Context: an optimization exercise on an open-source flow, tuned for small area and a short achievable clock period. The choices shown serve that exercise and are no tape-out recipe. Where RTL was checked, it was by simulation tests only, not by an equivalence proof against the original. Some runs may be left out. An edit can pass the tests and still lose a function that they never use. The RTL of runs 2 to 5 was laid out without a check of its function. No activity file was given, so power comes from the tool's default toggle rates.

**flow/design.v**
```verilog
module float_adder(clk,rst_n,add_a,add_b,adder_out);
parameter E_ref = {(8-1){1'b1}};
parameter E_max = {(8){1'b1}};
input wire[8+23:0] add_a,add_b;			 
output wire[8+23:0] adder_out;
input rst_n,clk;
assign adder_out = {add_s2,add_e2,add_f2};
wire [8-1:0] a_e = add_a[8+23-1:23];
wire [8-1:0] b_e = add_b[8+23-1:23];
wire [2*23+1:0] a_f = {2'b01,add_a[23-1:0],{23{1'b0}}};	 
wire [2*23+1:0] b_f = {2'b01,add_b[23-1:0],{23{1'b0}}};	 
wire 				  a_s = add_a[8+23];
wire 				  b_s = add_b[8+23];
reg a_s0,b_s0,add_s1,add_s2;
reg sub_eq1;
reg[8-1:0] add_e0;					 
reg[8-1:0] add_e1;
reg[8-1:0] add_e2;
reg[2*23+1:0] a_f0,b_f0;					  
reg[2*23+1:0] add_f1;									
reg[23-1:0] add_f2;
wire[2*23+1:0] sub_shift_f1 = (add_f1 << (sub_shift-1'b1));
reg[8-1:0] sub_shift;
always @(posedge clk or negedge rst_n) begin
	if(!rst_n) begin					 
		a_s0 <= 0;
		b_s0 <= 0;
		add_e0 <= 23;
		a_f0 <= 0;
		b_f0 <= 0;
	end
	else begin
		if(add_a == 0 && add_b == 0)begin
			a_s0 <= 0;
			b_s0 <= 0;
			add_e0 <= 23;
			a_f0 <= 0;
			b_f0 <= 0;
		end
		else begin
			if((a_e < b_e)|| (a_e == b_e && a_f < b_f)) begin			
				a_s0 <= b_s;				 
				b_s0 <= a_s;				 
				add_e0 <= b_e;				 
				a_f0 <= b_f;				 
				b_f0 <= a_f>>(b_e-a_e);	 
			end
			else begin
				a_s0 <= a_s;			 
				b_s0 <= b_s;
				add_e0 <= a_e;
				a_f0 <= a_f;
				b_f0 <= b_f>>(a_e-b_e);	 
			end
		end
	end
end
always @(posedge clk or negedge rst_n) begin
	if(!rst_n) begin					 
		add_e1 <= 23;
		add_f1 <= 0;
		add_s1 <= 0;
		sub_eq1 <= 0;
	end
	else begin
		sub_eq1 <= 0;
		if(a_s0 == b_s0) begin		 
			add_f1 <= a_f0 + b_f0;
		end
		else begin  
			add_f1 <= a_f0 - b_f0;
			if(a_f0 == b_f0) begin		 
				sub_eq1 <= 1;
			end
		end
		add_s1 <= a_s0;
		add_e1 <= add_e0;
	end
end
always @(posedge clk or negedge rst_n) begin
	if(!rst_n) begin					 
		add_e2 <= 0;
		add_f2 <= 0;
		add_s2 <= 0;
	end
	else begin
		add_s2 <= add_s1;
		if(add_e1 == E_max) begin		 
				add_f2 <= 1;
				add_e2 <= {8{1'b1}};
		end
		else begin							 
			if(add_f1[2*23+1]) begin			 
				add_f2 <= add_f1[2*23:23+1]+add_f1[23];
				add_e2 <= add_e1+1'b1;
			end
			else begin
				if(sub_eq1 == 1) begin			 
					add_s2 <= 0;
					add_e2 <= 0;
					add_f2 <= 0;
				end
				else begin
					add_f2 <= sub_shift_f1[2*23-1:23]+sub_shift_f1[23-1];
					add_e2 <= add_e1 - (sub_shift-1'b1);
				end
			end
		end
	end
end
always @(add_f1) begin
	casex(add_f1[2*23+1:23+1])
		24'b1xxxxxxxxxxxxxxxxxxxxxxx: sub_shift=8'd0;
		24'b01xxxxxxxxxxxxxxxxxxxxxx: sub_shift=8'd1;
		24'b001xxxxxxxxxxxxxxxxxxxxx: sub_shift=8'd2;
		24'b0001xxxxxxxxxxxxxxxxxxxx: sub_shift=8'd3;
		24'b00001xxxxxxxxxxxxxxxxxxx: sub_shift=8'd4;
		24'b000001xxxxxxxxxxxxxxxxxx: sub_shift=8'd5;
		24'b0000001xxxxxxxxxxxxxxxxx: sub_shift=8'd6;
		24'b00000001xxxxxxxxxxxxxxxx: sub_shift=8'd7;
		24'b000000001xxxxxxxxxxxxxxx: sub_shift=8'd8;
		24'b0000000001xxxxxxxxxxxxxx: sub_shift=8'd9;
		24'b00000000001xxxxxxxxxxxxx: sub_shift=8'd10;
		24'b000000000001xxxxxxxxxxxx: sub_shift=8'd11;
		24'b0000000000001xxxxxxxxxxx: sub_shift=8'd12;
		24'b00000000000001xxxxxxxxxx: sub_shift=8'd13;
		24'b000000000000001xxxxxxxxx: sub_shift=8'd14;
		24'b0000000000000001xxxxxxxx: sub_shift=8'd15;
		24'b00000000000000001xxxxxxx: sub_shift=8'd16;
		24'b000000000000000001xxxxxx: sub_shift=8'd17;
		24'b0000000000000000001xxxxx: sub_shift=8'd18;
		24'b00000000000000000001xxxx: sub_shift=8'd19;
		24'b000000000000000000001xxx: sub_shift=8'd20;
		24'b0000000000000000000001xx: sub_shift=8'd21;
		24'b00000000000000000000001x: sub_shift=8'd22;
		24'b000000000000000000000001: sub_shift=8'd23;
		default: sub_shift = 8'd24;
	endcase
end
endmodule
module float_mult(clk,rst_n,mul_a,mul_b,out_a);
parameter E_ref = {(8-1){1'b1}};			 
parameter E_add_max = {(8){1'b1}}+E_ref-1;
input wire[8+23:0] mul_a,mul_b;			 
output wire[8+23:0] out_a;
input rst_n,clk;
assign out_a = {S[2],e2,f2};
wire[8:0] mul_a_e,mul_b_e;		 
wire[23:0] mul_a_f,mul_b_f;
wire S0;
assign S0 = mul_a[8+23]^mul_b[8+23];			 
assign mul_a_e = {1'b0,mul_a[8+23-1:23]};		 
assign mul_b_e = {1'b0,mul_b[8+23-1:23]};		 
assign mul_a_f = {1'b1,mul_a[23-1:0]};						 
assign mul_b_f = {1'b1,mul_b[23-1:0]};						 
reg[23*2+1:0] f0;								 
reg[23+1:0] f1;
reg[23-1:0] f2;
reg[8:0] e0,e1;							 
reg[8-1:0]e2;
reg[2:0] S;											 
always @(posedge clk or negedge rst_n) begin
	if(!rst_n) begin					 
		f0 <= 0;
		e0 <= 0;
		S <= 0;
	end
	else begin
		S <= {S[1:0],S0};			 
		if(mul_a_e == {1'b0,{(8){1'b1}}} || mul_b_e == {1'b0,{(8){1'b1}}})begin		 
			f0 <= 1;
			e0 <= E_add_max;
		end
		else begin
			f0 <= mul_a_f*mul_b_f;
			e0 <= mul_a_e+mul_b_e;
		end
	end
end
always @(posedge clk or negedge rst_n)begin
		if(!rst_n) begin					 
		f1 <= 0;
		e1 <= 0;
	end
	else begin
		if(e0 > E_ref) begin
			if(e0 >= E_add_max) begin		 
				e1 <= {(8+1){1'b1}};	 
				f1 <= 1;							 
			end
			else begin				 
				e1 <= (e0 - E_ref);
				f1 <= f0[23*2+1:23]+f0[23-1];			 
			end
		end
		else begin					 
			e1 <= 0;			 
			f1 <= 0;			 
		end
	end
end
always @(posedge clk or negedge rst_n)begin
	if(!rst_n) begin					 
		f2 <= 0;
		e2 <= 0;
	end
	else begin
		if(f1[23+1]) begin	 
			f2 <= f1[23:1];
			e2 <= e1[8-1:0]+1'b1;
		end
		else begin
			f2 <= f1[23-1:0];
			e2 <= e1[8-1:0];
		end
	end
end
endmodule
module float_comp(rst_n,clk,float_a,float_b,gt,eq,lt);
parameter E_bit = 8,F_bit = 23;
input clk,rst_n;
input [F_bit+E_bit:0] float_a,float_b;
output wire gt,eq,lt;
wire a_s = float_a[F_bit+E_bit];
wire b_s = float_b[F_bit+E_bit];
wire[E_bit-1:0] a_e = float_a[F_bit+E_bit-1:F_bit];
wire[E_bit-1:0] b_e = float_b[F_bit+E_bit-1:F_bit];
wire[F_bit-1:0] a_f = float_a[F_bit-1:0];
wire[F_bit-1:0] b_f = float_b[F_bit-1:0];
reg great_than,equal;
assign gt = great_than;
assign eq = equal;
assign lt = (~great_than)&(~equal);
always @(posedge clk or negedge rst_n)begin
	if(!rst_n)begin
		great_than <= 0;
		equal <= 0;
	end
	else begin
		great_than <= 0;
		equal <= 0;
		if(a_s == b_s) begin										 
			if(a_e > b_e) great_than <= 1'b1^a_s; 			 
			else if(a_e < b_e) great_than <= 1'b0^a_s;	 
			else begin												 
				if(a_f > b_f) great_than <= 1'b1^a_s;		 
				else if(a_f < b_f) great_than <= 1'b0^a_s;	 
				else	equal <= 1'b1;								 
			end
		end
		else if(a_s == 0)										 
			great_than <= 1'b1;
		else
			great_than <= 1'b0;
	end
end
endmodule
module float2int(clk,rst_n,float_in,int_out);
parameter E_bit = 8,F_bit = 23,INT_WIDTH = 32;
parameter E_int_ref = {(E_bit-1){1'b1}}+F_bit;			 
input wire clk,rst_n;
input wire[E_bit+F_bit:0] float_in;
output reg[INT_WIDTH-1:0] int_out;
reg [INT_WIDTH-1:0] abs_buf;
wire [E_bit-1:0] f_e = float_in[E_bit+F_bit-1:F_bit];
wire [F_bit:0] f_f = {1'b1,float_in[F_bit-1:0]};	 
wire f_s = float_in[E_bit+F_bit];
always @(posedge clk or negedge rst_n) begin
	if(!rst_n) begin
		abs_buf <= 0;
		int_out <= 0;
	end
	else begin
		if (f_e == E_int_ref)begin
			abs_buf = f_f;
		end
		else if(f_e > E_int_ref) begin
			abs_buf = f_f << (f_e-E_int_ref);
		end
		else begin
			abs_buf = f_f >> (E_int_ref-f_e);
		end
		if(f_s) begin
			int_out <= ~abs_buf+1;
		end
		else begin
			int_out <= abs_buf;
		end
	end
end
endmodule
module int2float(clk,rst_n,int_in,float_out);
parameter E_bit = 8,F_bit = 23,INT_WIDTH = 32;
parameter E_ref = {(E_bit-1){1'b1}};			 
input wire clk,rst_n;
input wire[INT_WIDTH-1:0] int_in;
output wire[E_bit+F_bit:0] float_out;
reg f_s;
reg[E_bit-1:0] f_e;
reg[F_bit-1:0] f_f;
assign float_out = {f_s,f_e,f_f};		 
wire int_s = int_in[INT_WIDTH-1];		 
wire[INT_WIDTH-1:0] abs_int = int_s?(~int_in+1):int_in;
reg[INT_WIDTH-1:0] int_shift_buf;
reg[E_bit-1:0] e_shift;
always @(posedge clk or negedge rst_n) begin
	if(!rst_n) begin
		f_s <= 0;
		f_e <= E_ref;
		f_f <= 0;
	end
	else begin
		if(e_shift > F_bit) begin		 
			int_shift_buf = abs_int>>(e_shift-F_bit);
		end
		else begin							 
			int_shift_buf = abs_int<<(F_bit-e_shift);
		end
		f_e <= E_ref + e_shift;
		f_f = int_shift_buf[F_bit-1:0];
		f_s <= int_s;
	end
end
always @(abs_int) begin
	casex(abs_int)
		32'b1xxxxxxxxxxxxxxxxxxxxxxxxxxxxxxx: e_shift=7'd31;
		32'b01xxxxxxxxxxxxxxxxxxxxxxxxxxxxxx: e_shift=7'd30;
		32'b001xxxxxxxxxxxxxxxxxxxxxxxxxxxxx: e_shift=7'd29;
		32'b0001xxxxxxxxxxxxxxxxxxxxxxxxxxxx: e_shift=7'd28;
		32'b00001xxxxxxxxxxxxxxxxxxxxxxxxxxx: e_shift=7'd27;
		32'b000001xxxxxxxxxxxxxxxxxxxxxxxxxx: e_shift=7'd26;
		32'b0000001xxxxxxxxxxxxxxxxxxxxxxxxx: e_shift=7'd25;
		32'b00000001xxxxxxxxxxxxxxxxxxxxxxxx: e_shift=7'd24;
		32'b000000001xxxxxxxxxxxxxxxxxxxxxxx: e_shift=7'd23;
		32'b0000000001xxxxxxxxxxxxxxxxxxxxxx: e_shift=7'd22;
		32'b00000000001xxxxxxxxxxxxxxxxxxxxx: e_shift=7'd21;
		32'b000000000001xxxxxxxxxxxxxxxxxxxx: e_shift=7'd20;
		32'b0000000000001xxxxxxxxxxxxxxxxxxx: e_shift=7'd19;
		32'b00000000000001xxxxxxxxxxxxxxxxxx: e_shift=7'd18;
		32'b000000000000001xxxxxxxxxxxxxxxxx: e_shift=7'd17;
		32'b0000000000000001xxxxxxxxxxxxxxxx: e_shift=7'd16;
		32'b00000000000000001xxxxxxxxxxxxxxx: e_shift=7'd15;
		32'b000000000000000001xxxxxxxxxxxxxx: e_shift=7'd14;
		32'b0000000000000000001xxxxxxxxxxxxx: e_shift=7'd13;
		32'b00000000000000000001xxxxxxxxxxxx: e_shift=7'd12;
		32'b000000000000000000001xxxxxxxxxxx: e_shift=7'd11;
		32'b0000000000000000000001xxxxxxxxxx: e_shift=7'd10;
		32'b00000000000000000000001xxxxxxxxx: e_shift=7'd9;
		32'b000000000000000000000001xxxxxxxx: e_shift=7'd8;
		32'b0000000000000000000000001xxxxxxx: e_shift=7'd7;
		32'b00000000000000000000000001xxxxxx: e_shift=7'd6;
		32'b000000000000000000000000001xxxxx: e_shift=7'd5;
		32'b0000000000000000000000000001xxxx: e_shift=7'd4;
		32'b00000000000000000000000000001xxx: e_shift=7'd3;
		32'b000000000000000000000000000001xx: e_shift=7'd2;
		32'b0000000000000000000000000000001x: e_shift=7'd1;
		32'b00000000000000000000000000000001: e_shift=7'd0;
		default: e_shift = 7'd0;
	endcase
end
endmodule
module float_ops(
	input         clk,
	input         rst_n,
	input  [31:0] add_a,
	input  [31:0] add_b,
	output [31:0] add_out,
	input  [31:0] mul_a,
	input  [31:0] mul_b,
	output [31:0] mul_out,
	input  [31:0] cmp_a,
	input  [31:0] cmp_b,
	output        cmp_gt,
	output        cmp_eq,
	output        cmp_lt,
	input  [31:0] f2i_in,
	output [31:0] f2i_out,
	input  [31:0] i2f_in,
	output [31:0] i2f_out
);
	float_adder u_add(.clk(clk), .rst_n(rst_n), .add_a(add_a), .add_b(add_b), .adder_out(add_out));
	float_mult  u_mul(.clk(clk), .rst_n(rst_n), .mul_a(mul_a), .mul_b(mul_b), .out_a(mul_out));
	float_comp  u_cmp(.rst_n(rst_n), .clk(clk), .float_a(cmp_a), .float_b(cmp_b), .gt(cmp_gt), .eq(cmp_eq), .lt(cmp_lt));
	float2int   u_f2i(.clk(clk), .rst_n(rst_n), .float_in(f2i_in), .int_out(f2i_out));
	int2float   u_i2f(.clk(clk), .rst_n(rst_n), .int_in(i2f_in), .float_out(i2f_out));
endmodule
```
**flow/run.sh**
```bash
#!/bin/bash
# synth_recipe.tcl (not shown) runs the flow's synth.tcl, then flattens the netlist and writes it again
# the make line also repeats each setting of config.mk as NAME=value (left out here)
make -C /OpenROAD-flow-scripts/flow DESIGN_CONFIG=/design/flow/config.mk WORK_HOME=/design/flow/orfs CLKGATE_MAP_FILE= SYNTH_SCRIPT=/design/flow/synth_recipe.tcl finish
```
**flow/config.mk**
```make
export PLATFORM = sky130hd
export DESIGN_NAME = float_ops
export DESIGN_NICKNAME = float_ops
export VERILOG_FILES = /design/flow/design.v
export SDC_FILE = /design/flow/constraint.sdc
export NUM_CORES = 4
export LEC_CHECK = 0
export CAP_MARGIN = 20
export CORE_MARGIN = 2
export CORE_UTILIZATION = 40
export SLEW_MARGIN = 20
```
**flow/constraint.sdc**
```tcl
create_clock -name core_clock -period 10.0 [get_ports {clk}]
set_input_delay 2.0000 -clock core_clock [delete_from_list [all_inputs] [get_ports {clk}]]
set_output_delay 2.0000 -clock core_clock [all_outputs]
set_load 0.01 [all_outputs]
```
==> flow_metrics.py, run 1 <==
metrics = {
    "setup_path": {
        "end_kind": "flop",
        "worstReg2RegEnd": "u_add.add_f2[18]$_DFF_PN0_",
        "worst-setup-path-type": "input port to flop",
        "r2r_start": "u_add.add_f1[47]$_DFF_PN0_",
        "worstSetupStartpointType": "input port",
        "required_ps": 10430,
    },
    "run_status": {
        "status": "complete, no violations",
    },
    "drt": {
        "postRouteAntennaNets": 0,
        "drtIter0Drc": 4189,
        "via_count": 46000,
        "dr_wl_met3_mm": 10.4,
    },
    "placement": {
        "pre_cts_ws_ps": -461,
    },
    "die": {
        "chipHeight_um": 362,
    },
    "final_layout": {
        "layout_common_cells": "inv_1, nand2_1, fa_1, clkdlybuf4s50_1, nor2_1",
        "multi_input_area_um2": 38600,
        "postLayoutCoreUtil_pct": 46.5,
        "register_area_um2": 8500,
        "largestRegisters": "u_add.add_f1 x48, u_add.b_f0 x47, u_f2i.int_out x32",
        "largest_register_ffs": 48,
    },
    "yosys": {
        "yosys.area_share.xor_xnor_pct": 4.34,
        "synth_ff_type": "dfrtp_1",
        "synth_top_family_by_area": "adder cells",
        "ys_top_cells_by_count": "inv_1, nand2_1, fa_1, nor2_1, dfrtp_1",
        "ys_seq_elements": 339,
        "syn_area_per_cell_um2": 8.51,
    },
    "power": {
        "p_seq_mw": 2.40,
        "leakagePower_nw": 26.8,
        "totalPowerFinal_mw": 21.8,
    },
    "clock_tree": {
        "cts_setup_buffers": 0,
    },
    "sta": {
        "tns_ps": 0,
        "rsz0062_at_grt": "no",
        "setup_viol": 0,
    },
}
Fig. 1: run 1, zoomed window
Window x 81 to 101, y 81 to 101 µm. Cells in gray, sequential cells in the stronger gray; small squares are vias.
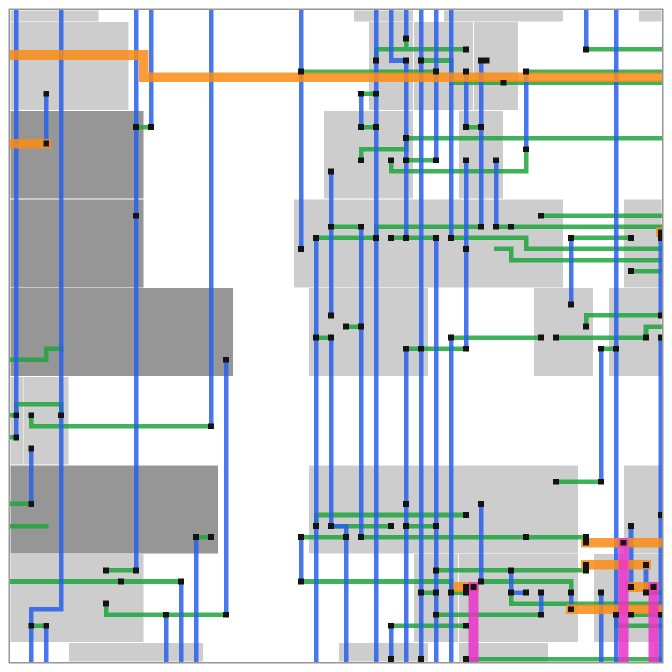
| color | layer |
|---|---|
| magenta | metal 4 |
| orange | metal 3 |
| green | metal 1 |
| blue | metal 2 |
cells with their middle in the window: 19
sequential cells in the window: 2
netlist names of flops here include: u_mul.f1 (2)

Fig. 2: run 1, nets reached from selected ports
Scale bar: 100 µm.
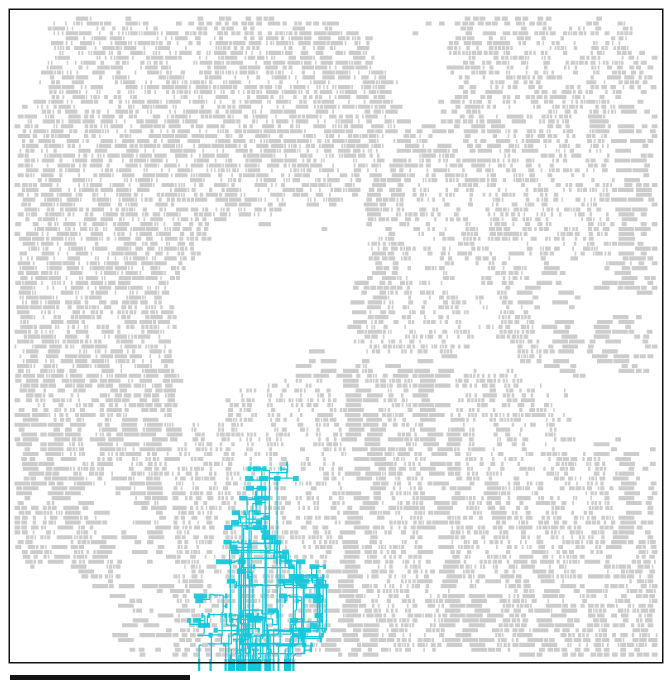
| color | port | bits | direction | edge | end cells | wire |
|---|---|---|---|---|---|---|
| cyan | add_a | 32 | input | south | 119 | 3060 µm |
IO Pins: 389
I/O Buffers: 388

Fig. 3: run 1, clock wires, drivers and flops
Scale bar: 100 µm.
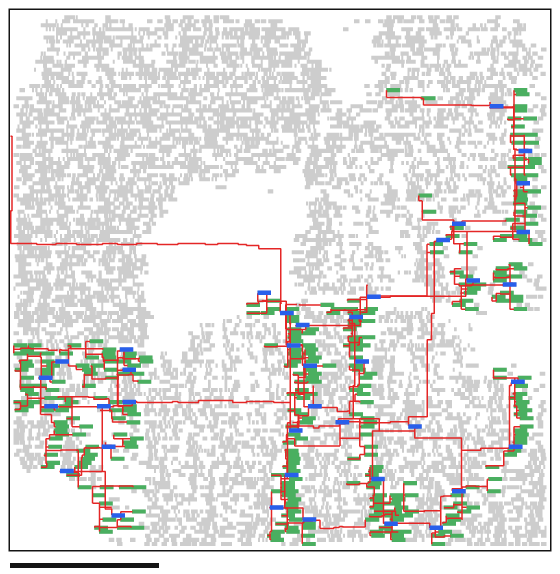
[red] clock wires | length: 4960 µm
[blue] clock drivers | count: 39
[green] flip-flops | count: 339
routed clock nets: 40
worst skew pair latency: 600 ps
clk pwr: 1.53 mW

Fig. 4: run 1, ports around the boundary
Scale bar: 100 µm. Pins as bars across the die edge, other pins in gray.
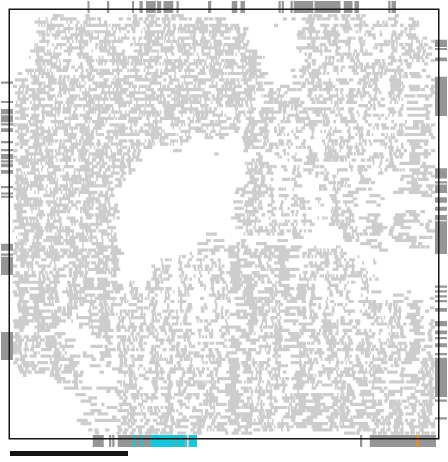
| color | port | pins | direction | edge |
|---|---|---|---|---|
| cyan | add_a | 32 | input | south |
| orange | cmp_eq | 1 | output | south |

--- run 2 (changed files replaced; the others as in run 1) ---
==> flow/design.v <==
module float_adder(clk,rst_n,add_a,add_b,adder_out);
input wire [31:0] add_a,add_b;
output wire [31:0] adder_out;
input rst_n,clk;
wire a_lt_b = add_a[30:0] < add_b[30:0];
wire [31:0] bg   = a_lt_b ? add_b : add_a;
wire [31:0] sml = a_lt_b ? add_a : add_b;
wire [7:0]  d     = bg[30:23] - sml[30:23];
reg        s0, sub0, bz0, hb0;
reg [7:0]  e0;
reg [4:0]  d0;
reg [22:0] fa0, fb0;
always @(posedge clk) begin
	s0   <= bg[31];
	sub0 <= add_a[31] ^ add_b[31];
	bz0  <= ~|{add_a, add_b};
	e0   <= bg[30:23];
	d0   <= (d > 8'd27) ? 5'd31 : d[4:0];
	fa0  <= bg[22:0];
	hb0  <= (d <= 8'd46);
	fb0  <= (d <= 8'd46) ? sml[22:0] : 23'd0;
end
wire [26:0] ar = {2'b01, fa0, 2'b00};
wire [57:0] bw = {1'b0, hb0, fb0, 2'b00, 31'd0} >> d0;
wire        st = |bw[30:10];    
wire [26:0] br = bw[57:31];
wire [26:0] r  = sub0 ? (ar - br - {26'd0, st}) : (ar + br);
reg [26:0] r1;
reg        s1, bz1, nan1;
reg [7:0]  e1;
always @(posedge clk) begin
	r1   <= r;
	s1   <= s0;
	bz1  <= bz0;
	nan1 <= &e0;
	e1   <= e0;
end
reg [4:0] ss;
integer i;
always @(*) begin
	ss = 5'd24;
	for (i = 3; i <= 26; i = i + 1)
		if (r1[i]) ss = 26 - i;
end
wire [26:0] n    = r1 << ss;
wire [22:0] frac = n[25:3] + {22'd0, n[2]};
wire        zero = bz1 | ~|r1;
reg        s2;
reg [7:0]  e2;
reg [22:0] f2;
always @(posedge clk) begin
	if (nan1) begin
		s2 <= s1;
		e2 <= 8'hff;
		f2 <= 23'd1;
	end else if (zero) begin
		s2 <= 1'b0;
		e2 <= 8'd0;
		f2 <= 23'd0;
	end else begin
		s2 <= s1;
		e2 <= e1 + 8'd1 - {3'd0, ss};
		f2 <= frac;
	end
end
assign adder_out = {s2, e2, f2};
endmodule
module float_mult(clk,rst_n,mul_a,mul_b,out_a);
input wire [31:0] mul_a,mul_b;
output wire [31:0] out_a;
input rst_n,clk;
wire [8:0] esum = {1'b0, mul_a[30:23]} + {1'b0, mul_b[30:23]};
wire nan_in = (&mul_a[30:23]) | (&mul_b[30:23]);
reg [22:0] fa0, fb0;
reg        s0, ovf0, unf0;
reg [7:0]  e0;
always @(posedge clk) begin
	fa0  <= mul_a[22:0];
	fb0  <= mul_b[22:0];
	s0   <= mul_a[31] ^ mul_b[31];
	ovf0 <= nan_in | (esum >= 9'd381);
	unf0 <= ~nan_in & (esum <= 9'd127);
	e0   <= esum[7:0] - 8'd127;
end
wire [47:0] prod = {1'b1, fa0} * {1'b1, fb0} + 48'h400000;
reg [24:0] p1;
reg        s1, ovf1, unf1;
reg [7:0]  e1;
always @(posedge clk) begin
	p1   <= prod[47:23];
	s1   <= s0;
	ovf1 <= ovf0;
	unf1 <= unf0;
	e1   <= e0;
end
reg        s2;
reg [7:0]  e2;
reg [22:0] f2;
always @(posedge clk) begin
	s2 <= s1;
	if (ovf1) begin
		e2 <= 8'hff;
		f2 <= 23'd1;
	end else if (unf1) begin
		e2 <= 8'd0;
		f2 <= 23'd0;
	end else if (p1[24]) begin
		e2 <= e1 + 8'd1;
		f2 <= p1[23:1];
	end else begin
		e2 <= e1;
		f2 <= p1[22:0];
	end
end
assign out_a = {s2, e2, f2};
endmodule
module float_comp(rst_n,clk,float_a,float_b,gt,eq,lt);
input clk,rst_n;
input [31:0] float_a,float_b;
output wire gt,eq,lt;
reg gt_r, eq_r;
wire mag_gt = float_a[30:0] > float_b[30:0];
wire mag_lt = float_a[30:0] < float_b[30:0];
wire gt_d = (float_a[31] ^ float_b[31]) ? ~float_a[31] :
            (float_a[31] ? mag_lt : mag_gt);
always @(posedge clk) begin
	gt_r <= gt_d;
	eq_r <= (float_a == float_b);
end
assign gt = gt_r;
assign eq = eq_r;
assign lt = ~(gt_r | eq_r);
endmodule
module float2int(clk,rst_n,float_in,int_out);
input wire clk,rst_n;
input wire [31:0] float_in;
output reg [31:0] int_out;
wire [7:0]  e   = float_in[30:23];
wire [54:0] v   = {1'b1, float_in[22:0], 31'b0};
wire [7:0]  r   = 8'd181 - e;
wire        inr = (e >= 8'd127) && (e <= 8'd181);
wire [54:0] sh  = v >> r[5:0];
wire [31:0] mag = inr ? sh[31:0] : 32'd0;
always @(posedge clk)
	int_out <= float_in[31] ? (~mag + 32'd1) : mag;
endmodule
module int2float(clk,rst_n,int_in,float_out);
input wire clk,rst_n;
input wire [31:0] int_in;
output wire [31:0] float_out;
reg        f_s;
reg [7:0]  f_e;
reg [22:0] f_f;
assign float_out = {f_s, f_e, f_f};
wire        s   = int_in[31];
wire [31:0] x0  = s ? (~int_in + 32'd1) : int_in;
wire z4 = ~|x0[31:16];
wire [31:0] x1 = z4 ? {x0[15:0], 16'd0} : x0;
wire z3 = ~|x1[31:24];
wire [31:0] x2 = z3 ? {x1[23:0], 8'd0} : x1;
wire z2 = ~|x2[31:28];
wire [31:0] x3 = z2 ? {x2[27:0], 4'd0} : x2;
wire z1 = ~|x3[31:30];
wire [31:0] x4 = z1 ? {x3[29:0], 2'd0} : x3;
wire z0 = ~x4[31];
wire [31:0] x5 = z0 ? {x4[30:0], 1'b0} : x4;
wire [4:0] lz = {z4, z3, z2, z1, z0};
always @(posedge clk) begin
	f_s <= s;
	f_e <= 8'd158 - {3'd0, lz};
	f_f <= x5[30:8];
end
endmodule
module float_ops(
	input         clk,
	input         rst_n,
	input  [31:0] add_a,
	input  [31:0] add_b,
	output [31:0] add_out,
	input  [31:0] mul_a,
	input  [31:0] mul_b,
	output [31:0] mul_out,
	input  [31:0] cmp_a,
	input  [31:0] cmp_b,
	output        cmp_gt,
	output        cmp_eq,
	output        cmp_lt,
	input  [31:0] f2i_in,
	output [31:0] f2i_out,
	input  [31:0] i2f_in,
	output [31:0] i2f_out
);
	float_adder u_add(.clk(clk), .rst_n(rst_n), .add_a(add_a), .add_b(add_b), .adder_out(add_out));
	float_mult  u_mul(.clk(clk), .rst_n(rst_n), .mul_a(mul_a), .mul_b(mul_b), .out_a(mul_out));
	float_comp  u_cmp(.rst_n(rst_n), .clk(clk), .float_a(cmp_a), .float_b(cmp_b), .gt(cmp_gt), .eq(cmp_eq), .lt(cmp_lt));
	float2int   u_f2i(.clk(clk), .rst_n(rst_n), .float_in(f2i_in), .int_out(f2i_out));
	int2float   u_i2f(.clk(clk), .rst_n(rst_n), .int_in(i2f_in), .float_out(i2f_out));
endmodule
Fig. 5: run 2, zoomed window
Window x 70 to 90, y 70 to 90 µm. Cells in gray, sequential cells in the stronger gray; small squares are vias.
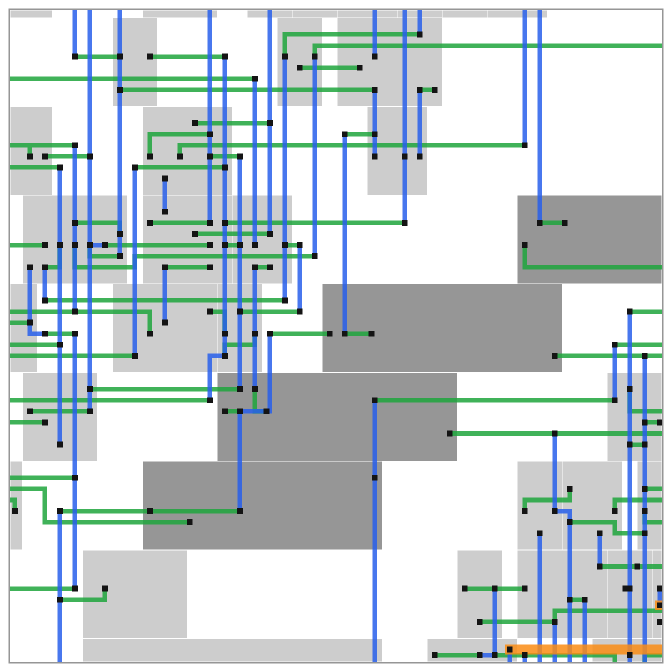
| color | layer |
|---|---|
| blue | metal 2 |
| green | metal 1 |
| orange | metal 3 |
netlist names of flops here include: u_add.r1 (4)
sequential cells in the window: 4
most frequent: dfxtp_1 (4)
cells with their middle in the window: 22

Fig. 6: run 2, nets reached from selected ports
Scale bar: 100 µm.
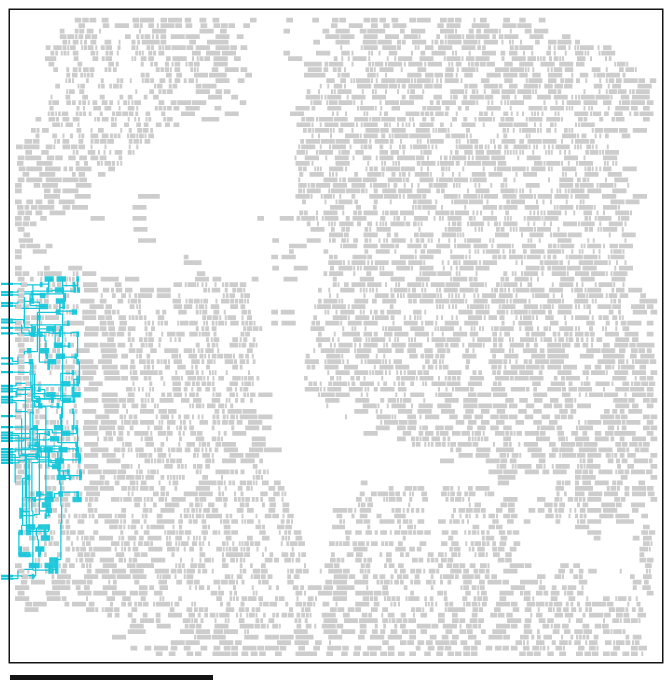
| color | port | bits | direction | edge | end cells | wire |
|---|---|---|---|---|---|---|
| cyan | add_a | 32 | input | west | 115 | 1830 µm |
I/O Buffers: 387

Fig. 7: run 2, clock wires, drivers and flops
Scale bar: 100 µm.
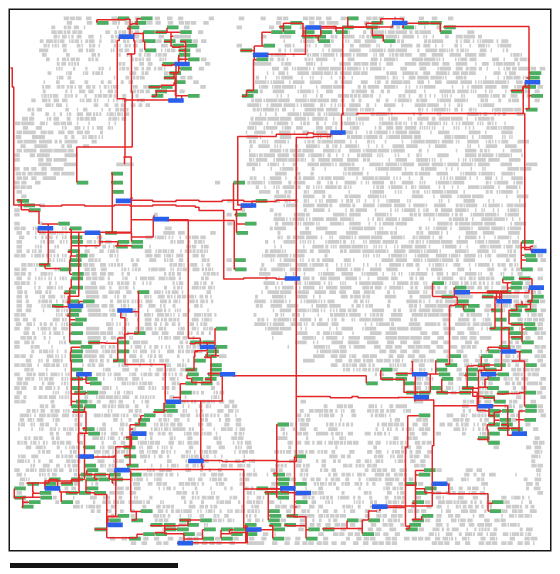
[blue] clock drivers | count: 42
[green] flip-flops | count: 324
[red] clock wires | length: 5850 µm
routed clock nets: 43
flops lie: all over the die
worst skew pair latency: 660 ps
Worst Skew: 51.8 ps

==> run 2 against run 1 <==
Compared with the run above:
- synthesized cell count shrank 23%
- final cell count shrank 22%
- final area shrank 21%
- highest routed layer unchanged
- critical endpoint is now u_mul.p1[24]$_DFF_P_
- largest power group unchanged
- worst hold slack lost 3.9 ps
- power shrank 26%
- non-clock buffer count shrank 180
- sequential power shrank 15%
- critical path type is now flop to flop
==> flow_metrics.py, run 2 <==
metrics = {
    "yosys": {
        "synthDistinctLibCells": 101,
        "syn_area_per_cell_um2": 8.70,
        "synth_ff_type": "dfxtp_1",
        "synth_edf_count": 0,
        "yosys.area_share.xor_xnor_pct": 3.90,
        "synth_simple_gate_area_share_pct": 16.5,
        "synth_top_family_by_area": "adder cells",
        "ys_top_cells_by_count": "inv_1, nand2_1, fa_1, ha_1, dfxtp_1",
        "ys_seq_elements": 324,
    },
    "setup_path": {
        "worst-setup-path-type": "flop to flop",
        "required_ps": 10540,
        "end_kind": "flop",
        "r2r_start": "u_mul.fb0[9]$_DFF_P_",
        "worstReg2RegEnd": "u_mul.p1[24]$_DFF_P_",
        "worstSetupStartpointType": "flop",
    },
    "clock_tree": {
        "cts-root-buf": "clkbuf_16",
        "hold_buffers": 0,
        "cts_setup_buffers": 0,
        "h-tree-depth": 2,
    },
    "drt": {
        "wirelength_met1_mm": 50.8,
        "postRouteAntennaNets": 0,
        "drtIter0Drc": 2113,
        "via_count": 33400,
        "dr_wl_met3_mm": 7.40,
    },
    "run": {
        "max_cap_violations": 0,
    },
    "power": {
        "p_clk_mw": 1.66,
        "p_seq_mw": 2.05,
        "totalPowerFinal_mw": 16.0,
        "p_sw_share_pct": 49.5,
        "vdd_drop_max_v": 0.000734,
        "leakagePower_nw": 21.8,
    },
    "final_layout": {
        "inverters_excl_clock": 729,
        "postLayoutCoreUtil_pct": 47.1,
        "num-nets-final": 6024,
        "largest_register_ffs": 32,
        "multi_input_area_um2": 30300,
        "areaGrowthSynthToFinish_pct": 16.6,
        "register_area_um2": 6490,
        "largestRegisters": "u_f2i.int_out x32, u_add.r1 x27, u_mul.p1 x25",
        "drive_gt1_share_pct": 5.52,
        "layout_common_cells": "inv_1, nand2_1, fa_1, clkdlybuf4s50_1, ha_1",
    },
    "sta": {
        "worst_slew_pin_slew_ps": 1100,
        "slew_headroom_pct": 24.6,
        "rsz0062_at_grt": "no",
        "tns_ps": 0,
        "setup_viol": 0,
    },
    "die": {
        "chipHeight_um": 322,
        "core_um2": 100000,
        "ios": 389,
    },
    "placement": {
        "pre_cts_ws_ps": 1420,
        "dpl_cell_area_um2": 45600,
    },
    "grt": {
        "antenna_found_initial": 7,
    },
    "run_status": {
        "status": "complete, no violations",
    },
}
Fig. 8: run 2, ports around the boundary
Scale bar: 100 µm. Pins as bars across the die edge, other pins in gray.
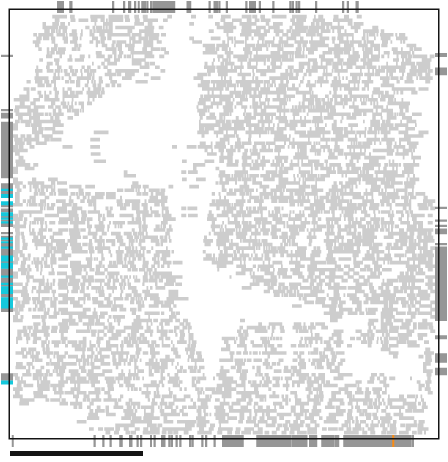

## Run 3: large edit since run 2, in outline
flow/design.v: 198 -> 572 lines; modules unchanged: 2
  float_adder: edited, 67 -> 79 lines
  float_mult: edited, 49 -> 397 lines
  mul_fa: new, 6 lines
  mul_ha: new, 6 lines
  float2int: edited, 13 -> 16 lines
  int2float: edited, 27 -> 26 lines
==> module mul_ha as of run 3 <==
module mul_ha(a, b, s, co);
input  wire a, b;
output wire s, co;
assign s  = a ^ b;
assign co = a & b;
endmodule
==> module float_adder as of run 3 <==
module float_adder(clk,rst_n,add_a,add_b,adder_out);
input wire [31:0] add_a,add_b;
output wire [31:0] adder_out;
input rst_n,clk;
wire [7:0] ea = add_a[30:23];
wire [7:0] eb = add_b[30:23];
wire [8:0] dab = {1'b0, ea} - {1'b0, eb};
wire [8:0] dba = {1'b0, eb} - {1'b0, ea};
wire a_lt_b = add_a[30:0] < add_b[30:0];
wire [7:0] d   = a_lt_b ? dba[7:0] : dab[7:0];
wire [31:0] bg  = a_lt_b ? add_b : add_a;
wire [22:0] sf  = a_lt_b ? add_a[22:0] : add_b[22:0];
reg        s0, sub0, bz0, hb0;
reg [7:0]  e0;
reg [4:0]  d0;
reg [22:0] fa0, fb0;
always @(posedge clk) begin
	s0   <= bg[31];
	sub0 <= add_a[31] ^ add_b[31];
	bz0  <= ~|{add_a, add_b};
	e0   <= bg[30:23];
	d0   <= (d > 8'd27) ? 5'd31 : d[4:0];
	fa0  <= bg[22:0];
	hb0  <= (d <= 8'd46);
	fb0  <= (d <= 8'd46) ? sf : 23'd0;
end
wire [23:0] bm = {hb0, fb0};
wire [26:0] ar = {2'b01, fa0, 2'b00};
wire [26:0] br = {1'b0, bm, 2'b00} >> d0;
reg st;
integer k;
always @(*) begin
	st = 1'b0;
	for (k = 0; k < 24; k = k + 1)
		if ((k + 3 <= d0) && (k + 23 >= d0)) st = st | bm[k];
end
wire [26:0] r = sub0 ? (ar - br - {26'd0, st}) : (ar + br);
reg [26:0] r1;
reg        s1, bz1, nan1;
reg [7:0]  e1;
always @(posedge clk) begin
	r1   <= r;
	s1   <= s0;
	bz1  <= bz0;
	nan1 <= &e0;
	e1   <= e0;
end
reg [4:0] ss;
integer i;
always @(*) begin
	ss = 5'd24;
	for (i = 3; i <= 26; i = i + 1)
		if (r1[i]) ss = 26 - i;
end
wire [23:0] q    = r1[26] ? r1[25:2] : (r1[25] ? r1[24:1] : r1[23:0]);
wire [22:0] fr   = q[23:1] + {22'd0, q[0]};
wire [26:0] n    = r1 << ss;
wire [22:0] frac = (r1[26] | r1[25] | r1[24]) ? fr : n[25:3];
wire        zero = bz1 | ~|r1;
reg        s2;
reg [7:0]  e2;
reg [22:0] f2;
always @(posedge clk) begin
	if (nan1) begin
		s2 <= s1;
		e2 <= 8'hff;
		f2 <= 23'd1;
	end else if (zero) begin
		s2 <= 1'b0;
		e2 <= 8'd0;
		f2 <= 23'd0;
	end else begin
		s2 <= s1;
		e2 <= e1 + 8'd1 - {3'd0, ss};
		f2 <= frac;
	end
end
assign adder_out = {s2, e2, f2};
endmodule
==> module float2int as of run 3 <==
module float2int(clk,rst_n,float_in,int_out);
input wire clk,rst_n;
input wire [31:0] float_in;
output wire [31:0] int_out;
wire [7:0]  e   = float_in[30:23];
wire [86:0] w   = {63'd0, 1'b1, float_in[22:0]} << e[5:0];
wire        mid = (e[7:6] == 2'b10) && (e[5:0] <= 6'd53);
wire [31:0] mag = mid ? w[53:22] : {31'd0, e == 8'd127};
reg        s_r;
reg [31:0] m_r;
always @(posedge clk) begin
	s_r <= float_in[31];
	m_r <= mag;
end
assign int_out = s_r ? (~m_r + 32'd1) : m_r;
endmodule
==> module mul_fa as of run 3 <==
module mul_fa(a, b, ci, s, co);
input  wire a, b, ci;
output wire s, co;
assign s  = a ^ b ^ ci;
assign co = (a & b) | (a & ci) | (b & ci);
endmodule
==> module int2float as of run 3 <==
module int2float(clk,rst_n,int_in,float_out);
input wire clk,rst_n;
input wire [31:0] int_in;
output wire [31:0] float_out;
wire        s   = int_in[31];
wire [31:0] y   = int_in ^ {32{s}};
wire [31:0] mag = s ? (~int_in + 32'd1) : int_in;
reg  [5:0]  c;
integer i;
always @(*) begin
	c = 6'd32;
	for (i = 0; i < 32; i = i + 1)
		if (y[i]) c = 31 - i;
end
wire [31:0] m8 = mag << {c[5:3], 3'b000};
reg        s_r;
reg [5:0]  c_r;
reg [31:0] m_r;
always @(posedge clk) begin
	s_r <= s;
	c_r <= c;
	m_r <= m8;
end
wire [31:0] n = m_r << c_r[2:0];
assign float_out = {s_r, n[31] ? (8'd158 - {2'd0, c_r}) : (8'd159 - {2'd0, c_r}), n[30:8]};
endmodule
--- a/flow/config.mk
+++ b/flow/config.mk
@@ -9,3 +9,6 @@
 export CORE_MARGIN = 2
 export CORE_UTILIZATION = 40
+export SETUP_SLACK_MARGIN = 5
 export SLEW_MARGIN = 20
+export SYNTH_HIERARCHICAL = 1
+export SYNTH_MINIMUM_KEEP_SIZE = 0
Fig. 9: run 3, ports around the boundary
Scale bar: 100 µm. Pins as bars across the die edge, other pins in gray.
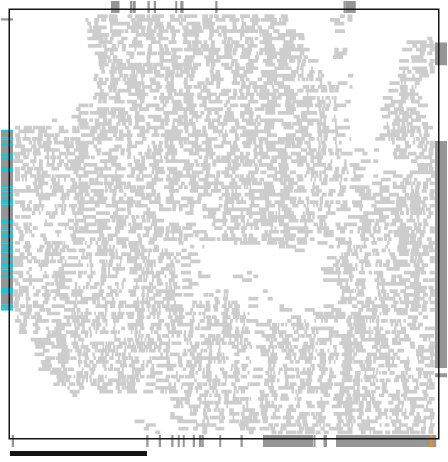
| color | port | pins | direction | edge |
|---|---|---|---|---|
| cyan | add_a | 32 | input | west |
| orange | cmp_eq | 1 | output | south |
all pins by edge: 136 east, 132 south, 98 west, 23 north
die extent in x: 313 µm
Die Span Y: 313 µm

Fig. 10: run 3, nets reached from selected ports
Scale bar: 100 µm.
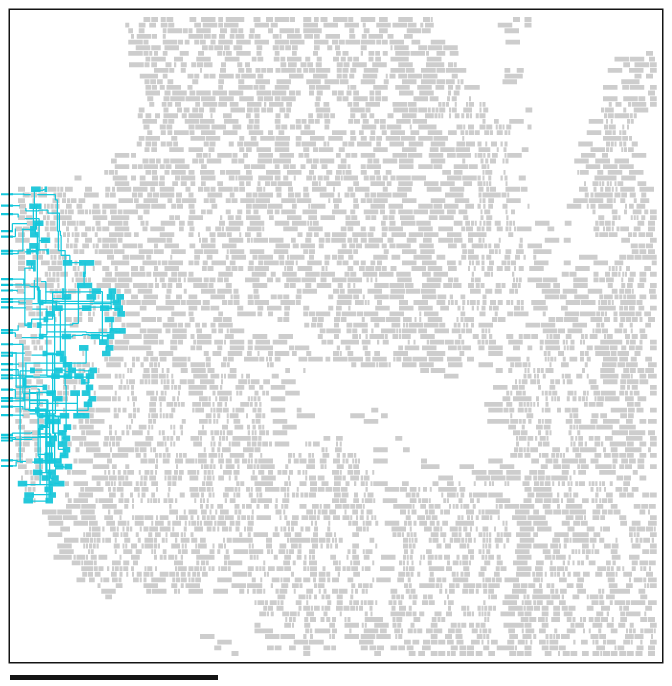
| color | port | bits | direction | edge | end cells | wire |
|---|---|---|---|---|---|---|
| cyan | add_a | 32 | input | west | 102 | 2080 µm |

Fig. 11: run 3, clock wires, drivers and flops
Scale bar: 100 µm.
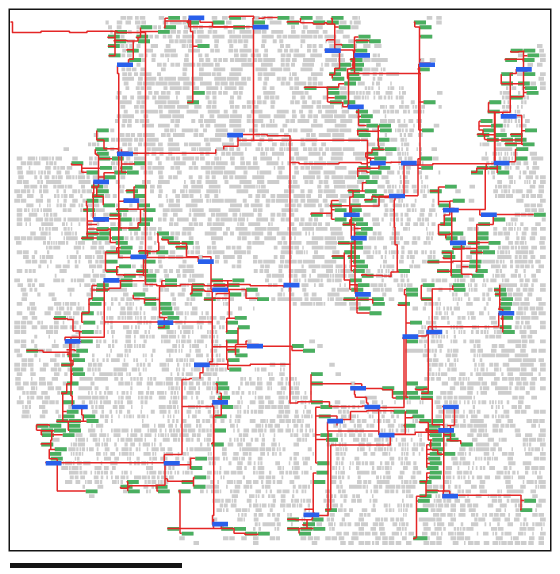
[blue] clock drivers | count: 49
[red] clock wires | length: 6070 µm
[green] flip-flops | count: 400
flops lie: all over the die
Worst Skew: 32.7 ps
Clock power frac: 16.2%
worst skew pair latency: 640 ps

==> run 3 against run 2 <==
Compared with the run above:
- still clean
- via count is 1.1% lower
- register-to-register slack better by 3900 ps
- combinational power is 43% lower
- setup slack better by 3700 ps
- global-route usage is 1.5 points higher
- sequential power is 17% higher
- routed wire length is 4.6% higher
- non-clock buffer count is 16 higher
- die area is 5.3% lower
- highest routed layer unchanged
==> flow_metrics.py, run 3 <==
metrics = {
    "yosys": {
        "syn_area_per_cell_um2": 8.94,
        "synth_top_family_by_area": "adder cells",
        "synth_simple_gate_area_share_pct": 12.2,
        "synthDistinctLibCells": 111,
        "synth_ff_type": "dfxtp_1",
        "ys_seq_elements": 400,
        "yosys.area_share.xor_xnor_pct": 10.6,
        "synth_edf_count": 0,
        "ys_top_cells_by_count": "dfxtp_1, xnor2_1, a22oi_1, nor2_1, nand2_1",
    },
    "power": {
        "leakagePower_nw": 18.3,
        "totalPowerFinal_mw": 11.3,
        "p_clk_mw": 1.82,
        "vdd_drop_max_v": 0.000260,
        "p_seq_mw": 2.39,
    },
    "setup_path": {
        "worstSetupStartpointType": "flop",
        "end_kind": "output port",
        "r2r_start": "u_add.d0[0]$_SDFF_PN1_",
        "worstReg2RegEnd": "u_add.r1[24]$_DFF_P_",
        "worst-setup-path-type": "flop to output port",
    },
    "final_layout": {
        "inverters_excl_clock": 251,
        "layout_common_cells": "dfxtp_1, xnor2_1, clkdlybuf4s50_1, a22oi_1, nor2_1",
        "areaGrowthSynthToFinish_pct": 17.8,
        "postLayoutCoreUtil_pct": 47.5,
        "bufAreaShareNonClock_pct": 10.3,
        "multi_input_area_um2": 28200,
        "drive_gt1_share_pct": 9.37,
    },
    "drt": {
        "drtIter0Drc": 2817,
        "wirelength_met1_mm": 52.4,
        "via_count": 33000,
        "postRouteAntennaNets": 0,
        "dr_wl_met3_mm": 11.9,
    },
    "sta": {
        "setup_viol": 0,
        "tns_ps": 0,
        "worst_slew_pin_slew_ps": 962,
        "slew_headroom_pct": 34.2,
        "rsz0062_at_grt": "yes",
    },
    "placement": {
        "pre_cts_ws_ps": 3580,
        "dpl_cell_area_um2": 43000,
    },
    "clock_tree": {
        "cts-root-buf": "clkbuf_16",
        "hold_buffers": 0,
        "h-tree-depth": 2,
        "cts_setup_buffers": 3,
    },
    "run": {
        "max_cap_violations": 0,
    },
    "run_status": {
        "status": "complete, no violations",
    },
    "die": {
        "core_um2": 94900,
        "ios": 389,
    },
    "grt": {
        "antenna_found_initial": 16,
    },
}
Fig. 12: run 3, zoomed window
Window x 68 to 88, y 68 to 88 µm. Cells in gray, sequential cells in the stronger gray; small squares are vias.
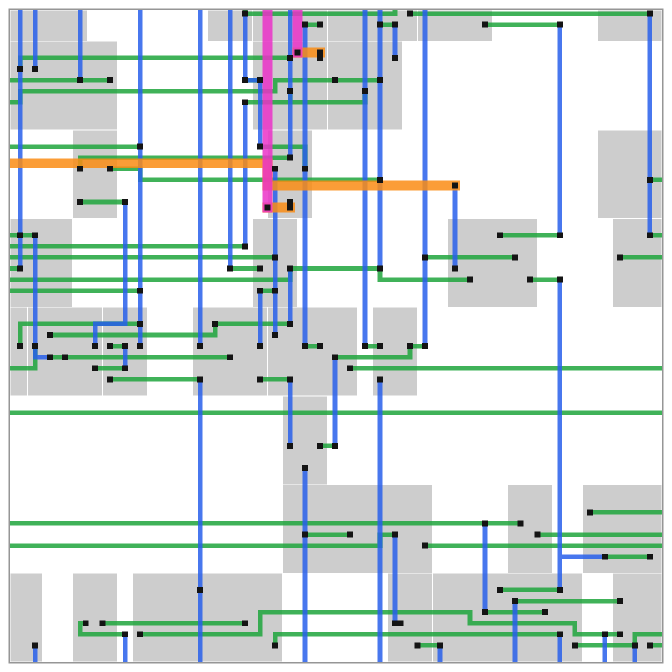

==> run 3 -> run 4 <==
--- a/flow/design.v
+++ b/flow/design.v
@@ -35,5 +35,5 @@
 		if ((k + 3 <= d0) && (k + 23 >= d0)) st = st | bm[k];
 end
-wire [26:0] r = sub0 ? (ar - br - {26'd0, st}) : (ar + br);
+wire [26:0] r = ar + (br ^ {27{sub0}}) + {26'd0, sub0 & ~st};
 reg [26:0] r1;
 reg        s1, bz1, nan1;
@@ -452,6 +452,155 @@
 	e1   <= e0;
 end
-wire [40:0] psum = ra1 + rb1;
-wire [24:0] p1 = psum[40:16];
+wire [40:0] bk_g0, bk_p0;
+assign bk_g0 = ra1 & rb1;
+assign bk_p0 = ra1 ^ rb1;
+wire bk_g1 = bk_g0[1] | (bk_p0[1] & bk_g0[0]);
+wire bk_p1 = bk_p0[1] & bk_p0[0];
+wire bk_g2 = bk_g0[3] | (bk_p0[3] & bk_g0[2]);
+wire bk_p2 = bk_p0[3] & bk_p0[2];
+wire bk_g3 = bk_g0[5] | (bk_p0[5] & bk_g0[4]);
+wire bk_p3 = bk_p0[5] & bk_p0[4];
+wire bk_g4 = bk_g0[7] | (bk_p0[7] & bk_g0[6]);
+wire bk_p4 = bk_p0[7] & bk_p0[6];
+wire bk_g5 = bk_g0[9] | (bk_p0[9] & bk_g0[8]);
+wire bk_p5 = bk_p0[9] & bk_p0[8];
+wire bk_g6 = bk_g0[11] | (bk_p0[11] & bk_g0[10]);
+wire bk_p6 = bk_p0[11] & bk_p0[10];
+wire bk_g7 = bk_g0[13] | (bk_p0[13] & bk_g0[12]);
+wire bk_p7 = bk_p0[13] & bk_p0[12];
+wire bk_g8 = bk_g0[15] | (bk_p0[15] & bk_g0[14]);
+wire bk_p8 = bk_p0[15] & bk_p0[14];
+wire bk_g9 = bk_g0[17] | (bk_p0[17] & bk_g0[16]);
+wire bk_p9 = bk_p0[17] & bk_p0[16];
+wire bk_g10 = bk_g0[19] | (bk_p0[19] & bk_g0[18]);
+wire bk_p10 = bk_p0[19] & bk_p0[18];
+wire bk_g11 = bk_g0[21] | (bk_p0[21] & bk_g0[20]);
+wire bk_p11 = bk_p0[21] & bk_p0[20];
+wire bk_g12 = bk_g0[23] | (bk_p0[23] & bk_g0[22]);
+wire bk_p12 = bk_p0[23] & bk_p0[22];
+wire bk_g13 = bk_g0[25] | (bk_p0[25] & bk_g0[24]);
+wire bk_p13 = bk_p0[25] & bk_p0[24];
+wire bk_g14 = bk_g0[27] | (bk_p0[27] & bk_g0[26]);
+wire bk_p14 = bk_p0[27] & bk_p0[26];
+wire bk_g15 = bk_g0[29] | (bk_p0[29] & bk_g0[28]);
+wire bk_p15 = bk_p0[29] & bk_p0[28];
+wire bk_g16 = bk_g0[31] | (bk_p0[31] & bk_g0[30]);
+wire bk_p16 = bk_p0[31] & bk_p0[30];
+wire bk_g17 = bk_g0[33] | (bk_p0[33] & bk_g0[32]);
+wire bk_p17 = bk_p0[33] & bk_p0[32];
+wire bk_g18 = bk_g0[35] | (bk_p0[35] & bk_g0[34]);
+wire bk_p18 = bk_p0[35] & bk_p0[34];
+wire bk_g19 = bk_g0[37] | (bk_p0[37] & bk_g0[36]);
+wire bk_p19 = bk_p0[37] & bk_p0[36];
+wire bk_g20 = bk_g0[39] | (bk_p0[39] & bk_g0[38]);
+wire bk_p20 = bk_p0[39] & bk_p0[38];
+wire bk_g21 = bk_g2 | (bk_p2 & bk_g1);
+wire bk_p21 = bk_p2 & bk_p1;
+wire bk_g22 = bk_g4 | (bk_p4 & bk_g3);
+wire bk_p22 = bk_p4 & bk_p3;
+wire bk_g23 = bk_g6 | (bk_p6 & bk_g5);
+wire bk_p23 = bk_p6 & bk_p5;
+wire bk_g24 = bk_g8 | (bk_p8 & bk_g7);
+wire bk_p24 = bk_p8 & bk_p7;
+wire bk_g25 = bk_g10 | (bk_p10 & bk_g9);
+wire bk_p25 = bk_p10 & bk_p9;
+wire bk_g26 = bk_g12 | (bk_p12 & bk_g11);
+wire bk_p26 = bk_p12 & bk_p11;
+wire bk_g27 = bk_g14 | (bk_p14 & bk_g13);
+wire bk_p27 = bk_p14 & bk_p13;
+wire bk_g28 = bk_g16 | (bk_p16 & bk_g15);
+wire bk_p28 = bk_p16 & bk_p15;
+wire bk_g29 = bk_g18 | (bk_p18 & bk_g17);
+wire bk_p29 = bk_p18 & bk_p17;
+wire bk_g30 = bk_g20 | (bk_p20 & bk_g19);
+wire bk_p30 = bk_p20 & bk_p19;
+wire bk_g31 = bk_g22 | (bk_p22 & bk_g21);
+wire bk_p31 = bk_p22 & bk_p21;
+wire bk_g32 = bk_g24 | (bk_p24 & bk_g23);
+wire bk_p32 = bk_p24 & bk_p23;
+wire bk_g33 = bk_g26 | (bk_p26 & bk_g25);
+wire bk_p33 = bk_p26 & bk_p25;
+wire bk_g34 = bk_g28 | (bk_p28 & bk_g27);
+wire bk_p34 = bk_p28 & bk_p27;
+wire bk_g35 = bk_g30 | (bk_p30 & bk_g29);
+wire bk_p35 = bk_p30 & bk_p29;
+wire bk_g36 = bk_g32 | (bk_p32 & bk_g31);
+wire bk_p36 = bk_p32 & bk_p31;
+wire bk_g37 = bk_g34 | (bk_p34 & bk_g33);
+wire bk_p37 = bk_p34 & bk_p33;
+wire bk_g38 = bk_g37 | (bk_p37 & bk_g36);
+wire bk_p38 = bk_p37 & bk_p36;
+wire bk_g39 = bk_g33 | (bk_p33 & bk_g36);
+wire bk_p39 = bk_p33 & bk_p36;
+wire bk_g40 = bk_g35 | (bk_p35 & bk_g38);
+wire bk_p40 = bk_p35 & bk_p38;
+wire bk_g41 = bk_g23 | (bk_p23 & bk_g31);
+wire bk_p41 = bk_p23 & bk_p31;
+wire bk_g42 = bk_g25 | (bk_p25 & bk_g36);
+wire bk_p42 = bk_p25 & bk_p36;
+wire bk_g43 = bk_g27 | (bk_p27 & bk_g39);
+wire bk_p43 = bk_p27 & bk_p39;
+wire bk_g44 = bk_g29 | (bk_p29 & bk_g38);
+wire bk_p44 = bk_p29 & bk_p38;
+wire bk_g45 = bk_g3 | (bk_p3 & bk_g21);
+wire bk_p45 = bk_p3 & bk_p21;
+wire bk_g46 = bk_g5 | (bk_p5 & bk_g31);
+wire bk_p46 = bk_p5 & bk_p31;
+wire bk_g47 = bk_g7 | (bk_p7 & bk_g41);
+wire bk_p47 = bk_p7 & bk_p41;
+wire bk_g48 = bk_g9 | (bk_p9 & bk_g36);
+wire bk_p48 = bk_p9 & bk_p36;
+wire bk_g49 = bk_g11 | (bk_p11 & bk_g42);
+wire bk_p49 = bk_p11 & bk_p42;
+wire bk_g50 = bk_g13 | (bk_p13 & bk_g39);
+wire bk_p50 = bk_p13 & bk_p39;
+wire bk_g51 = bk_g15 | (bk_p15 & bk_g43);
+wire bk_p51 = bk_p15 & bk_p43;
+wire bk_g52 = bk_g17 | (bk_p17 & bk_g38);
+wire bk_p52 = bk_p17 & bk_p38;
+wire bk_g53 = bk_g19 | (bk_p19 & bk_g44);
+wire bk_p53 = bk_p19 & bk_p44;
+wire bk_g54 = bk_g0[2] | (bk_p0[2] & bk_g1);
+wire bk_p54 = bk_p0[2] & bk_p1;
+wire bk_g55 = bk_g0[4] | (bk_p0[4] & bk_g21);
+wire bk_p55 = bk_p0[4] & bk_p21;
+wire bk_g56 = bk_g0[6] | (bk_p0[6] & bk_g45);
+wire bk_p56 = bk_p0[6] & bk_p45;
+wire bk_g57 = bk_g0[8] | (bk_p0[8] & bk_g31);
+wire bk_p57 = bk_p0[8] & bk_p31;
+wire bk_g58 = bk_g0[10] | (bk_p0[10] & bk_g46);
+wire bk_p58 = bk_p0[10] & bk_p46;
+wire bk_g59 = bk_g0[12] | (bk_p0[12] & bk_g41);
+wire bk_p59 = bk_p0[12] & bk_p41;
+wire bk_g60 = bk_g0[14] | (bk_p0[14] & bk_g47);
+wire bk_p60 = bk_p0[14] & bk_p47;
+wire bk_g61 = bk_g0[16] | (bk_p0[16] & bk_g36);
+wire bk_p61 = bk_p0[16] & bk_p36;
+wire bk_g62 = bk_g0[18] | (bk_p0[18] & bk_g48);
+wire bk_p62 = bk_p0[18] & bk_p48;
+wire bk_g63 = bk_g0[20] | (bk_p0[20] & bk_g42);
+wire bk_p63 = bk_p0[20] & bk_p42;
+wire bk_g64 = bk_g0[22] | (bk_p0[22] & bk_g49);
+wire bk_p64 = bk_p0[22] & bk_p49;
+wire bk_g65 = bk_g0[24] | (bk_p0[24] & bk_g39);
+wire bk_p65 = bk_p0[24] & bk_p39;
+wire bk_g66 = bk_g0[26] | (bk_p0[26] & bk_g50);
+wire bk_p66 = bk_p0[26] & bk_p50;
+wire bk_g67 = bk_g0[28] | (bk_p0[28] & bk_g43);
+wire bk_p67 = bk_p0[28] & bk_p43;
+wire bk_g68 = bk_g0[30] | (bk_p0[30] & bk_g51);
+wire bk_p68 = bk_p0[30] & bk_p51;
+wire bk_g69 = bk_g0[32] | (bk_p0[32] & bk_g38);
+wire bk_p69 = bk_p0[32] & bk_p38;
+wire bk_g70 = bk_g0[34] | (bk_p0[34] & bk_g52);
+wire bk_p70 = bk_p0[34] & bk_p52;
+wire bk_g71 = bk_g0[36] | (bk_p0[36] & bk_g44);
+wire bk_p71 = bk_p0[36] & bk_p44;
+wire bk_g72 = bk_g0[38] | (bk_p0[38] & bk_g53);
+wire bk_p72 = bk_p0[38] & bk_p53;
+wire bk_g73 = bk_g0[40] | (bk_p0[40] & bk_g40);
+wire bk_p73 = bk_p0[40] & bk_p40;
+wire [24:0] bk_sum = {bk_p0[40] ^ bk_g40, bk_p0[39] ^ bk_g72, bk_p0[38] ^ bk_g53, bk_p0[37] ^ bk_g71, bk_p0[36] ^ bk_g44, bk_p0[35] ^ bk_g70, bk_p0[34] ^ bk_g52, bk_p0[33] ^ bk_g69, bk_p0[32] ^ bk_g38, bk_p0[31] ^ bk_g68, bk_p0[30] ^ bk_g51, bk_p0[29] ^ bk_g67, bk_p0[28] ^ bk_g43, bk_p0[27] ^ bk_g66, bk_p0[26] ^ bk_g50, bk_p0[25] ^ bk_g65, bk_p0[24] ^ bk_g39, bk_p0[23] ^ bk_g64, bk_p0[22] ^ bk_g49, bk_p0[21] ^ bk_g63, bk_p0[20] ^ bk_g42, bk_p0[19] ^ bk_g62, bk_p0[18] ^ bk_g48, bk_p0[17] ^ bk_g61, bk_p0[16] ^ bk_g36};
+wire [24:0] p1 = bk_sum;
 reg        s2;
 reg [7:0]  e2;
==> flow/flow/run.sh (new file) <==
#!/bin/bash
# Own layout flow: the standard flow (standard synthesis unchanged), with
# the ports buffered by the smallest plain buffer instead of the default
# delay-cell buffer; timing repair upsizes it where a path needs it.
set -euo pipefail
export BUFFER_PORTS_ARGS="-buffer_cell sky130_fd_sc_hd__buf_1"
bash standard.sh finish > standard_flow.log 2>&1
==> flow/standard.sh (new file) <==
#!/bin/bash
# synth_recipe.tcl (not shown) runs the flow's synth.tcl, then flattens the netlist and writes it again
# the make line also repeats each setting of config.mk as NAME=value (left out here)
make -C /OpenROAD-flow-scripts/flow DESIGN_CONFIG=/design/flow/config.mk WORK_HOME=/design/flow/orfs CLKGATE_MAP_FILE= SYNTH_SCRIPT=/design/flow/synth_recipe.tcl "${@:-finish}"
removed: flow/run.sh
Fig. 13: run 4, zoomed window
Window x 67 to 87, y 67 to 87 µm. Cells in gray, sequential cells in the stronger gray; small squares are vias.
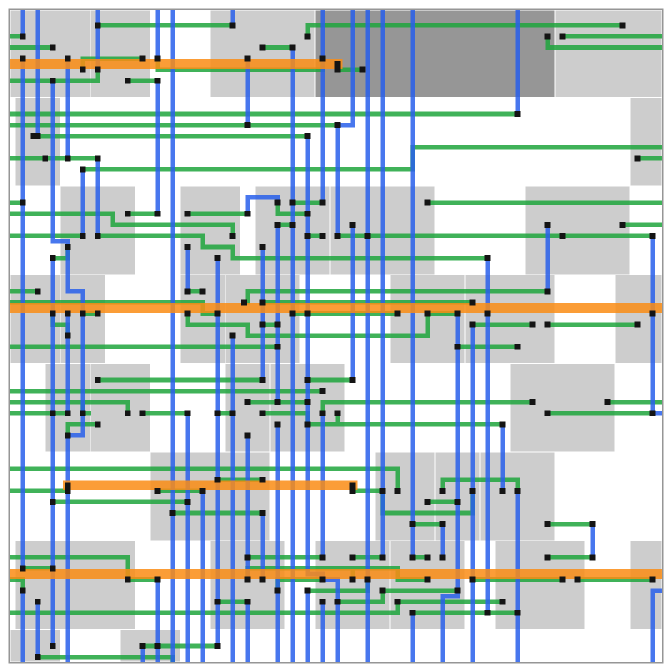
| color | layer |
|---|---|
| blue | metal 2 |
| green | metal 1 |
| orange | metal 3 |
netlist names of flops here include: u_add.fa0 (1)
sequential cells in the window: 1
most frequent: o22ai_1 (6), a21oi_1 (4)
cells with their middle in the window: 31

Fig. 14: run 4, ports around the boundary
Scale bar: 100 µm. Pins as bars across the die edge, other pins in gray.
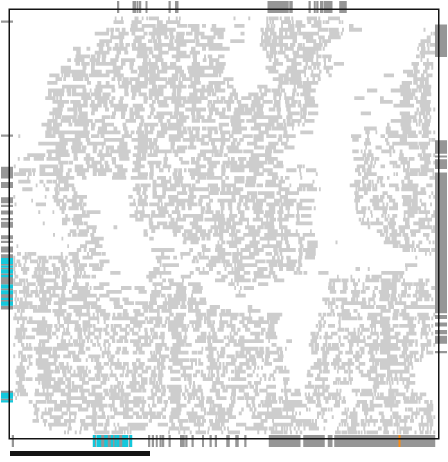
| color | port | pins | direction | edge |
|---|---|---|---|---|
| orange | cmp_eq | 1 | output | south |
| cyan | add_a | 32 | input | 18 west, 14 south |
die extent in x: 307 µm
Die Span Y: 307 µm

Fig. 15: run 4, clock wires, drivers and flops
Scale bar: 100 µm.
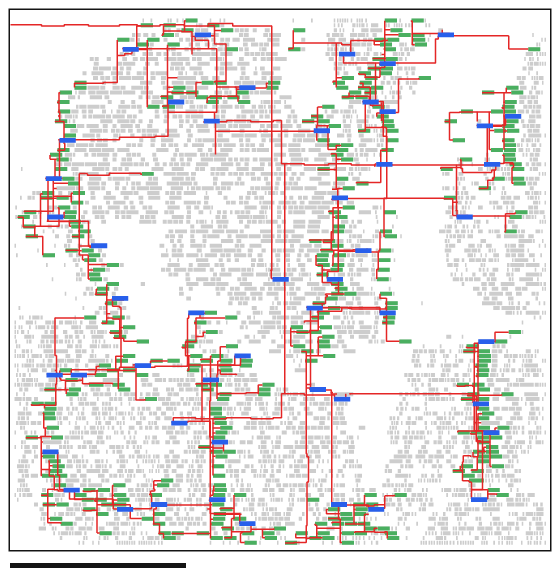
[red] clock wires | length: 6160 µm
[green] flip-flops | count: 400
[blue] clock drivers | count: 49
routed clock nets: 50
flops lie: all over the die
Clock power frac: 17.4%
Worst Skew: 31.1 ps
clk pwr: 1.93 mW

==> run 4 against run 3 <==
Compared with the run above:
- critical path depth is 6 higher
- fmax hardly changed
- power is 1.5% lower
- register-to-register slack worse by 80 ps
- synthesized cell count is 6.4% lower
- worst hold slack better by 0.53 ps
- sequential share of layout area is 1.9 points higher
- sequential power is 5% higher
- combinational power is 5.8% lower
- clock-buffer cell count is 4 higher
- die area is 4.2% lower
- critical endpoint is now u_add.d0[4]$_SDFF_PN1_
- highest routed layer unchanged
==> flow_metrics.py, run 4 <==
metrics = {
    "final_layout": {
        "inverters_excl_clock": 193,
        "layout_common_cells": "dfxtp_1, buf_1, xnor2_1, a22oi_1, fa_1",
        "postLayoutCoreUtil_pct": 45.1,
        "areaGrowthSynthToFinish_pct": 11.3,
        "drive_gt1_share_pct": 8.33,
    },
    "power": {
        "leakagePower_nw": 16.2,
        "p_seq_mw": 2.52,
        "totalPowerFinal_mw": 11.1,
    },
    "run": {
        "max_cap_violations": 0,
    },
    "clock_tree": {
        "hold_buffers": 0,
        "clock_latency_ps": 640,
    },
    "drt": {
        "wirelength_met1_mm": 49.4,
        "drtIter0Drc": 2553,
        "dr_wl_met3_mm": 8.52,
    },
    "yosys": {
        "synth_top_family_by_area": "adder cells",
        "synthDistinctLibCells": 109,
        "synth_ff_type": "dfxtp_1",
        "yosys.area_share.xor_xnor_pct": 11.0,
    },
    "sta": {
        "worst_slew_pin_slew_ps": 1010,
        "setup_viol": 0,
        "rsz0062_at_grt": "yes",
    },
    "setup_path": {
        "end_kind": "flop",
        "worstSetupStartpointType": "input port",
        "r2r_start": "u_add.d0[2]$_SDFF_PN1_",
    },
    "run_status": {
        "status": "complete, no violations",
    },
}
Fig. 16: run 4, nets reached from selected ports
Scale bar: 100 µm.
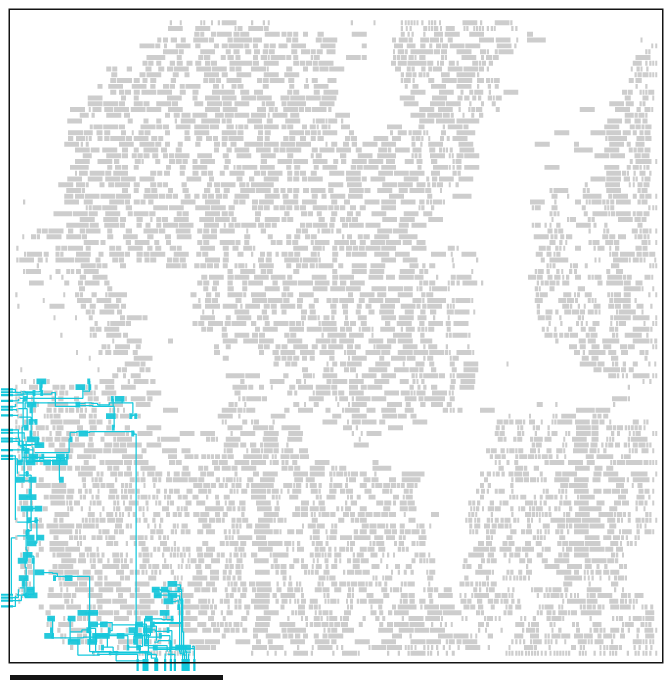

==> run 4 -> run 5 <==
--- a/flow/design.v
+++ b/flow/design.v
@@ -663,9 +663,28 @@
 reg        s_r;
 reg [31:0] m_r;
+reg [2:0]  any_r;
 always @(posedge clk) begin
-	s_r <= float_in[31];
-	m_r <= mag;
+	s_r   <= float_in[31];
+	m_r   <= mag;
+	any_r <= {|mag[23:16], |mag[15:8], |mag[7:0]};
 end
-assign int_out = s_r ? (~m_r + 32'd1) : m_r;
+wire [31:0] below;
+genvar i;
+generate for (i = 0; i < 32; i = i + 1) begin : g_below
+	if (i % 8 == 0) begin : g_first
+		if (i == 0) begin : g_zero
+			assign below[i] = 1'b0;
+		end else begin : g_lower
+			assign below[i] = |any_r[i/8-1:0];
+		end
+	end else begin : g_rest
+		if (i < 8) begin : g_byte0
+			assign below[i] = |m_r[i-1:0];
+		end else begin : g_upper
+			assign below[i] = (|m_r[i-1:(i/8)*8]) | (|any_r[i/8-1:0]);
+		end
+	end
+end endgenerate
+assign int_out = m_r ^ ({32{s_r}} & below);
 endmodule
 module int2float(clk,rst_n,int_in,float_out);
Fig. 17: run 5, nets reached from selected ports
Scale bar: 100 µm.
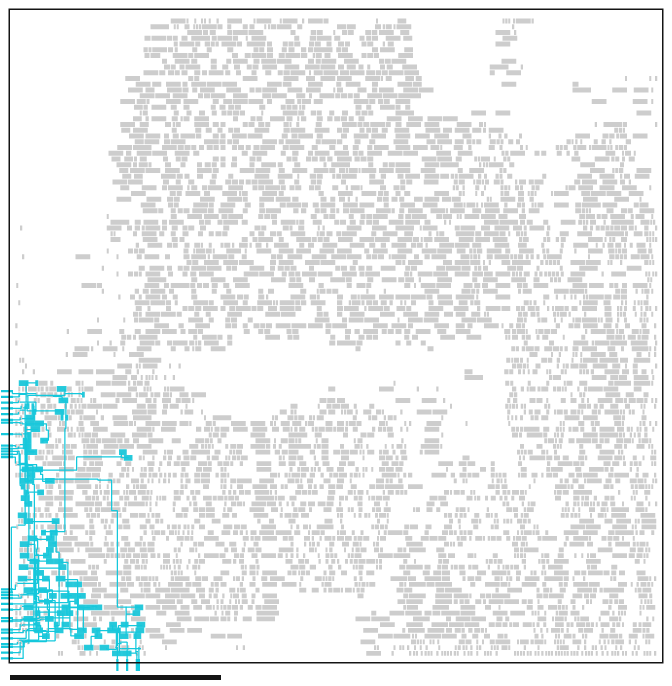
| color | port | bits | direction | edge | end cells | wire |
|---|---|---|---|---|---|---|
| cyan | add_a | 32 | input | 28 west, 4 south | 101 | 1790 µm |

Fig. 18: run 5, clock wires, drivers and flops
Scale bar: 100 µm.
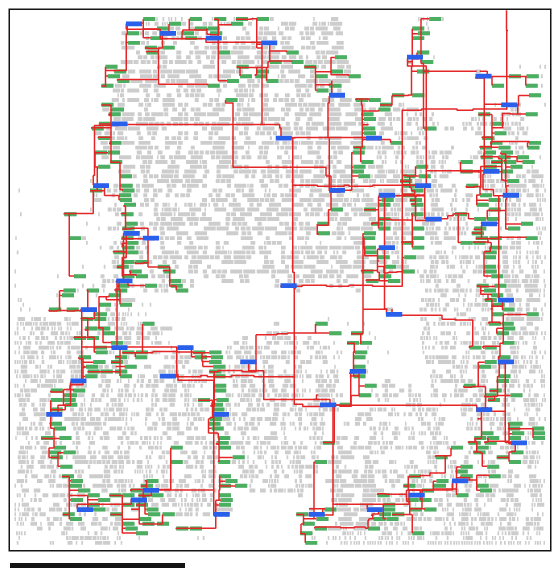
[green] flip-flops | count: 403
[blue] clock drivers | count: 47
[red] clock wires | length: 6290 µm
routed clock nets: 48
flops lie: all over the die
Worst Skew: 29.8 ps
Clock power frac: 16.2%
clk pwr: 1.81 mW

==> run 5 against run 4 <==
Compared with the run above:
- still clean
- setup slack improved by 180 ps
- worst hold slack got worse by 3.6 ps
- sequential share of layout area about the same
- sequential cell count up 3
- global-route usage grew 0.77 points
- clock skew is 1.3 ps lower
- die area increased by 1.3%
- critical path depth grew 2
- register-to-register slack improved by 50 ps
- routed wire length grew 4.7%
- critical path type unchanged
==> flow_metrics.py, run 5 <==
metrics = {
    "run_status": {
        "status": "complete, no violations",
    },
    "sta": {
        "worst_slew_pin_slew_ps": 1040,
        "tns_ps": 0,
    },
    "final_layout": {
        "layout_common_cells": "dfxtp_1, buf_1, xnor2_1, a22oi_1, fa_1",
        "num-nets-final": 5006,
        "areaGrowthSynthToFinish_pct": 10.9,
        "register_area_um2": 8070,
        "multi_input_area_um2": 27000,
        "bufAreaShareNonClock_pct": 5.23,
    },
    "drt": {
        "postRouteAntennaNets": 0,
        "drtIter0Drc": 3044,
        "dr_wl_met3_mm": 10.3,
    },
    "clock_tree": {
        "clock_latency_ps": 620,
        "hold_buffers": 0,
        "cts_setup_buffers": 0,
        "h-tree-depth": 2,
    },
    "yosys": {
        "syn_area_per_cell_um2": 9.12,
        "synth_top_family_by_area": "adder cells",
        "synthDistinctLibCells": 108,
        "ys_seq_elements": 403,
        "synth_ff_type": "dfxtp_1",
    },
    "power": {
        "p_seq_mw": 2.51,
        "p_sw_share_pct": 45.3,
        "vdd_drop_max_v": 0.000251,
    },
    "die": {
        "ios": 389,
    },
    "placement": {
        "port_buffers": 387,
    },
}
Fig. 19: run 5, zoomed window
Window x 67 to 87, y 67 to 87 µm. Cells in gray, sequential cells in the stronger gray; small squares are vias.
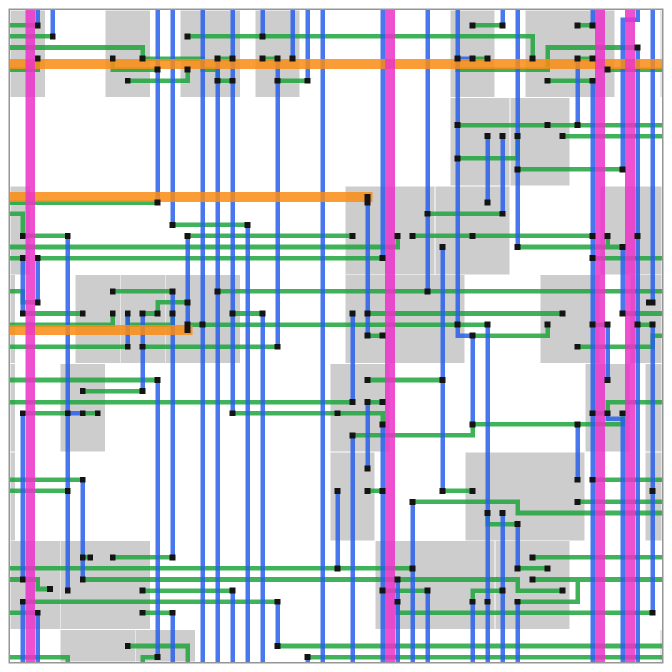
| color | layer |
|---|---|
| orange | metal 3 |
| magenta | metal 4 |
| blue | metal 2 |
| green | metal 1 |
most frequent: nand2_1 (6), a21oi_1 (4)
cells with their middle in the window: 25
sequential cells in the window: 0

Fig. 20: run 5, ports around the boundary
Scale bar: 100 µm. Pins as bars across the die edge, other pins in gray.
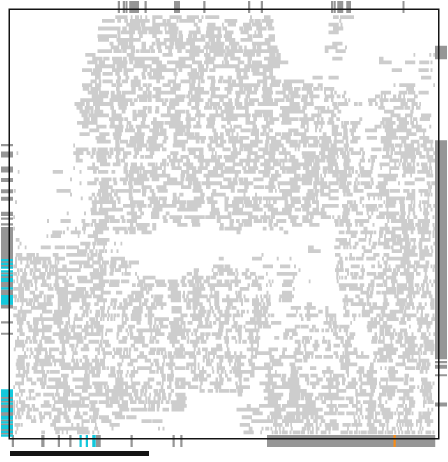

## Run 6: large edit since run 5, in outline
flow/design.v: 740 -> 846 lines; modules unchanged: 2
  float_adder: edited, 79 -> 79 lines
  float_mult: edited, 546 -> 689 lines
  float2int: edited, 35 -> 11 lines
  int2float: edited, 26 -> 25 lines
  removed: mul_fa, mul_ha
==> module float_adder as of run 6 <==
module float_adder(clk,rst_n,add_a,add_b,adder_out);
input wire [31:0] add_a,add_b;
output wire [31:0] adder_out;
input rst_n,clk;
wire [7:0] ea = add_a[30:23];
wire [7:0] eb = add_b[30:23];
wire [8:0] dab = {1'b0, ea} - {1'b0, eb};
wire [8:0] dba = {1'b0, eb} - {1'b0, ea};
wire a_lt_b = add_a[30:0] < add_b[30:0];
wire [7:0] d   = a_lt_b ? dba[7:0] : dab[7:0];
wire [31:0] bg  = a_lt_b ? add_b : add_a;
wire [22:0] sf  = a_lt_b ? add_a[22:0] : add_b[22:0];
reg        s0, sub0, bz0, hb0;
reg [7:0]  e0;
reg [4:0]  d0;
reg [22:0] fa0, fb0;
always @(posedge clk) begin
	s0   <= bg[31];
	sub0 <= add_a[31] ^ add_b[31];
	bz0  <= ~|{add_a, add_b};
	e0   <= bg[30:23];
	d0   <= (d > 8'd27) ? 5'd31 : d[4:0];
	fa0  <= bg[22:0];
	hb0  <= (d <= 8'd46);
	fb0  <= (d <= 8'd46) ? sf : 23'd0;
end
wire [23:0] bm = {hb0, fb0};
wire [26:0] ar = {2'b01, fa0, 2'b00};
wire [26:0] br = {1'b0, bm, 2'b00} >> d0;
reg st;
integer k;
always @(*) begin
	st = 1'b0;
	for (k = 0; k < 24; k = k + 1)
		if ((k + 3 <= d0) && (k + 23 >= d0)) st = st | bm[k];
end
wire [26:0] r = sub0 ? (ar - br - {26'd0, st}) : (ar + br);
reg [26:0] r1;
reg        s1, bz1, nan1;
reg [7:0]  e1;
always @(posedge clk) begin
	r1   <= r;
	s1   <= s0;
	bz1  <= bz0;
	nan1 <= &e0;
	e1   <= e0;
end
reg [4:0] ss;
integer i;
always @(*) begin
	ss = 5'd24;
	for (i = 3; i <= 26; i = i + 1)
		if (r1[i]) ss = 26 - i;
end
wire [23:0] q    = r1[26] ? r1[25:2] : (r1[25] ? r1[24:1] : r1[23:0]);
wire [22:0] fr   = q[23:1] + {22'd0, q[0]};
wire [26:0] n    = r1 << ss;
wire [22:0] frac = (r1[26] | r1[25] | r1[24]) ? fr : n[25:3];
wire        zero = bz1 | ~|r1;
reg        s2;
reg [7:0]  e2;
reg [22:0] f2;
always @(posedge clk) begin
	if (nan1) begin
		s2 <= s1;
		e2 <= 8'hff;
		f2 <= 23'd1;
	end else if (zero) begin
		s2 <= 1'b0;
		e2 <= 8'd0;
		f2 <= 23'd0;
	end else begin
		s2 <= s1;
		e2 <= e1 + 8'd1 - {3'd0, ss};
		f2 <= frac;
	end
end
assign adder_out = {s2, e2, f2};
endmodule
==> module float2int as of run 6 <==
module float2int(clk,rst_n,float_in,int_out);
input wire clk,rst_n;
input wire [31:0] float_in;
output reg [31:0] int_out;
wire [7:0]  e   = float_in[30:23];
wire [86:0] w   = {63'd0, 1'b1, float_in[22:0]} << e[5:0];
wire        mid = (e[7:6] == 2'b10) && (e[5:0] <= 6'd53);
wire [31:0] mag = mid ? w[53:22] : {31'd0, e == 8'd127};
always @(posedge clk)
	int_out <= float_in[31] ? (~mag + 32'd1) : mag;
endmodule
==> module int2float as of run 6 <==
module int2float(clk,rst_n,int_in,float_out);
input wire clk,rst_n;
input wire [31:0] int_in;
output wire [31:0] float_out;
reg        f_s;
reg [7:0]  f_e;
reg [22:0] f_f;
assign float_out = {f_s, f_e, f_f};
wire        s   = int_in[31];
wire [31:0] y   = int_in ^ {32{s}};
wire [31:0] mag = s ? (~int_in + 32'd1) : int_in;
reg  [5:0]  c;
integer i;
always @(*) begin
	c = 6'd32;
	for (i = 0; i < 32; i = i + 1)
		if (y[i]) c = 31 - i;
end
wire [31:0] n = mag << c;
always @(posedge clk) begin
	f_s <= s;
	f_e <= n[31] ? (8'd158 - {2'd0, c}) : (8'd159 - {2'd0, c});
	f_f <= n[30:8];
end
endmodule
==> flow/run.sh (new file) <==
#!/bin/bash
# synth_recipe.tcl (not shown) runs the flow's synth.tcl, then flattens the netlist and writes it again
# the make line also repeats each setting of config.mk as NAME=value (left out here)
make -C /OpenROAD-flow-scripts/flow DESIGN_CONFIG=/design/flow/config.mk WORK_HOME=/design/flow/orfs CLKGATE_MAP_FILE= SYNTH_SCRIPT=/design/flow/synth_recipe.tcl finish
--- a/flow/config.mk
+++ b/flow/config.mk
@@ -9,6 +9,3 @@
 export CORE_MARGIN = 2
 export CORE_UTILIZATION = 40
-export SETUP_SLACK_MARGIN = 5
 export SLEW_MARGIN = 20
-export SYNTH_HIERARCHICAL = 1
-export SYNTH_MINIMUM_KEEP_SIZE = 0
removed: flow/flow/run.sh
removed: flow/standard.sh
Fig. 21: run 6, ports around the boundary
Scale bar: 100 µm. Pins as bars across the die edge, other pins in gray.
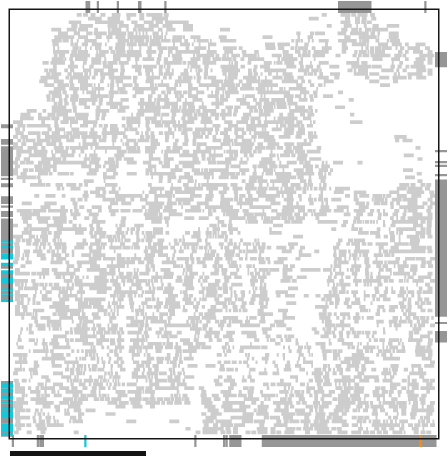
| color | port | pins | direction | edge |
|---|---|---|---|---|
| orange | cmp_eq | 1 | output | south |
| cyan | add_a | 32 | input | 31 west, 1 south |

Fig. 22: run 6, clock wires, drivers and flops
Scale bar: 100 µm.
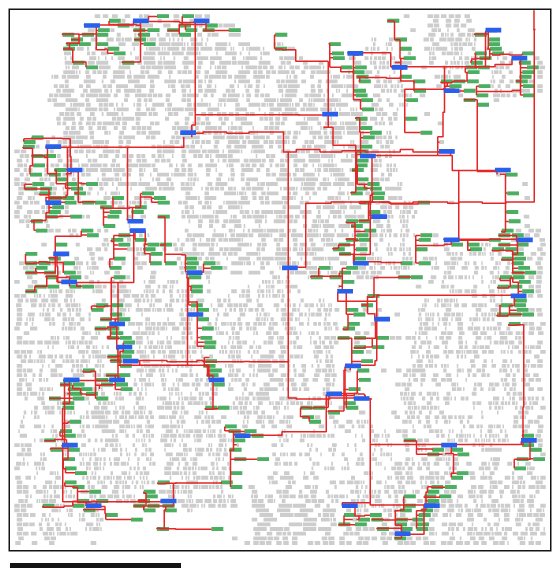
[green] flip-flops | count: 393
[red] clock wires | length: 6060 µm
[blue] clock drivers | count: 48
routed clock nets: 49

==> run 6 against run 5 <==
Compared with the run above:
- still clean
- routed wire length increased by 7.4%
- first-iteration DRC count decreased by 4.1%
- synthesized area increased by 4.4%
- sequential power decreased by 5%
- critical path depth increased by 2
- combinational power decreased by 4.9%
- setup slack got worse by 2200 ps
- fmax decreased by 32%
- die area increased by 4.3%
- sequential share of layout area decreased by 2.2 points
- clock skew decreased by 1.3 ps
- highest routed layer unchanged
==> flow_metrics.py, run 6 <==
metrics = {
    "yosys": {
        "synth_edf_count": 0,
        "synthDistinctLibCells": 89,
        "synth_top_family_by_area": "adder cells",
        "synth_ff_type": "dfxtp_1",
        "synth_simple_gate_area_share_pct": 12.2,
        "yosys.area_share.xor_xnor_pct": 10.1,
        "ys_seq_elements": 393,
    },
    "sta": {
        "setup_viol": 0,
        "rsz0062_at_grt": "no",
        "slew_headroom_pct": 24.8,
        "tns_ps": 0,
        "worst_slew_pin_slew_ps": 1130,
        "fin_skew_ps": 28.5,
    },
    "final_layout": {
        "areaGrowthSynthToFinish_pct": 16.8,
        "layout_common_cells": "inv_1, dfxtp_1, clkdlybuf4s50_1, xnor2_1, a22oi_1",
        "drive_gt1_share_pct": 6.40,
        "inverters_excl_clock": 474,
        "multi_input_area_um2": 27900,
        "postLayoutCoreUtil_pct": 46.9,
        "register_area_um2": 7870,
        "num-nets-final": 5498,
    },
    "power": {
        "p_sw_share_pct": 44.0,
        "leakagePower_nw": 19.1,
        "vdd_drop_max_v": 0.000160,
    },
    "setup_path": {
        "r2r_start": "u_add.d0[2]$_SDFF_PN1_",
        "worst-setup-path-type": "input port to flop",
        "required_ps": 10530,
        "end_kind": "flop",
        "worstSetupStartpointType": "input port",
    },
    "placement": {
        "pre_cts_ws_ps": 2280,
        "port_buffers": 387,
        "dpl_cell_area_um2": 43600,
    },
    "run": {
        "max_cap_violations": 0,
    },
    "clock_tree": {
        "hold_buffers": 0,
        "cts-root-buf": "clkbuf_16",
        "cts_setup_buffers": 0,
        "clock_latency_ps": 650,
    },
    "drt": {
        "via_count": 34100,
        "postRouteAntennaNets": 0,
        "drtIter0Drc": 2920,
    },
    "die": {
        "ios": 389,
        "die_w_um": 315,
        "core_um2": 96300,
    },
    "run_status": {
        "status": "complete, no violations",
    },
    "grt": {
        "antenna_found_initial": 13,
    },
}
Fig. 23: run 6, nets reached from selected ports
Scale bar: 100 µm.
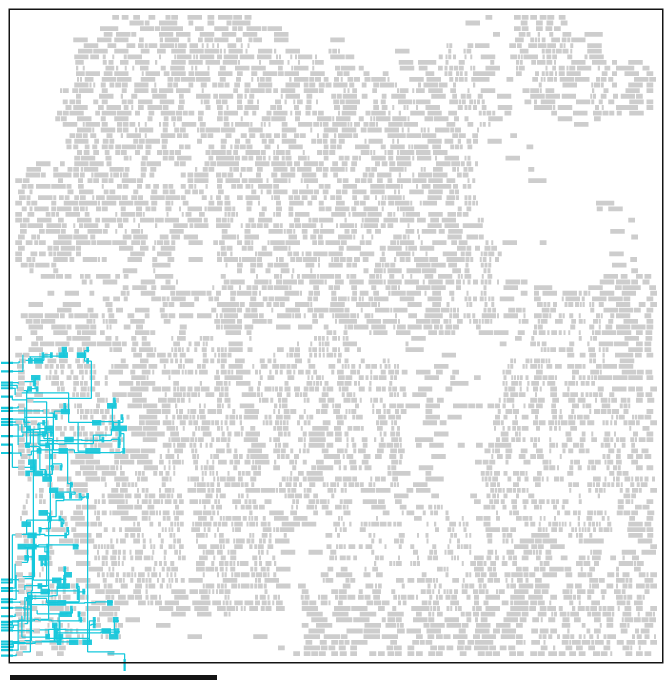
| color | port | bits | direction | edge | end cells | wire |
|---|---|---|---|---|---|---|
| cyan | add_a | 32 | input | 31 west, 1 south | 112 | 1970 µm |

Fig. 24: run 6, zoomed window
Window x 69 to 89, y 69 to 89 µm. Cells in gray, sequential cells in the stronger gray; small squares are vias.
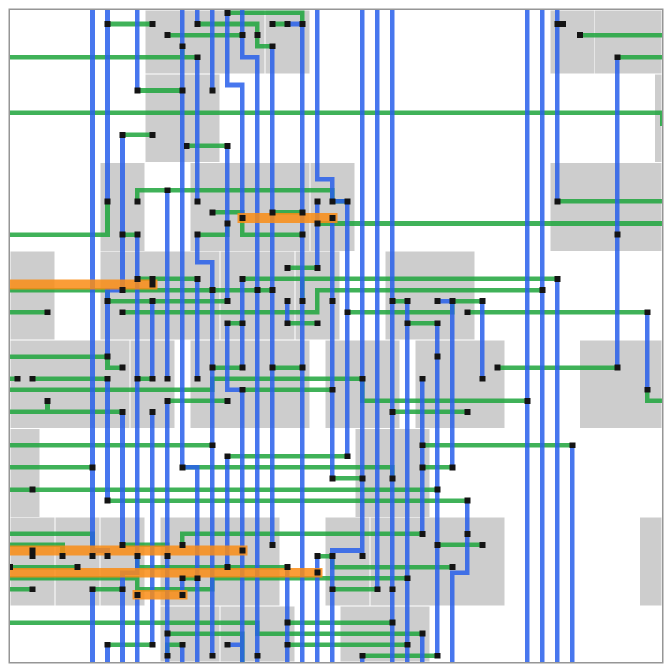

==> run 6 -> run 7 <==
--- a/flow/config.mk
+++ b/flow/config.mk
@@ -8,4 +8,6 @@
 export CAP_MARGIN = 20
 export CORE_MARGIN = 2
-export CORE_UTILIZATION = 40
+export CORE_UTILIZATION = 60
+export PLACE_DENSITY = 0.7
+export SETUP_SLACK_MARGIN = 5
 export SLEW_MARGIN = 20
Fig. 25: run 7, zoomed window
Window x 54 to 74, y 54 to 74 µm. Cells in gray, sequential cells in the stronger gray; small squares are vias.
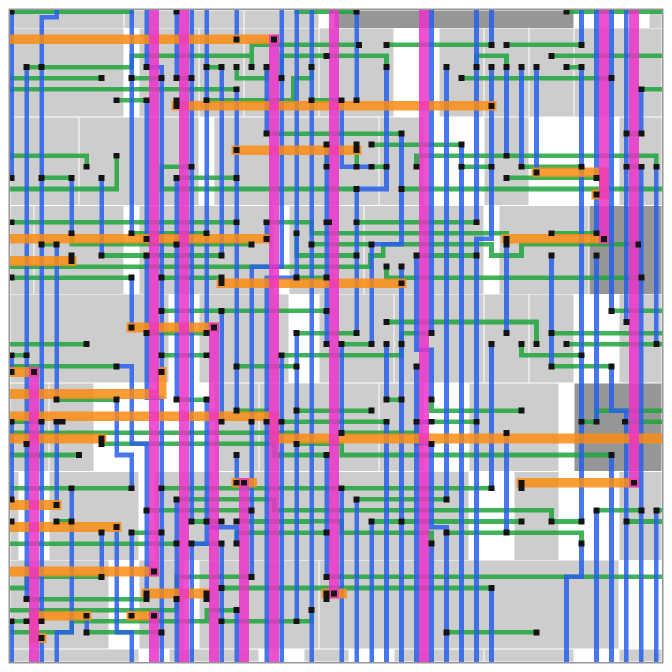
| color | layer |
|---|---|
| green | metal 1 |
| magenta | metal 4 |
| blue | metal 2 |
| orange | metal 3 |
sequential cells in the window: 0
most frequent: nor2_1 (11), mux2i_1 (5), buf_4 (5)
cells with their middle in the window: 40

Fig. 26: run 7, ports around the boundary
Scale bar: 100 µm. Pins as bars across the die edge, other pins in gray.
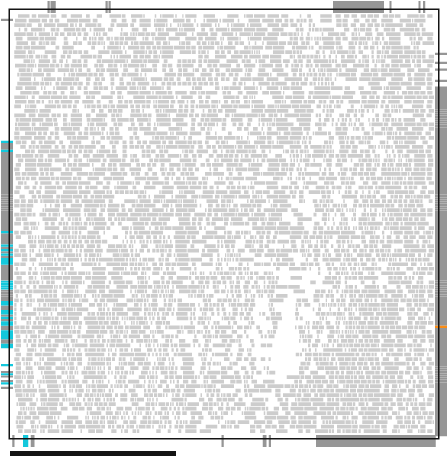
| color | port | pins | direction | edge |
|---|---|---|---|---|
| cyan | add_a | 32 | input | 29 west, 3 south |
| orange | cmp_eq | 1 | output | east |
all pins by edge: 159 east, 100 west, 88 south, 42 north
die extent in x: 258 µm
Die Span Y: 258 µm

Fig. 27: run 7, clock wires, drivers and flops
Scale bar: 100 µm.
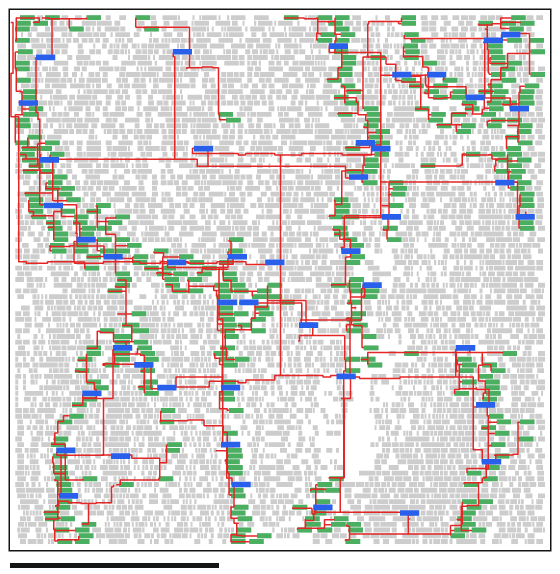
[green] flip-flops | count: 393
[blue] clock drivers | count: 45
[red] clock wires | length: 5190 µm
routed clock nets: 46
flops lie: all over the die

==> run 7 against run 6 <==
Compared with the run above:
- routed wire length is 2.0% higher
- core utilization is 28 points higher
- power is 4.1% higher
- non-clock buffer count increased by 165
- die area is 33% lower
- critical path type unchanged
- critical endpoint is now u_f2i.int_out[11]$_DFF_P_
==> flow_metrics.py, run 7 <==
metrics = {
    "drt": {
        "drtIter0Drc": 4443,
        "postRouteAntennaNets": 0,
        "dr_wl_met3_mm": 13.9,
        "via_count": 36600,
    },
    "final_layout": {
        "layout_common_cells": "inv_1, dfxtp_1, xnor2_1, clkdlybuf4s50_1, a22oi_1",
        "register_area_um2": 7890,
        "num-nets-final": 5669,
        "drive_gt1_share_pct": 14.9,
        "multi_input_area_um2": 29300,
    },
    "power": {
        "vdd_drop_max_v": 0.000201,
        "p_sw_share_pct": 44.6,
    },
    "yosys": {
        "synthDistinctLibCells": 89,
        "synth_edf_count": 0,
        "yosys.area_share.xor_xnor_pct": 10.1,
        "synth_ff_type": "dfxtp_1",
        "synth_simple_gate_area_share_pct": 12.2,
        "syn_area_per_cell_um2": 8.53,
    },
    "setup_path": {
        "required_ps": 10480,
        "worst-setup-path-type": "input port to flop",
        "worstReg2RegEnd": "u_mul.rb1[13]$_DFF_P_",
    },
    "grt": {
        "antenna_found_initial": 10,
    },
    "sta": {
        "tns_ps": 0,
        "setup_viol": 0,
        "worst_slew_pin_slew_ps": 1240,
        "rsz0062_at_grt": "yes",
    },
    "clock_tree": {
        "clock_latency_ps": 610,
        "cts_setup_buffers": 106,
        "h-tree-depth": 2,
    },
    "placement": {
        "pre_cts_ws_ps": 2310,
        "dpl_cell_area_um2": 43100,
    },
    "run": {
        "max_cap_violations": 0,
    },
    "run_status": {
        "status": "complete, no violations",
    },
    "die": {
        "core_um2": 64100,
    },
}
Fig. 28: run 7, nets reached from selected ports
Scale bar: 100 µm.
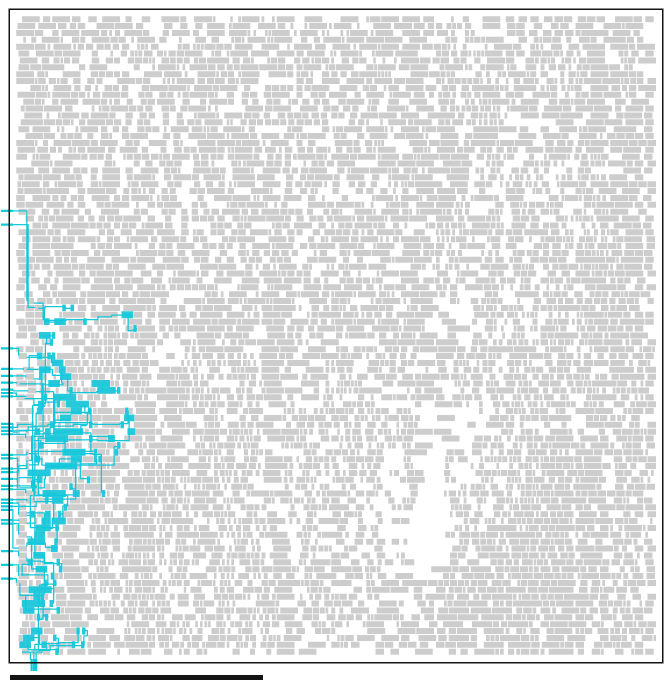

==> run 7 -> run 8 <==
--- a/flow/config.mk
+++ b/flow/config.mk
@@ -8,6 +8,7 @@
 export CAP_MARGIN = 20
 export CORE_MARGIN = 2
-export CORE_UTILIZATION = 60
-export PLACE_DENSITY = 0.7
+export CORE_UTILIZATION = 40
 export SETUP_SLACK_MARGIN = 5
 export SLEW_MARGIN = 20
+export SYNTH_HIERARCHICAL = 1
+export SYNTH_MINIMUM_KEEP_SIZE = 0
Fig. 29: run 8, nets reached from selected ports
Scale bar: 100 µm.
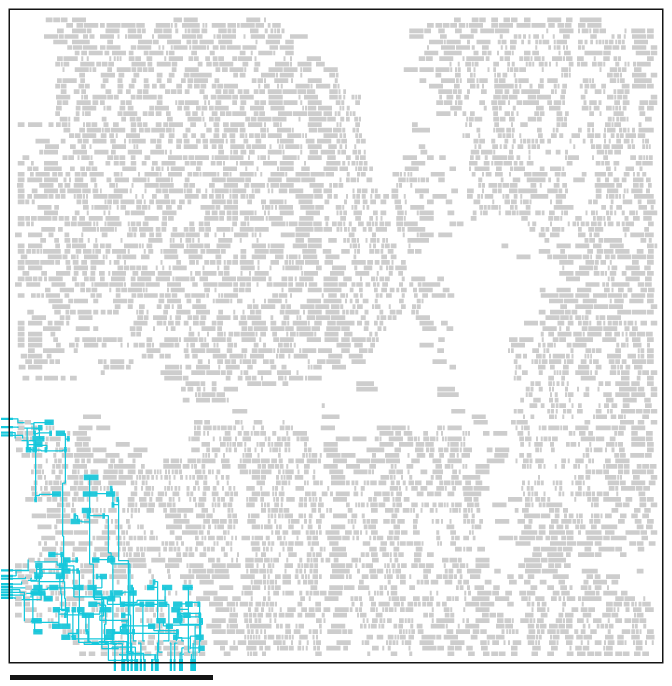
| color | port | bits | direction | edge | end cells | wire |
|---|---|---|---|---|---|---|
| cyan | add_a | 32 | input | 19 south, 13 west | 109 | 2000 µm |

Fig. 30: run 8, zoomed window
Window x 70 to 90, y 70 to 90 µm. Cells in gray, sequential cells in the stronger gray; small squares are vias.
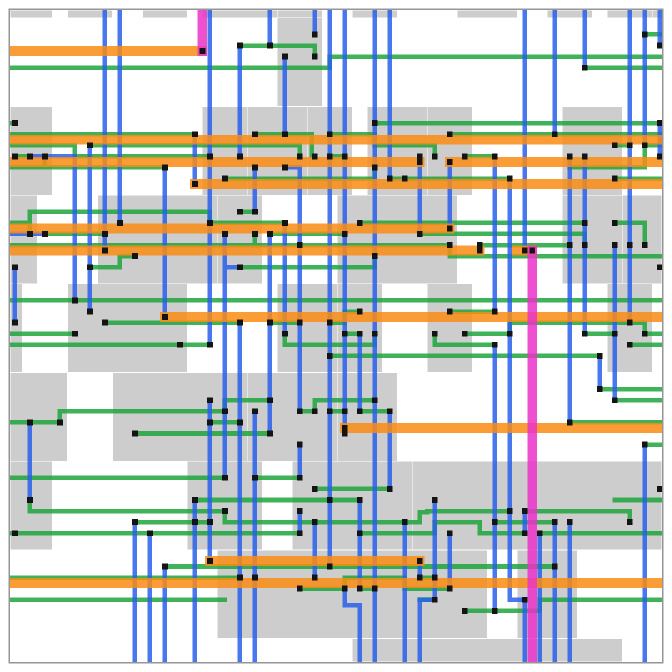
| color | layer |
|---|---|
| green | metal 1 |
| blue | metal 2 |
| orange | metal 3 |
| magenta | metal 4 |
most frequent: nand2_1 (6)
cells with their middle in the window: 27
sequential cells in the window: 0

==> run 8 against run 7 <==
Compared with the run above:
- synthesized area is 4.4% higher
- fmax rose by 18%
- routed wire length grew 5.6%
- sequential cell count unchanged
- critical path depth is 13 lower
- setup slack gained 890 ps
- clock power rose by 12%
- clock-buffer cell count up 4
- register-to-register slack improved by 60 ps
- largest cell class unchanged
- non-clock buffer count decreased by 137
- first-iteration DRC count down 27%
- core utilization down 27 points
==> flow_metrics.py, run 8 <==
metrics = {
    "setup_path": {
        "worstReg2RegEnd": "u_add.r1[26]$_DFF_P_",
        "worstSetupStartpointType": "input port",
        "worst-setup-path-type": "input port to flop",
        "required_ps": 10500,
    },
    "clock_tree": {
        "cts-root-buf": "clkbuf_16",
        "cts_setup_buffers": 12,
    },
    "yosys": {
        "synth_ff_type": "dfxtp_1",
        "synth_top_family_by_area": "compound AO/OA/AOI/OAI gates",
        "ys_seq_elements": 393,
        "synth_edf_count": 0,
        "synthDistinctLibCells": 123,
        "synth_simple_gate_area_share_pct": 13.4,
        "ys_top_cells_by_count": "inv_1, dfxtp_1, nand2_1, xnor2_1, a22oi_1",
    },
    "final_layout": {
        "inverters_excl_clock": 494,
        "register_area_um2": 7870,
        "areaGrowthSynthToFinish_pct": 18.2,
        "num-nets-final": 5728,
    },
    "die": {
        "core_um2": 100000,
    },
    "run_status": {
        "status": "complete, no violations",
    },
    "power": {
        "p_clk_mw": 1.93,
        "clkPwrFrac_pct": 16.5,
        "vdd_drop_max_v": 0.000169,
    },
    "sta": {
        "rsz0062_at_grt": "yes",
        "fin_skew_ps": 14.4,
    },
    "drt": {
        "wirelength_met1_mm": 60.3,
    },
}
Fig. 31: run 8, ports around the boundary
Scale bar: 100 µm. Pins as bars across the die edge, other pins in gray.
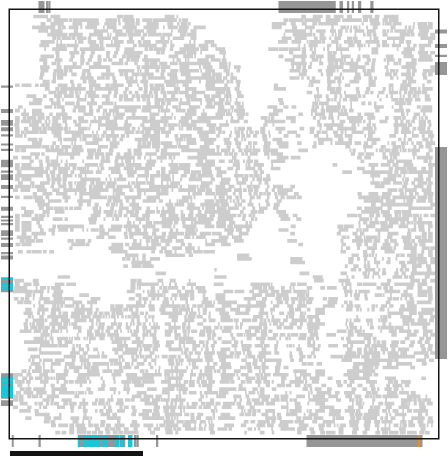
| color | port | pins | direction | edge |
|---|---|---|---|---|
| cyan | add_a | 32 | input | 19 south, 13 west |
| orange | cmp_eq | 1 | output | south |
all pins by edge: 139 south, 129 east, 61 west, 60 north

Fig. 32: run 8, clock wires, drivers and flops
Scale bar: 100 µm.
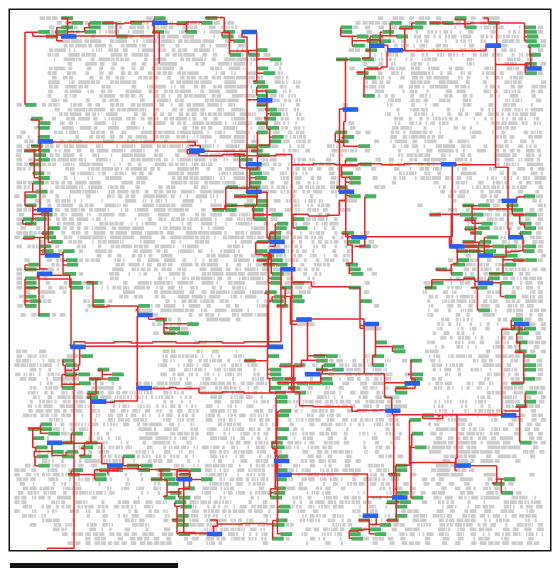

==> run 8 -> run 9 <==
==> flow/flow/run.sh (new file) <==
#!/bin/bash
set -euo pipefail
export SETUP_SLACK_MARGIN=6
export BUFFER_PORTS_ARGS="-buffer_cell sky130_fd_sc_hd__buf_1"
bash standard.sh finish > standard_flow.log 2>&1
==> flow/standard.sh (new file) <==
#!/bin/bash
# synth_recipe.tcl (not shown) runs the flow's synth.tcl, then flattens the netlist and writes it again
# the make line also repeats each setting of config.mk as NAME=value (left out here)
make -C /OpenROAD-flow-scripts/flow DESIGN_CONFIG=/design/flow/config.mk WORK_HOME=/design/flow/orfs CLKGATE_MAP_FILE= SYNTH_SCRIPT=/design/flow/synth_recipe.tcl "${@:-finish}"
--- a/flow/config.mk
+++ b/flow/config.mk
@@ -9,5 +9,4 @@
 export CORE_MARGIN = 2
 export CORE_UTILIZATION = 40
-export SETUP_SLACK_MARGIN = 5
 export SLEW_MARGIN = 20
 export SYNTH_HIERARCHICAL = 1
removed: flow/run.sh
Fig. 33: run 9, clock wires, drivers and flops
Scale bar: 100 µm.
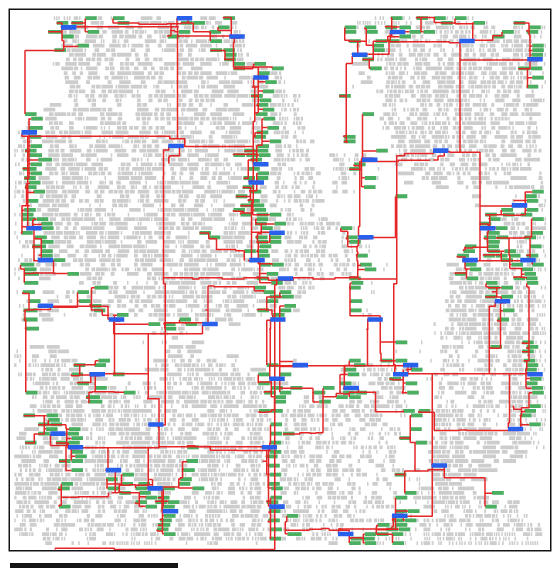
[blue] clock drivers | count: 49
[red] clock wires | length: 6370 µm
[green] flip-flops | count: 393
flops lie: all over the die
Clock power frac: 15.6%
Worst Skew: 24.2 ps
clk pwr: 1.89 mW

Fig. 34: run 9, zoomed window
Window x 70 to 90, y 70 to 90 µm. Cells in gray, sequential cells in the stronger gray; small squares are vias.
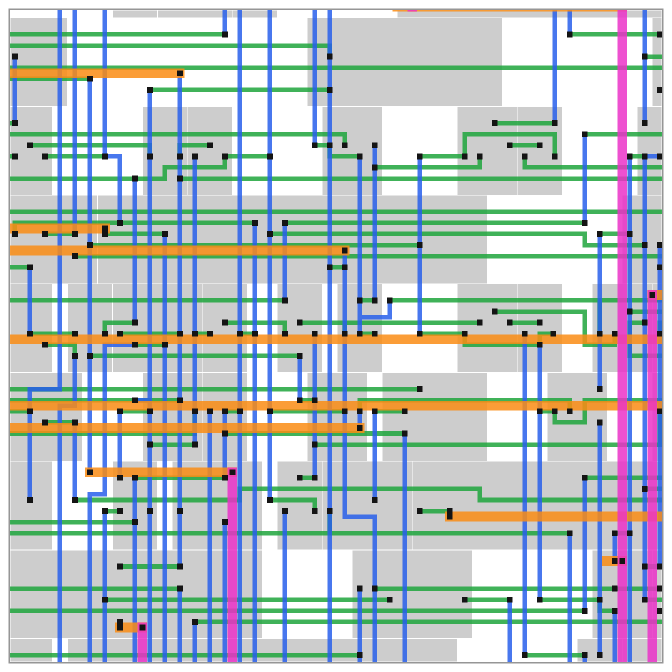
| color | layer |
|---|---|
| green | metal 1 |
| magenta | metal 4 |
| orange | metal 3 |
| blue | metal 2 |
most frequent: nand2_1 (10), o21ai_0 (5), buf_4 (4)
cells with their middle in the window: 31
sequential cells in the window: 0

==> run 9 against run 8 <==
Compared with the run above:
- global-route usage rose by 0.96 points
- critical path depth fell by 1
- worst hold slack barely moved
- highest routed layer unchanged
- register-to-register slack improved by 480 ps
- combinational power rose by 6.3%
- clock skew rose by 9.8 ps
- largest cell class unchanged
- still clean on timing, DRC and antenna
- sequential share of layout area fell by 1.0 points
- clock power fell by 2%
- power rose by 3.7%
==> flow_metrics.py, run 9 <==
metrics = {
    "setup_path": {
        "worstReg2RegEnd": "u_add.r1[26]$_DFF_P_",
        "required_ps": 10510,
        "worstSetupStartpointType": "input port",
        "worst-setup-path-type": "input port to flop",
    },
    "placement": {
        "port_buffers": 387,
        "dpl_cell_area_um2": 43100,
        "pre_cts_ws_ps": 2730,
    },
    "die": {
        "ios": 389,
        "chipHeight_um": 322,
        "core_um2": 100000,
        "die_w_um": 322,
    },
    "final_layout": {
        "drive_gt1_share_pct": 21.7,
        "register_area_um2": 7940,
        "multi_input_area_um2": 32600,
        "inverters_excl_clock": 492,
        "layout_common_cells": "inv_1, dfxtp_1, buf_1, nand2_1, xnor2_1",
        "num-nets-final": 5943,
        "postLayoutCoreUtil_pct": 51.3,
        "largestRegisters": "u_mul.ra1 x41, u_mul.rb1 x41, u_f2i.int_out x32",
        "bufAreaShareNonClock_pct": 10.8,
    },
    "sta": {
        "setup_viol": 0,
        "worst_slew_pin_slew_ps": 1250,
        "tns_ps": 0,
        "slew_headroom_pct": 16.9,
    },
    "yosys": {
        "synth_edf_count": 0,
        "ys_top_cells_by_count": "inv_1, dfxtp_1, nand2_1, xnor2_1, a22oi_1",
        "synth_top_family_by_area": "compound AO/OA/AOI/OAI gates",
        "syn_area_per_cell_um2": 8.51,
        "synth_ff_type": "dfxtp_1",
        "yosys.area_share.xor_xnor_pct": 9.78,
        "synth_simple_gate_area_share_pct": 13.4,
        "synthDistinctLibCells": 123,
    },
    "power": {
        "p_sw_share_pct": 46.3,
        "leakagePower_nw": 21.0,
        "p_seq_mw": 2.45,
        "vdd_drop_max_v": 0.000202,
    },
    "run_status": {
        "status": "complete, no violations",
    },
    "run": {
        "max_cap_violations": 0,
    },
    "drt": {
        "dr_wl_met3_mm": 13.1,
        "via_count": 38100,
    },
    "clock_tree": {
        "clock_latency_ps": 640,
        "h-tree-depth": 2,
    },
    "grt": {
        "antenna_found_initial": 12,
    },
}
Fig. 35: run 9, nets reached from selected ports
Scale bar: 100 µm.
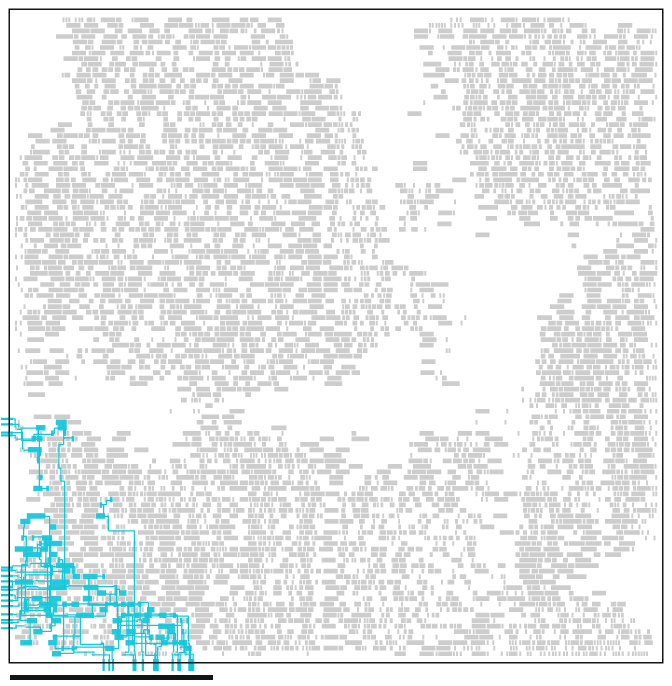
| color | port | bits | direction | edge | end cells | wire |
|---|---|---|---|---|---|---|
| cyan | add_a | 32 | input | 17 west, 15 south | 109 | 1860 µm |

Fig. 36: run 9, ports around the boundary
Scale bar: 100 µm. Pins as bars across the die edge, other pins in gray.
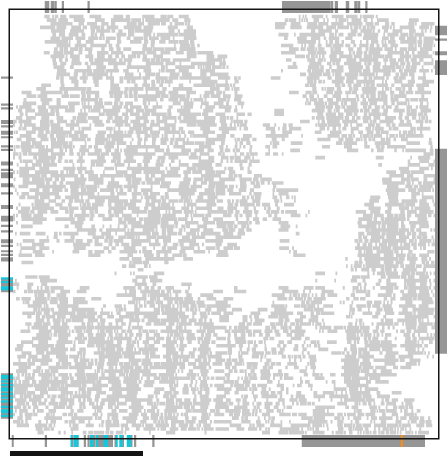

--- run 10: outline of the changes from run 9 ---
flow/design.v: 846 -> 723 lines; modules unchanged: 2
  float_adder: edited, 79 -> 79 lines
  float_mult: edited, 689 -> 529 lines
  mul_fa: new, 6 lines
  mul_ha: new, 6 lines
  float2int: edited, 11 -> 35 lines
  int2float: edited, 25 -> 26 lines
==> module mul_ha as of run 10 <==
module mul_ha(a, b, s, co);
input  wire a, b;
output wire s, co;
assign s  = a ^ b;
assign co = a & b;
endmodule
==> module float_adder as of run 10 <==
module float_adder(clk,rst_n,add_a,add_b,adder_out);
input wire [31:0] add_a,add_b;
output wire [31:0] adder_out;
input rst_n,clk;
wire [7:0] ea = add_a[30:23];
wire [7:0] eb = add_b[30:23];
wire [8:0] dab = {1'b0, ea} - {1'b0, eb};
wire [8:0] dba = {1'b0, eb} - {1'b0, ea};
wire a_lt_b = add_a[30:0] < add_b[30:0];
wire [7:0] d   = a_lt_b ? dba[7:0] : dab[7:0];
wire [31:0] bg  = a_lt_b ? add_b : add_a;
wire [22:0] sf  = a_lt_b ? add_a[22:0] : add_b[22:0];
reg        s0, sub0, bz0, hb0;
reg [7:0]  e0;
reg [4:0]  d0;
reg [22:0] fa0, fb0;
always @(posedge clk) begin
	s0   <= bg[31];
	sub0 <= add_a[31] ^ add_b[31];
	bz0  <= ~|{add_a, add_b};
	e0   <= bg[30:23];
	d0   <= (d > 8'd27) ? 5'd31 : d[4:0];
	fa0  <= bg[22:0];
	hb0  <= (d <= 8'd46);
	fb0  <= (d <= 8'd46) ? sf : 23'd0;
end
wire [23:0] bm = {hb0, fb0};
wire [26:0] ar = {2'b01, fa0, 2'b00};
wire [26:0] br = {1'b0, bm, 2'b00} >> d0;
reg st;
integer k;
always @(*) begin
	st = 1'b0;
	for (k = 0; k < 24; k = k + 1)
		if ((k + 3 <= d0) && (k + 23 >= d0)) st = st | bm[k];
end
wire [26:0] r = ar + (br ^ {27{sub0}}) + {26'd0, sub0 & ~st};
reg [26:0] r1;
reg        s1, bz1, nan1;
reg [7:0]  e1;
always @(posedge clk) begin
	r1   <= r;
	s1   <= s0;
	bz1  <= bz0;
	nan1 <= &e0;
	e1   <= e0;
end
reg [4:0] ss;
integer i;
always @(*) begin
	ss = 5'd24;
	for (i = 3; i <= 26; i = i + 1)
		if (r1[i]) ss = 26 - i;
end
wire [23:0] q    = r1[26] ? r1[25:2] : (r1[25] ? r1[24:1] : r1[23:0]);
wire [22:0] fr   = q[23:1] + {22'd0, q[0]};
wire [26:0] n    = r1 << ss;
wire [22:0] frac = (r1[26] | r1[25] | r1[24]) ? fr : n[25:3];
wire        zero = bz1 | ~|r1;
reg        s2;
reg [7:0]  e2;
reg [22:0] f2;
always @(posedge clk) begin
	if (nan1) begin
		s2 <= s1;
		e2 <= 8'hff;
		f2 <= 23'd1;
	end else if (zero) begin
		s2 <= 1'b0;
		e2 <= 8'd0;
		f2 <= 23'd0;
	end else begin
		s2 <= s1;
		e2 <= e1 + 8'd1 - {3'd0, ss};
		f2 <= frac;
	end
end
assign adder_out = {s2, e2, f2};
endmodule
==> module float2int as of run 10 <==
module float2int(clk,rst_n,float_in,int_out);
input wire clk,rst_n;
input wire [31:0] float_in;
output wire [31:0] int_out;
wire [7:0]  e   = float_in[30:23];
wire [86:0] w   = {63'd0, 1'b1, float_in[22:0]} << e[5:0];
wire        mid = (e[7:6] == 2'b10) && (e[5:0] <= 6'd53);
wire [31:0] mag = mid ? w[53:22] : {31'd0, e == 8'd127};
reg        s_r;
reg [31:0] m_r;
reg [2:0]  any_r;
always @(posedge clk) begin
	s_r   <= float_in[31];
	m_r   <= mag;
	any_r <= {|mag[23:16], |mag[15:8], |mag[7:0]};
end
wire [31:0] below;
genvar i;
generate for (i = 0; i < 32; i = i + 1) begin : g_below
	if (i % 8 == 0) begin : g_first
		if (i == 0) begin : g_zero
			assign below[i] = 1'b0;
		end else begin : g_lower
			assign below[i] = |any_r[i/8-1:0];
		end
	end else begin : g_rest
		if (i < 8) begin : g_byte0
			assign below[i] = |m_r[i-1:0];
		end else begin : g_upper
			assign below[i] = (|m_r[i-1:(i/8)*8]) | (|any_r[i/8-1:0]);
		end
	end
end endgenerate
assign int_out = m_r ^ ({32{s_r}} & below);
endmodule
==> flow/flow/run.sh (replaced) <==
#!/bin/bash
# Own layout flow: the standard flow (standard synthesis unchanged), with
# the ports buffered by the smallest plain buffer instead of the default
# delay-cell buffer; timing repair upsizes it where a path needs it.
set -euo pipefail
export BUFFER_PORTS_ARGS="-buffer_cell sky130_fd_sc_hd__buf_1"
bash standard.sh finish > standard_flow.log 2>&1
--- a/flow/config.mk
+++ b/flow/config.mk
@@ -9,4 +9,5 @@
 export CORE_MARGIN = 2
 export CORE_UTILIZATION = 40
+export SETUP_SLACK_MARGIN = 5
 export SLEW_MARGIN = 20
 export SYNTH_HIERARCHICAL = 1
Fig. 37: run 10, ports around the boundary
Scale bar: 100 µm. Pins as bars across the die edge, other pins in gray.
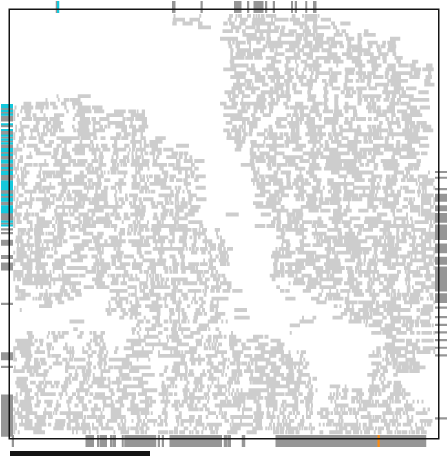
| color | port | pins | direction | edge |
|---|---|---|---|---|
| orange | cmp_eq | 1 | output | south |
| cyan | add_a | 32 | input | 31 west, 1 north |
Die Span Y: 305 µm
die extent in x: 305 µm

Fig. 38: run 10, nets reached from selected ports
Scale bar: 100 µm.
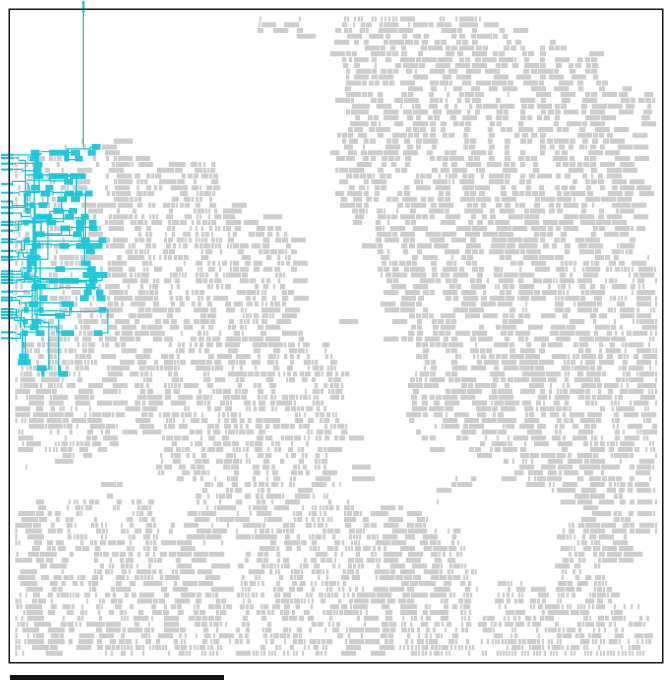
| color | port | bits | direction | edge | end cells | wire |
|---|---|---|---|---|---|---|
| cyan | add_a | 32 | input | 31 west, 1 north | 101 | 1600 µm |

==> run 10 against run 9 <==
Compared with the run above:
- still clean
- power is 9.4% lower
- synthesized cell count is 16% lower
- non-clock buffer count is 229 lower
- critical path depth is 5 higher
- routed wire length is 24% lower
- combinational power is 8.7% lower
- register-to-register slack worse by 470 ps
- final cell count is 17% lower
- setup slack worse by 260 ps
- sequential power is 8% lower
==> flow_metrics.py, run 10 <==
metrics = {
    "power": {
        "p_seq_mw": 2.26,
        "clkPwrFrac_pct": 14.7,
        "totalPowerFinal_mw": 11.0,
        "vdd_drop_max_v": 0.000246,
        "leakagePower_nw": 15.9,
        "p_clk_mw": 1.62,
        "p_sw_share_pct": 45.2,
    },
    "die": {
        "core_um2": 89900,
        "ios": 389,
    },
    "setup_path": {
        "required_ps": 10450,
        "worstSetupStartpointType": "flop",
        "end_kind": "flop",
        "worst-setup-path-type": "flop to flop",
        "r2r_start": "u_add.d0[1]$_SDFF_PN1_",
    },
    "sta": {
        "rsz0062_at_grt": "no",
        "tns_ps": 0,
        "worst_slew_pin_slew_ps": 949,
        "setup_viol": 0,
    },
    "final_layout": {
        "largestRegisters": "u_f2i.m_r x32, u_i2f.m_r x31, u_add.r1 x27",
        "areaGrowthSynthToFinish_pct": 10.7,
        "inverters_excl_clock": 192,
        "largest_register_ffs": 32,
        "register_area_um2": 7460,
        "drive_gt1_share_pct": 8.67,
        "postLayoutCoreUtil_pct": 44.5,
        "bufAreaShareNonClock_pct": 5.44,
    },
    "placement": {
        "dpl_cell_area_um2": 38400,
        "pre_cts_ws_ps": 4120,
    },
    "run": {
        "max_cap_violations": 0,
    },
    "drt": {
        "postRouteAntennaNets": 0,
        "dr_wl_met3_mm": 7.16,
        "drtIter0Drc": 2729,
    },
    "clock_tree": {
        "h-tree-depth": 2,
        "clock_latency_ps": 610,
        "cts_setup_buffers": 0,
        "hold_buffers": 0,
    },
    "run_status": {
        "status": "complete, no violations",
    },
    "grt": {
        "antenna_found_initial": 2,
    },
    "yosys": {
        "synth_simple_gate_area_share_pct": 12.2,
        "yosys.area_share.xor_xnor_pct": 11.2,
        "ys_seq_elements": 372,
        "synth_ff_type": "dfxtp_1",
        "synthDistinctLibCells": 106,
        "synth_edf_count": 0,
        "synth_top_family_by_area": "adder cells",
        "ys_top_cells_by_count": "dfxtp_1, xnor2_1, a22oi_1, fa_1, nor2_1",
    },
}
Fig. 39: run 10, signal wires on met3
Scale bar: 100 µm.
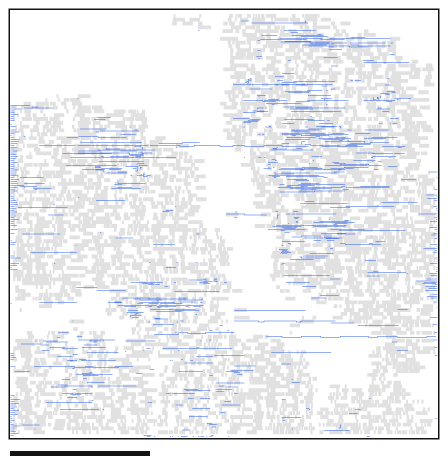
wire length on this layer: 7160 µm
longest straight run: 74.5 µm
share of all routed wire: 6.5%

==> port drivers added, routing unchanged <==
How much do the figures lean on ideal ports? The routed layouts below were timed once more, with nothing changed but the port constraints. Step 1, drivers: a clkbuf_16 drives clk and a buf_2 each remaining input, both assumed. Step 2 also shifts input and output timing later by t, the mid clock arrival at the registers, as if the neighbouring blocks saw the same clock. a / b / c = ideal ports / drivers / drivers and shift; a / b = the first two.
| run | t, ns | slack for setup (ns) | hold slack, ns | worst setup path after step 2 | worst slew at a driven data input, ns |
|---|---|---|---|---|---|
| run 1 | 0.643 | 0.453 / 0.499 / -0.144 | 0.329 / 0.329 / 0.329 | input to register | 0.15 |
| run 2 | 0.691 | 1.346 / 1.346 / 1.346 | 0.326 / 0.326 / 0.326 | register to register | 0.13 |
| run 3 | 0.696 | 5.047 / 4.974 / 4.437 | 0.324 / 0.324 / 0.324 | input to register | 0.13 |
| run 4 | 0.686 | 5.042 / 5.023 / 4.392 | 0.325 / 0.325 / 0.325 | input to register | 0.14 |
| run 5 | 0.675 | 5.220 / 5.228 / 4.590 | 0.321 / 0.321 / 0.321 | input to register | 0.10 |
| run 6 | 0.699 | 2.996 / 3.036 / 2.337 | 0.327 / 0.327 / 0.327 | input to register | 0.18 |
| run 7 | 0.659 | 4.157 / 4.058 / 3.399 | 0.317 / 0.317 / 0.317 | input to register | 0.17 |
| run 8 | 0.698 | 5.048 / 5.090 / 4.391 | 0.325 / 0.325 / 0.325 | input to register | 0.11 |
| run 9 | 0.692 | 5.461 / 5.455 / 4.763 | 0.325 / 0.325 / 0.325 | input to register | 0.16 |
| run 10 | 0.652 | 5.198 / 5.198 / 4.630 | 0.323 / 0.323 / 0.323 | input to register | 0.08 |
Met with ideal ports but missed after step 2: setup timing in run 1. For run 7, which loses most, drivers alone change the setup slack by -0.099 ns; drivers and shift together by -0.758 ns.
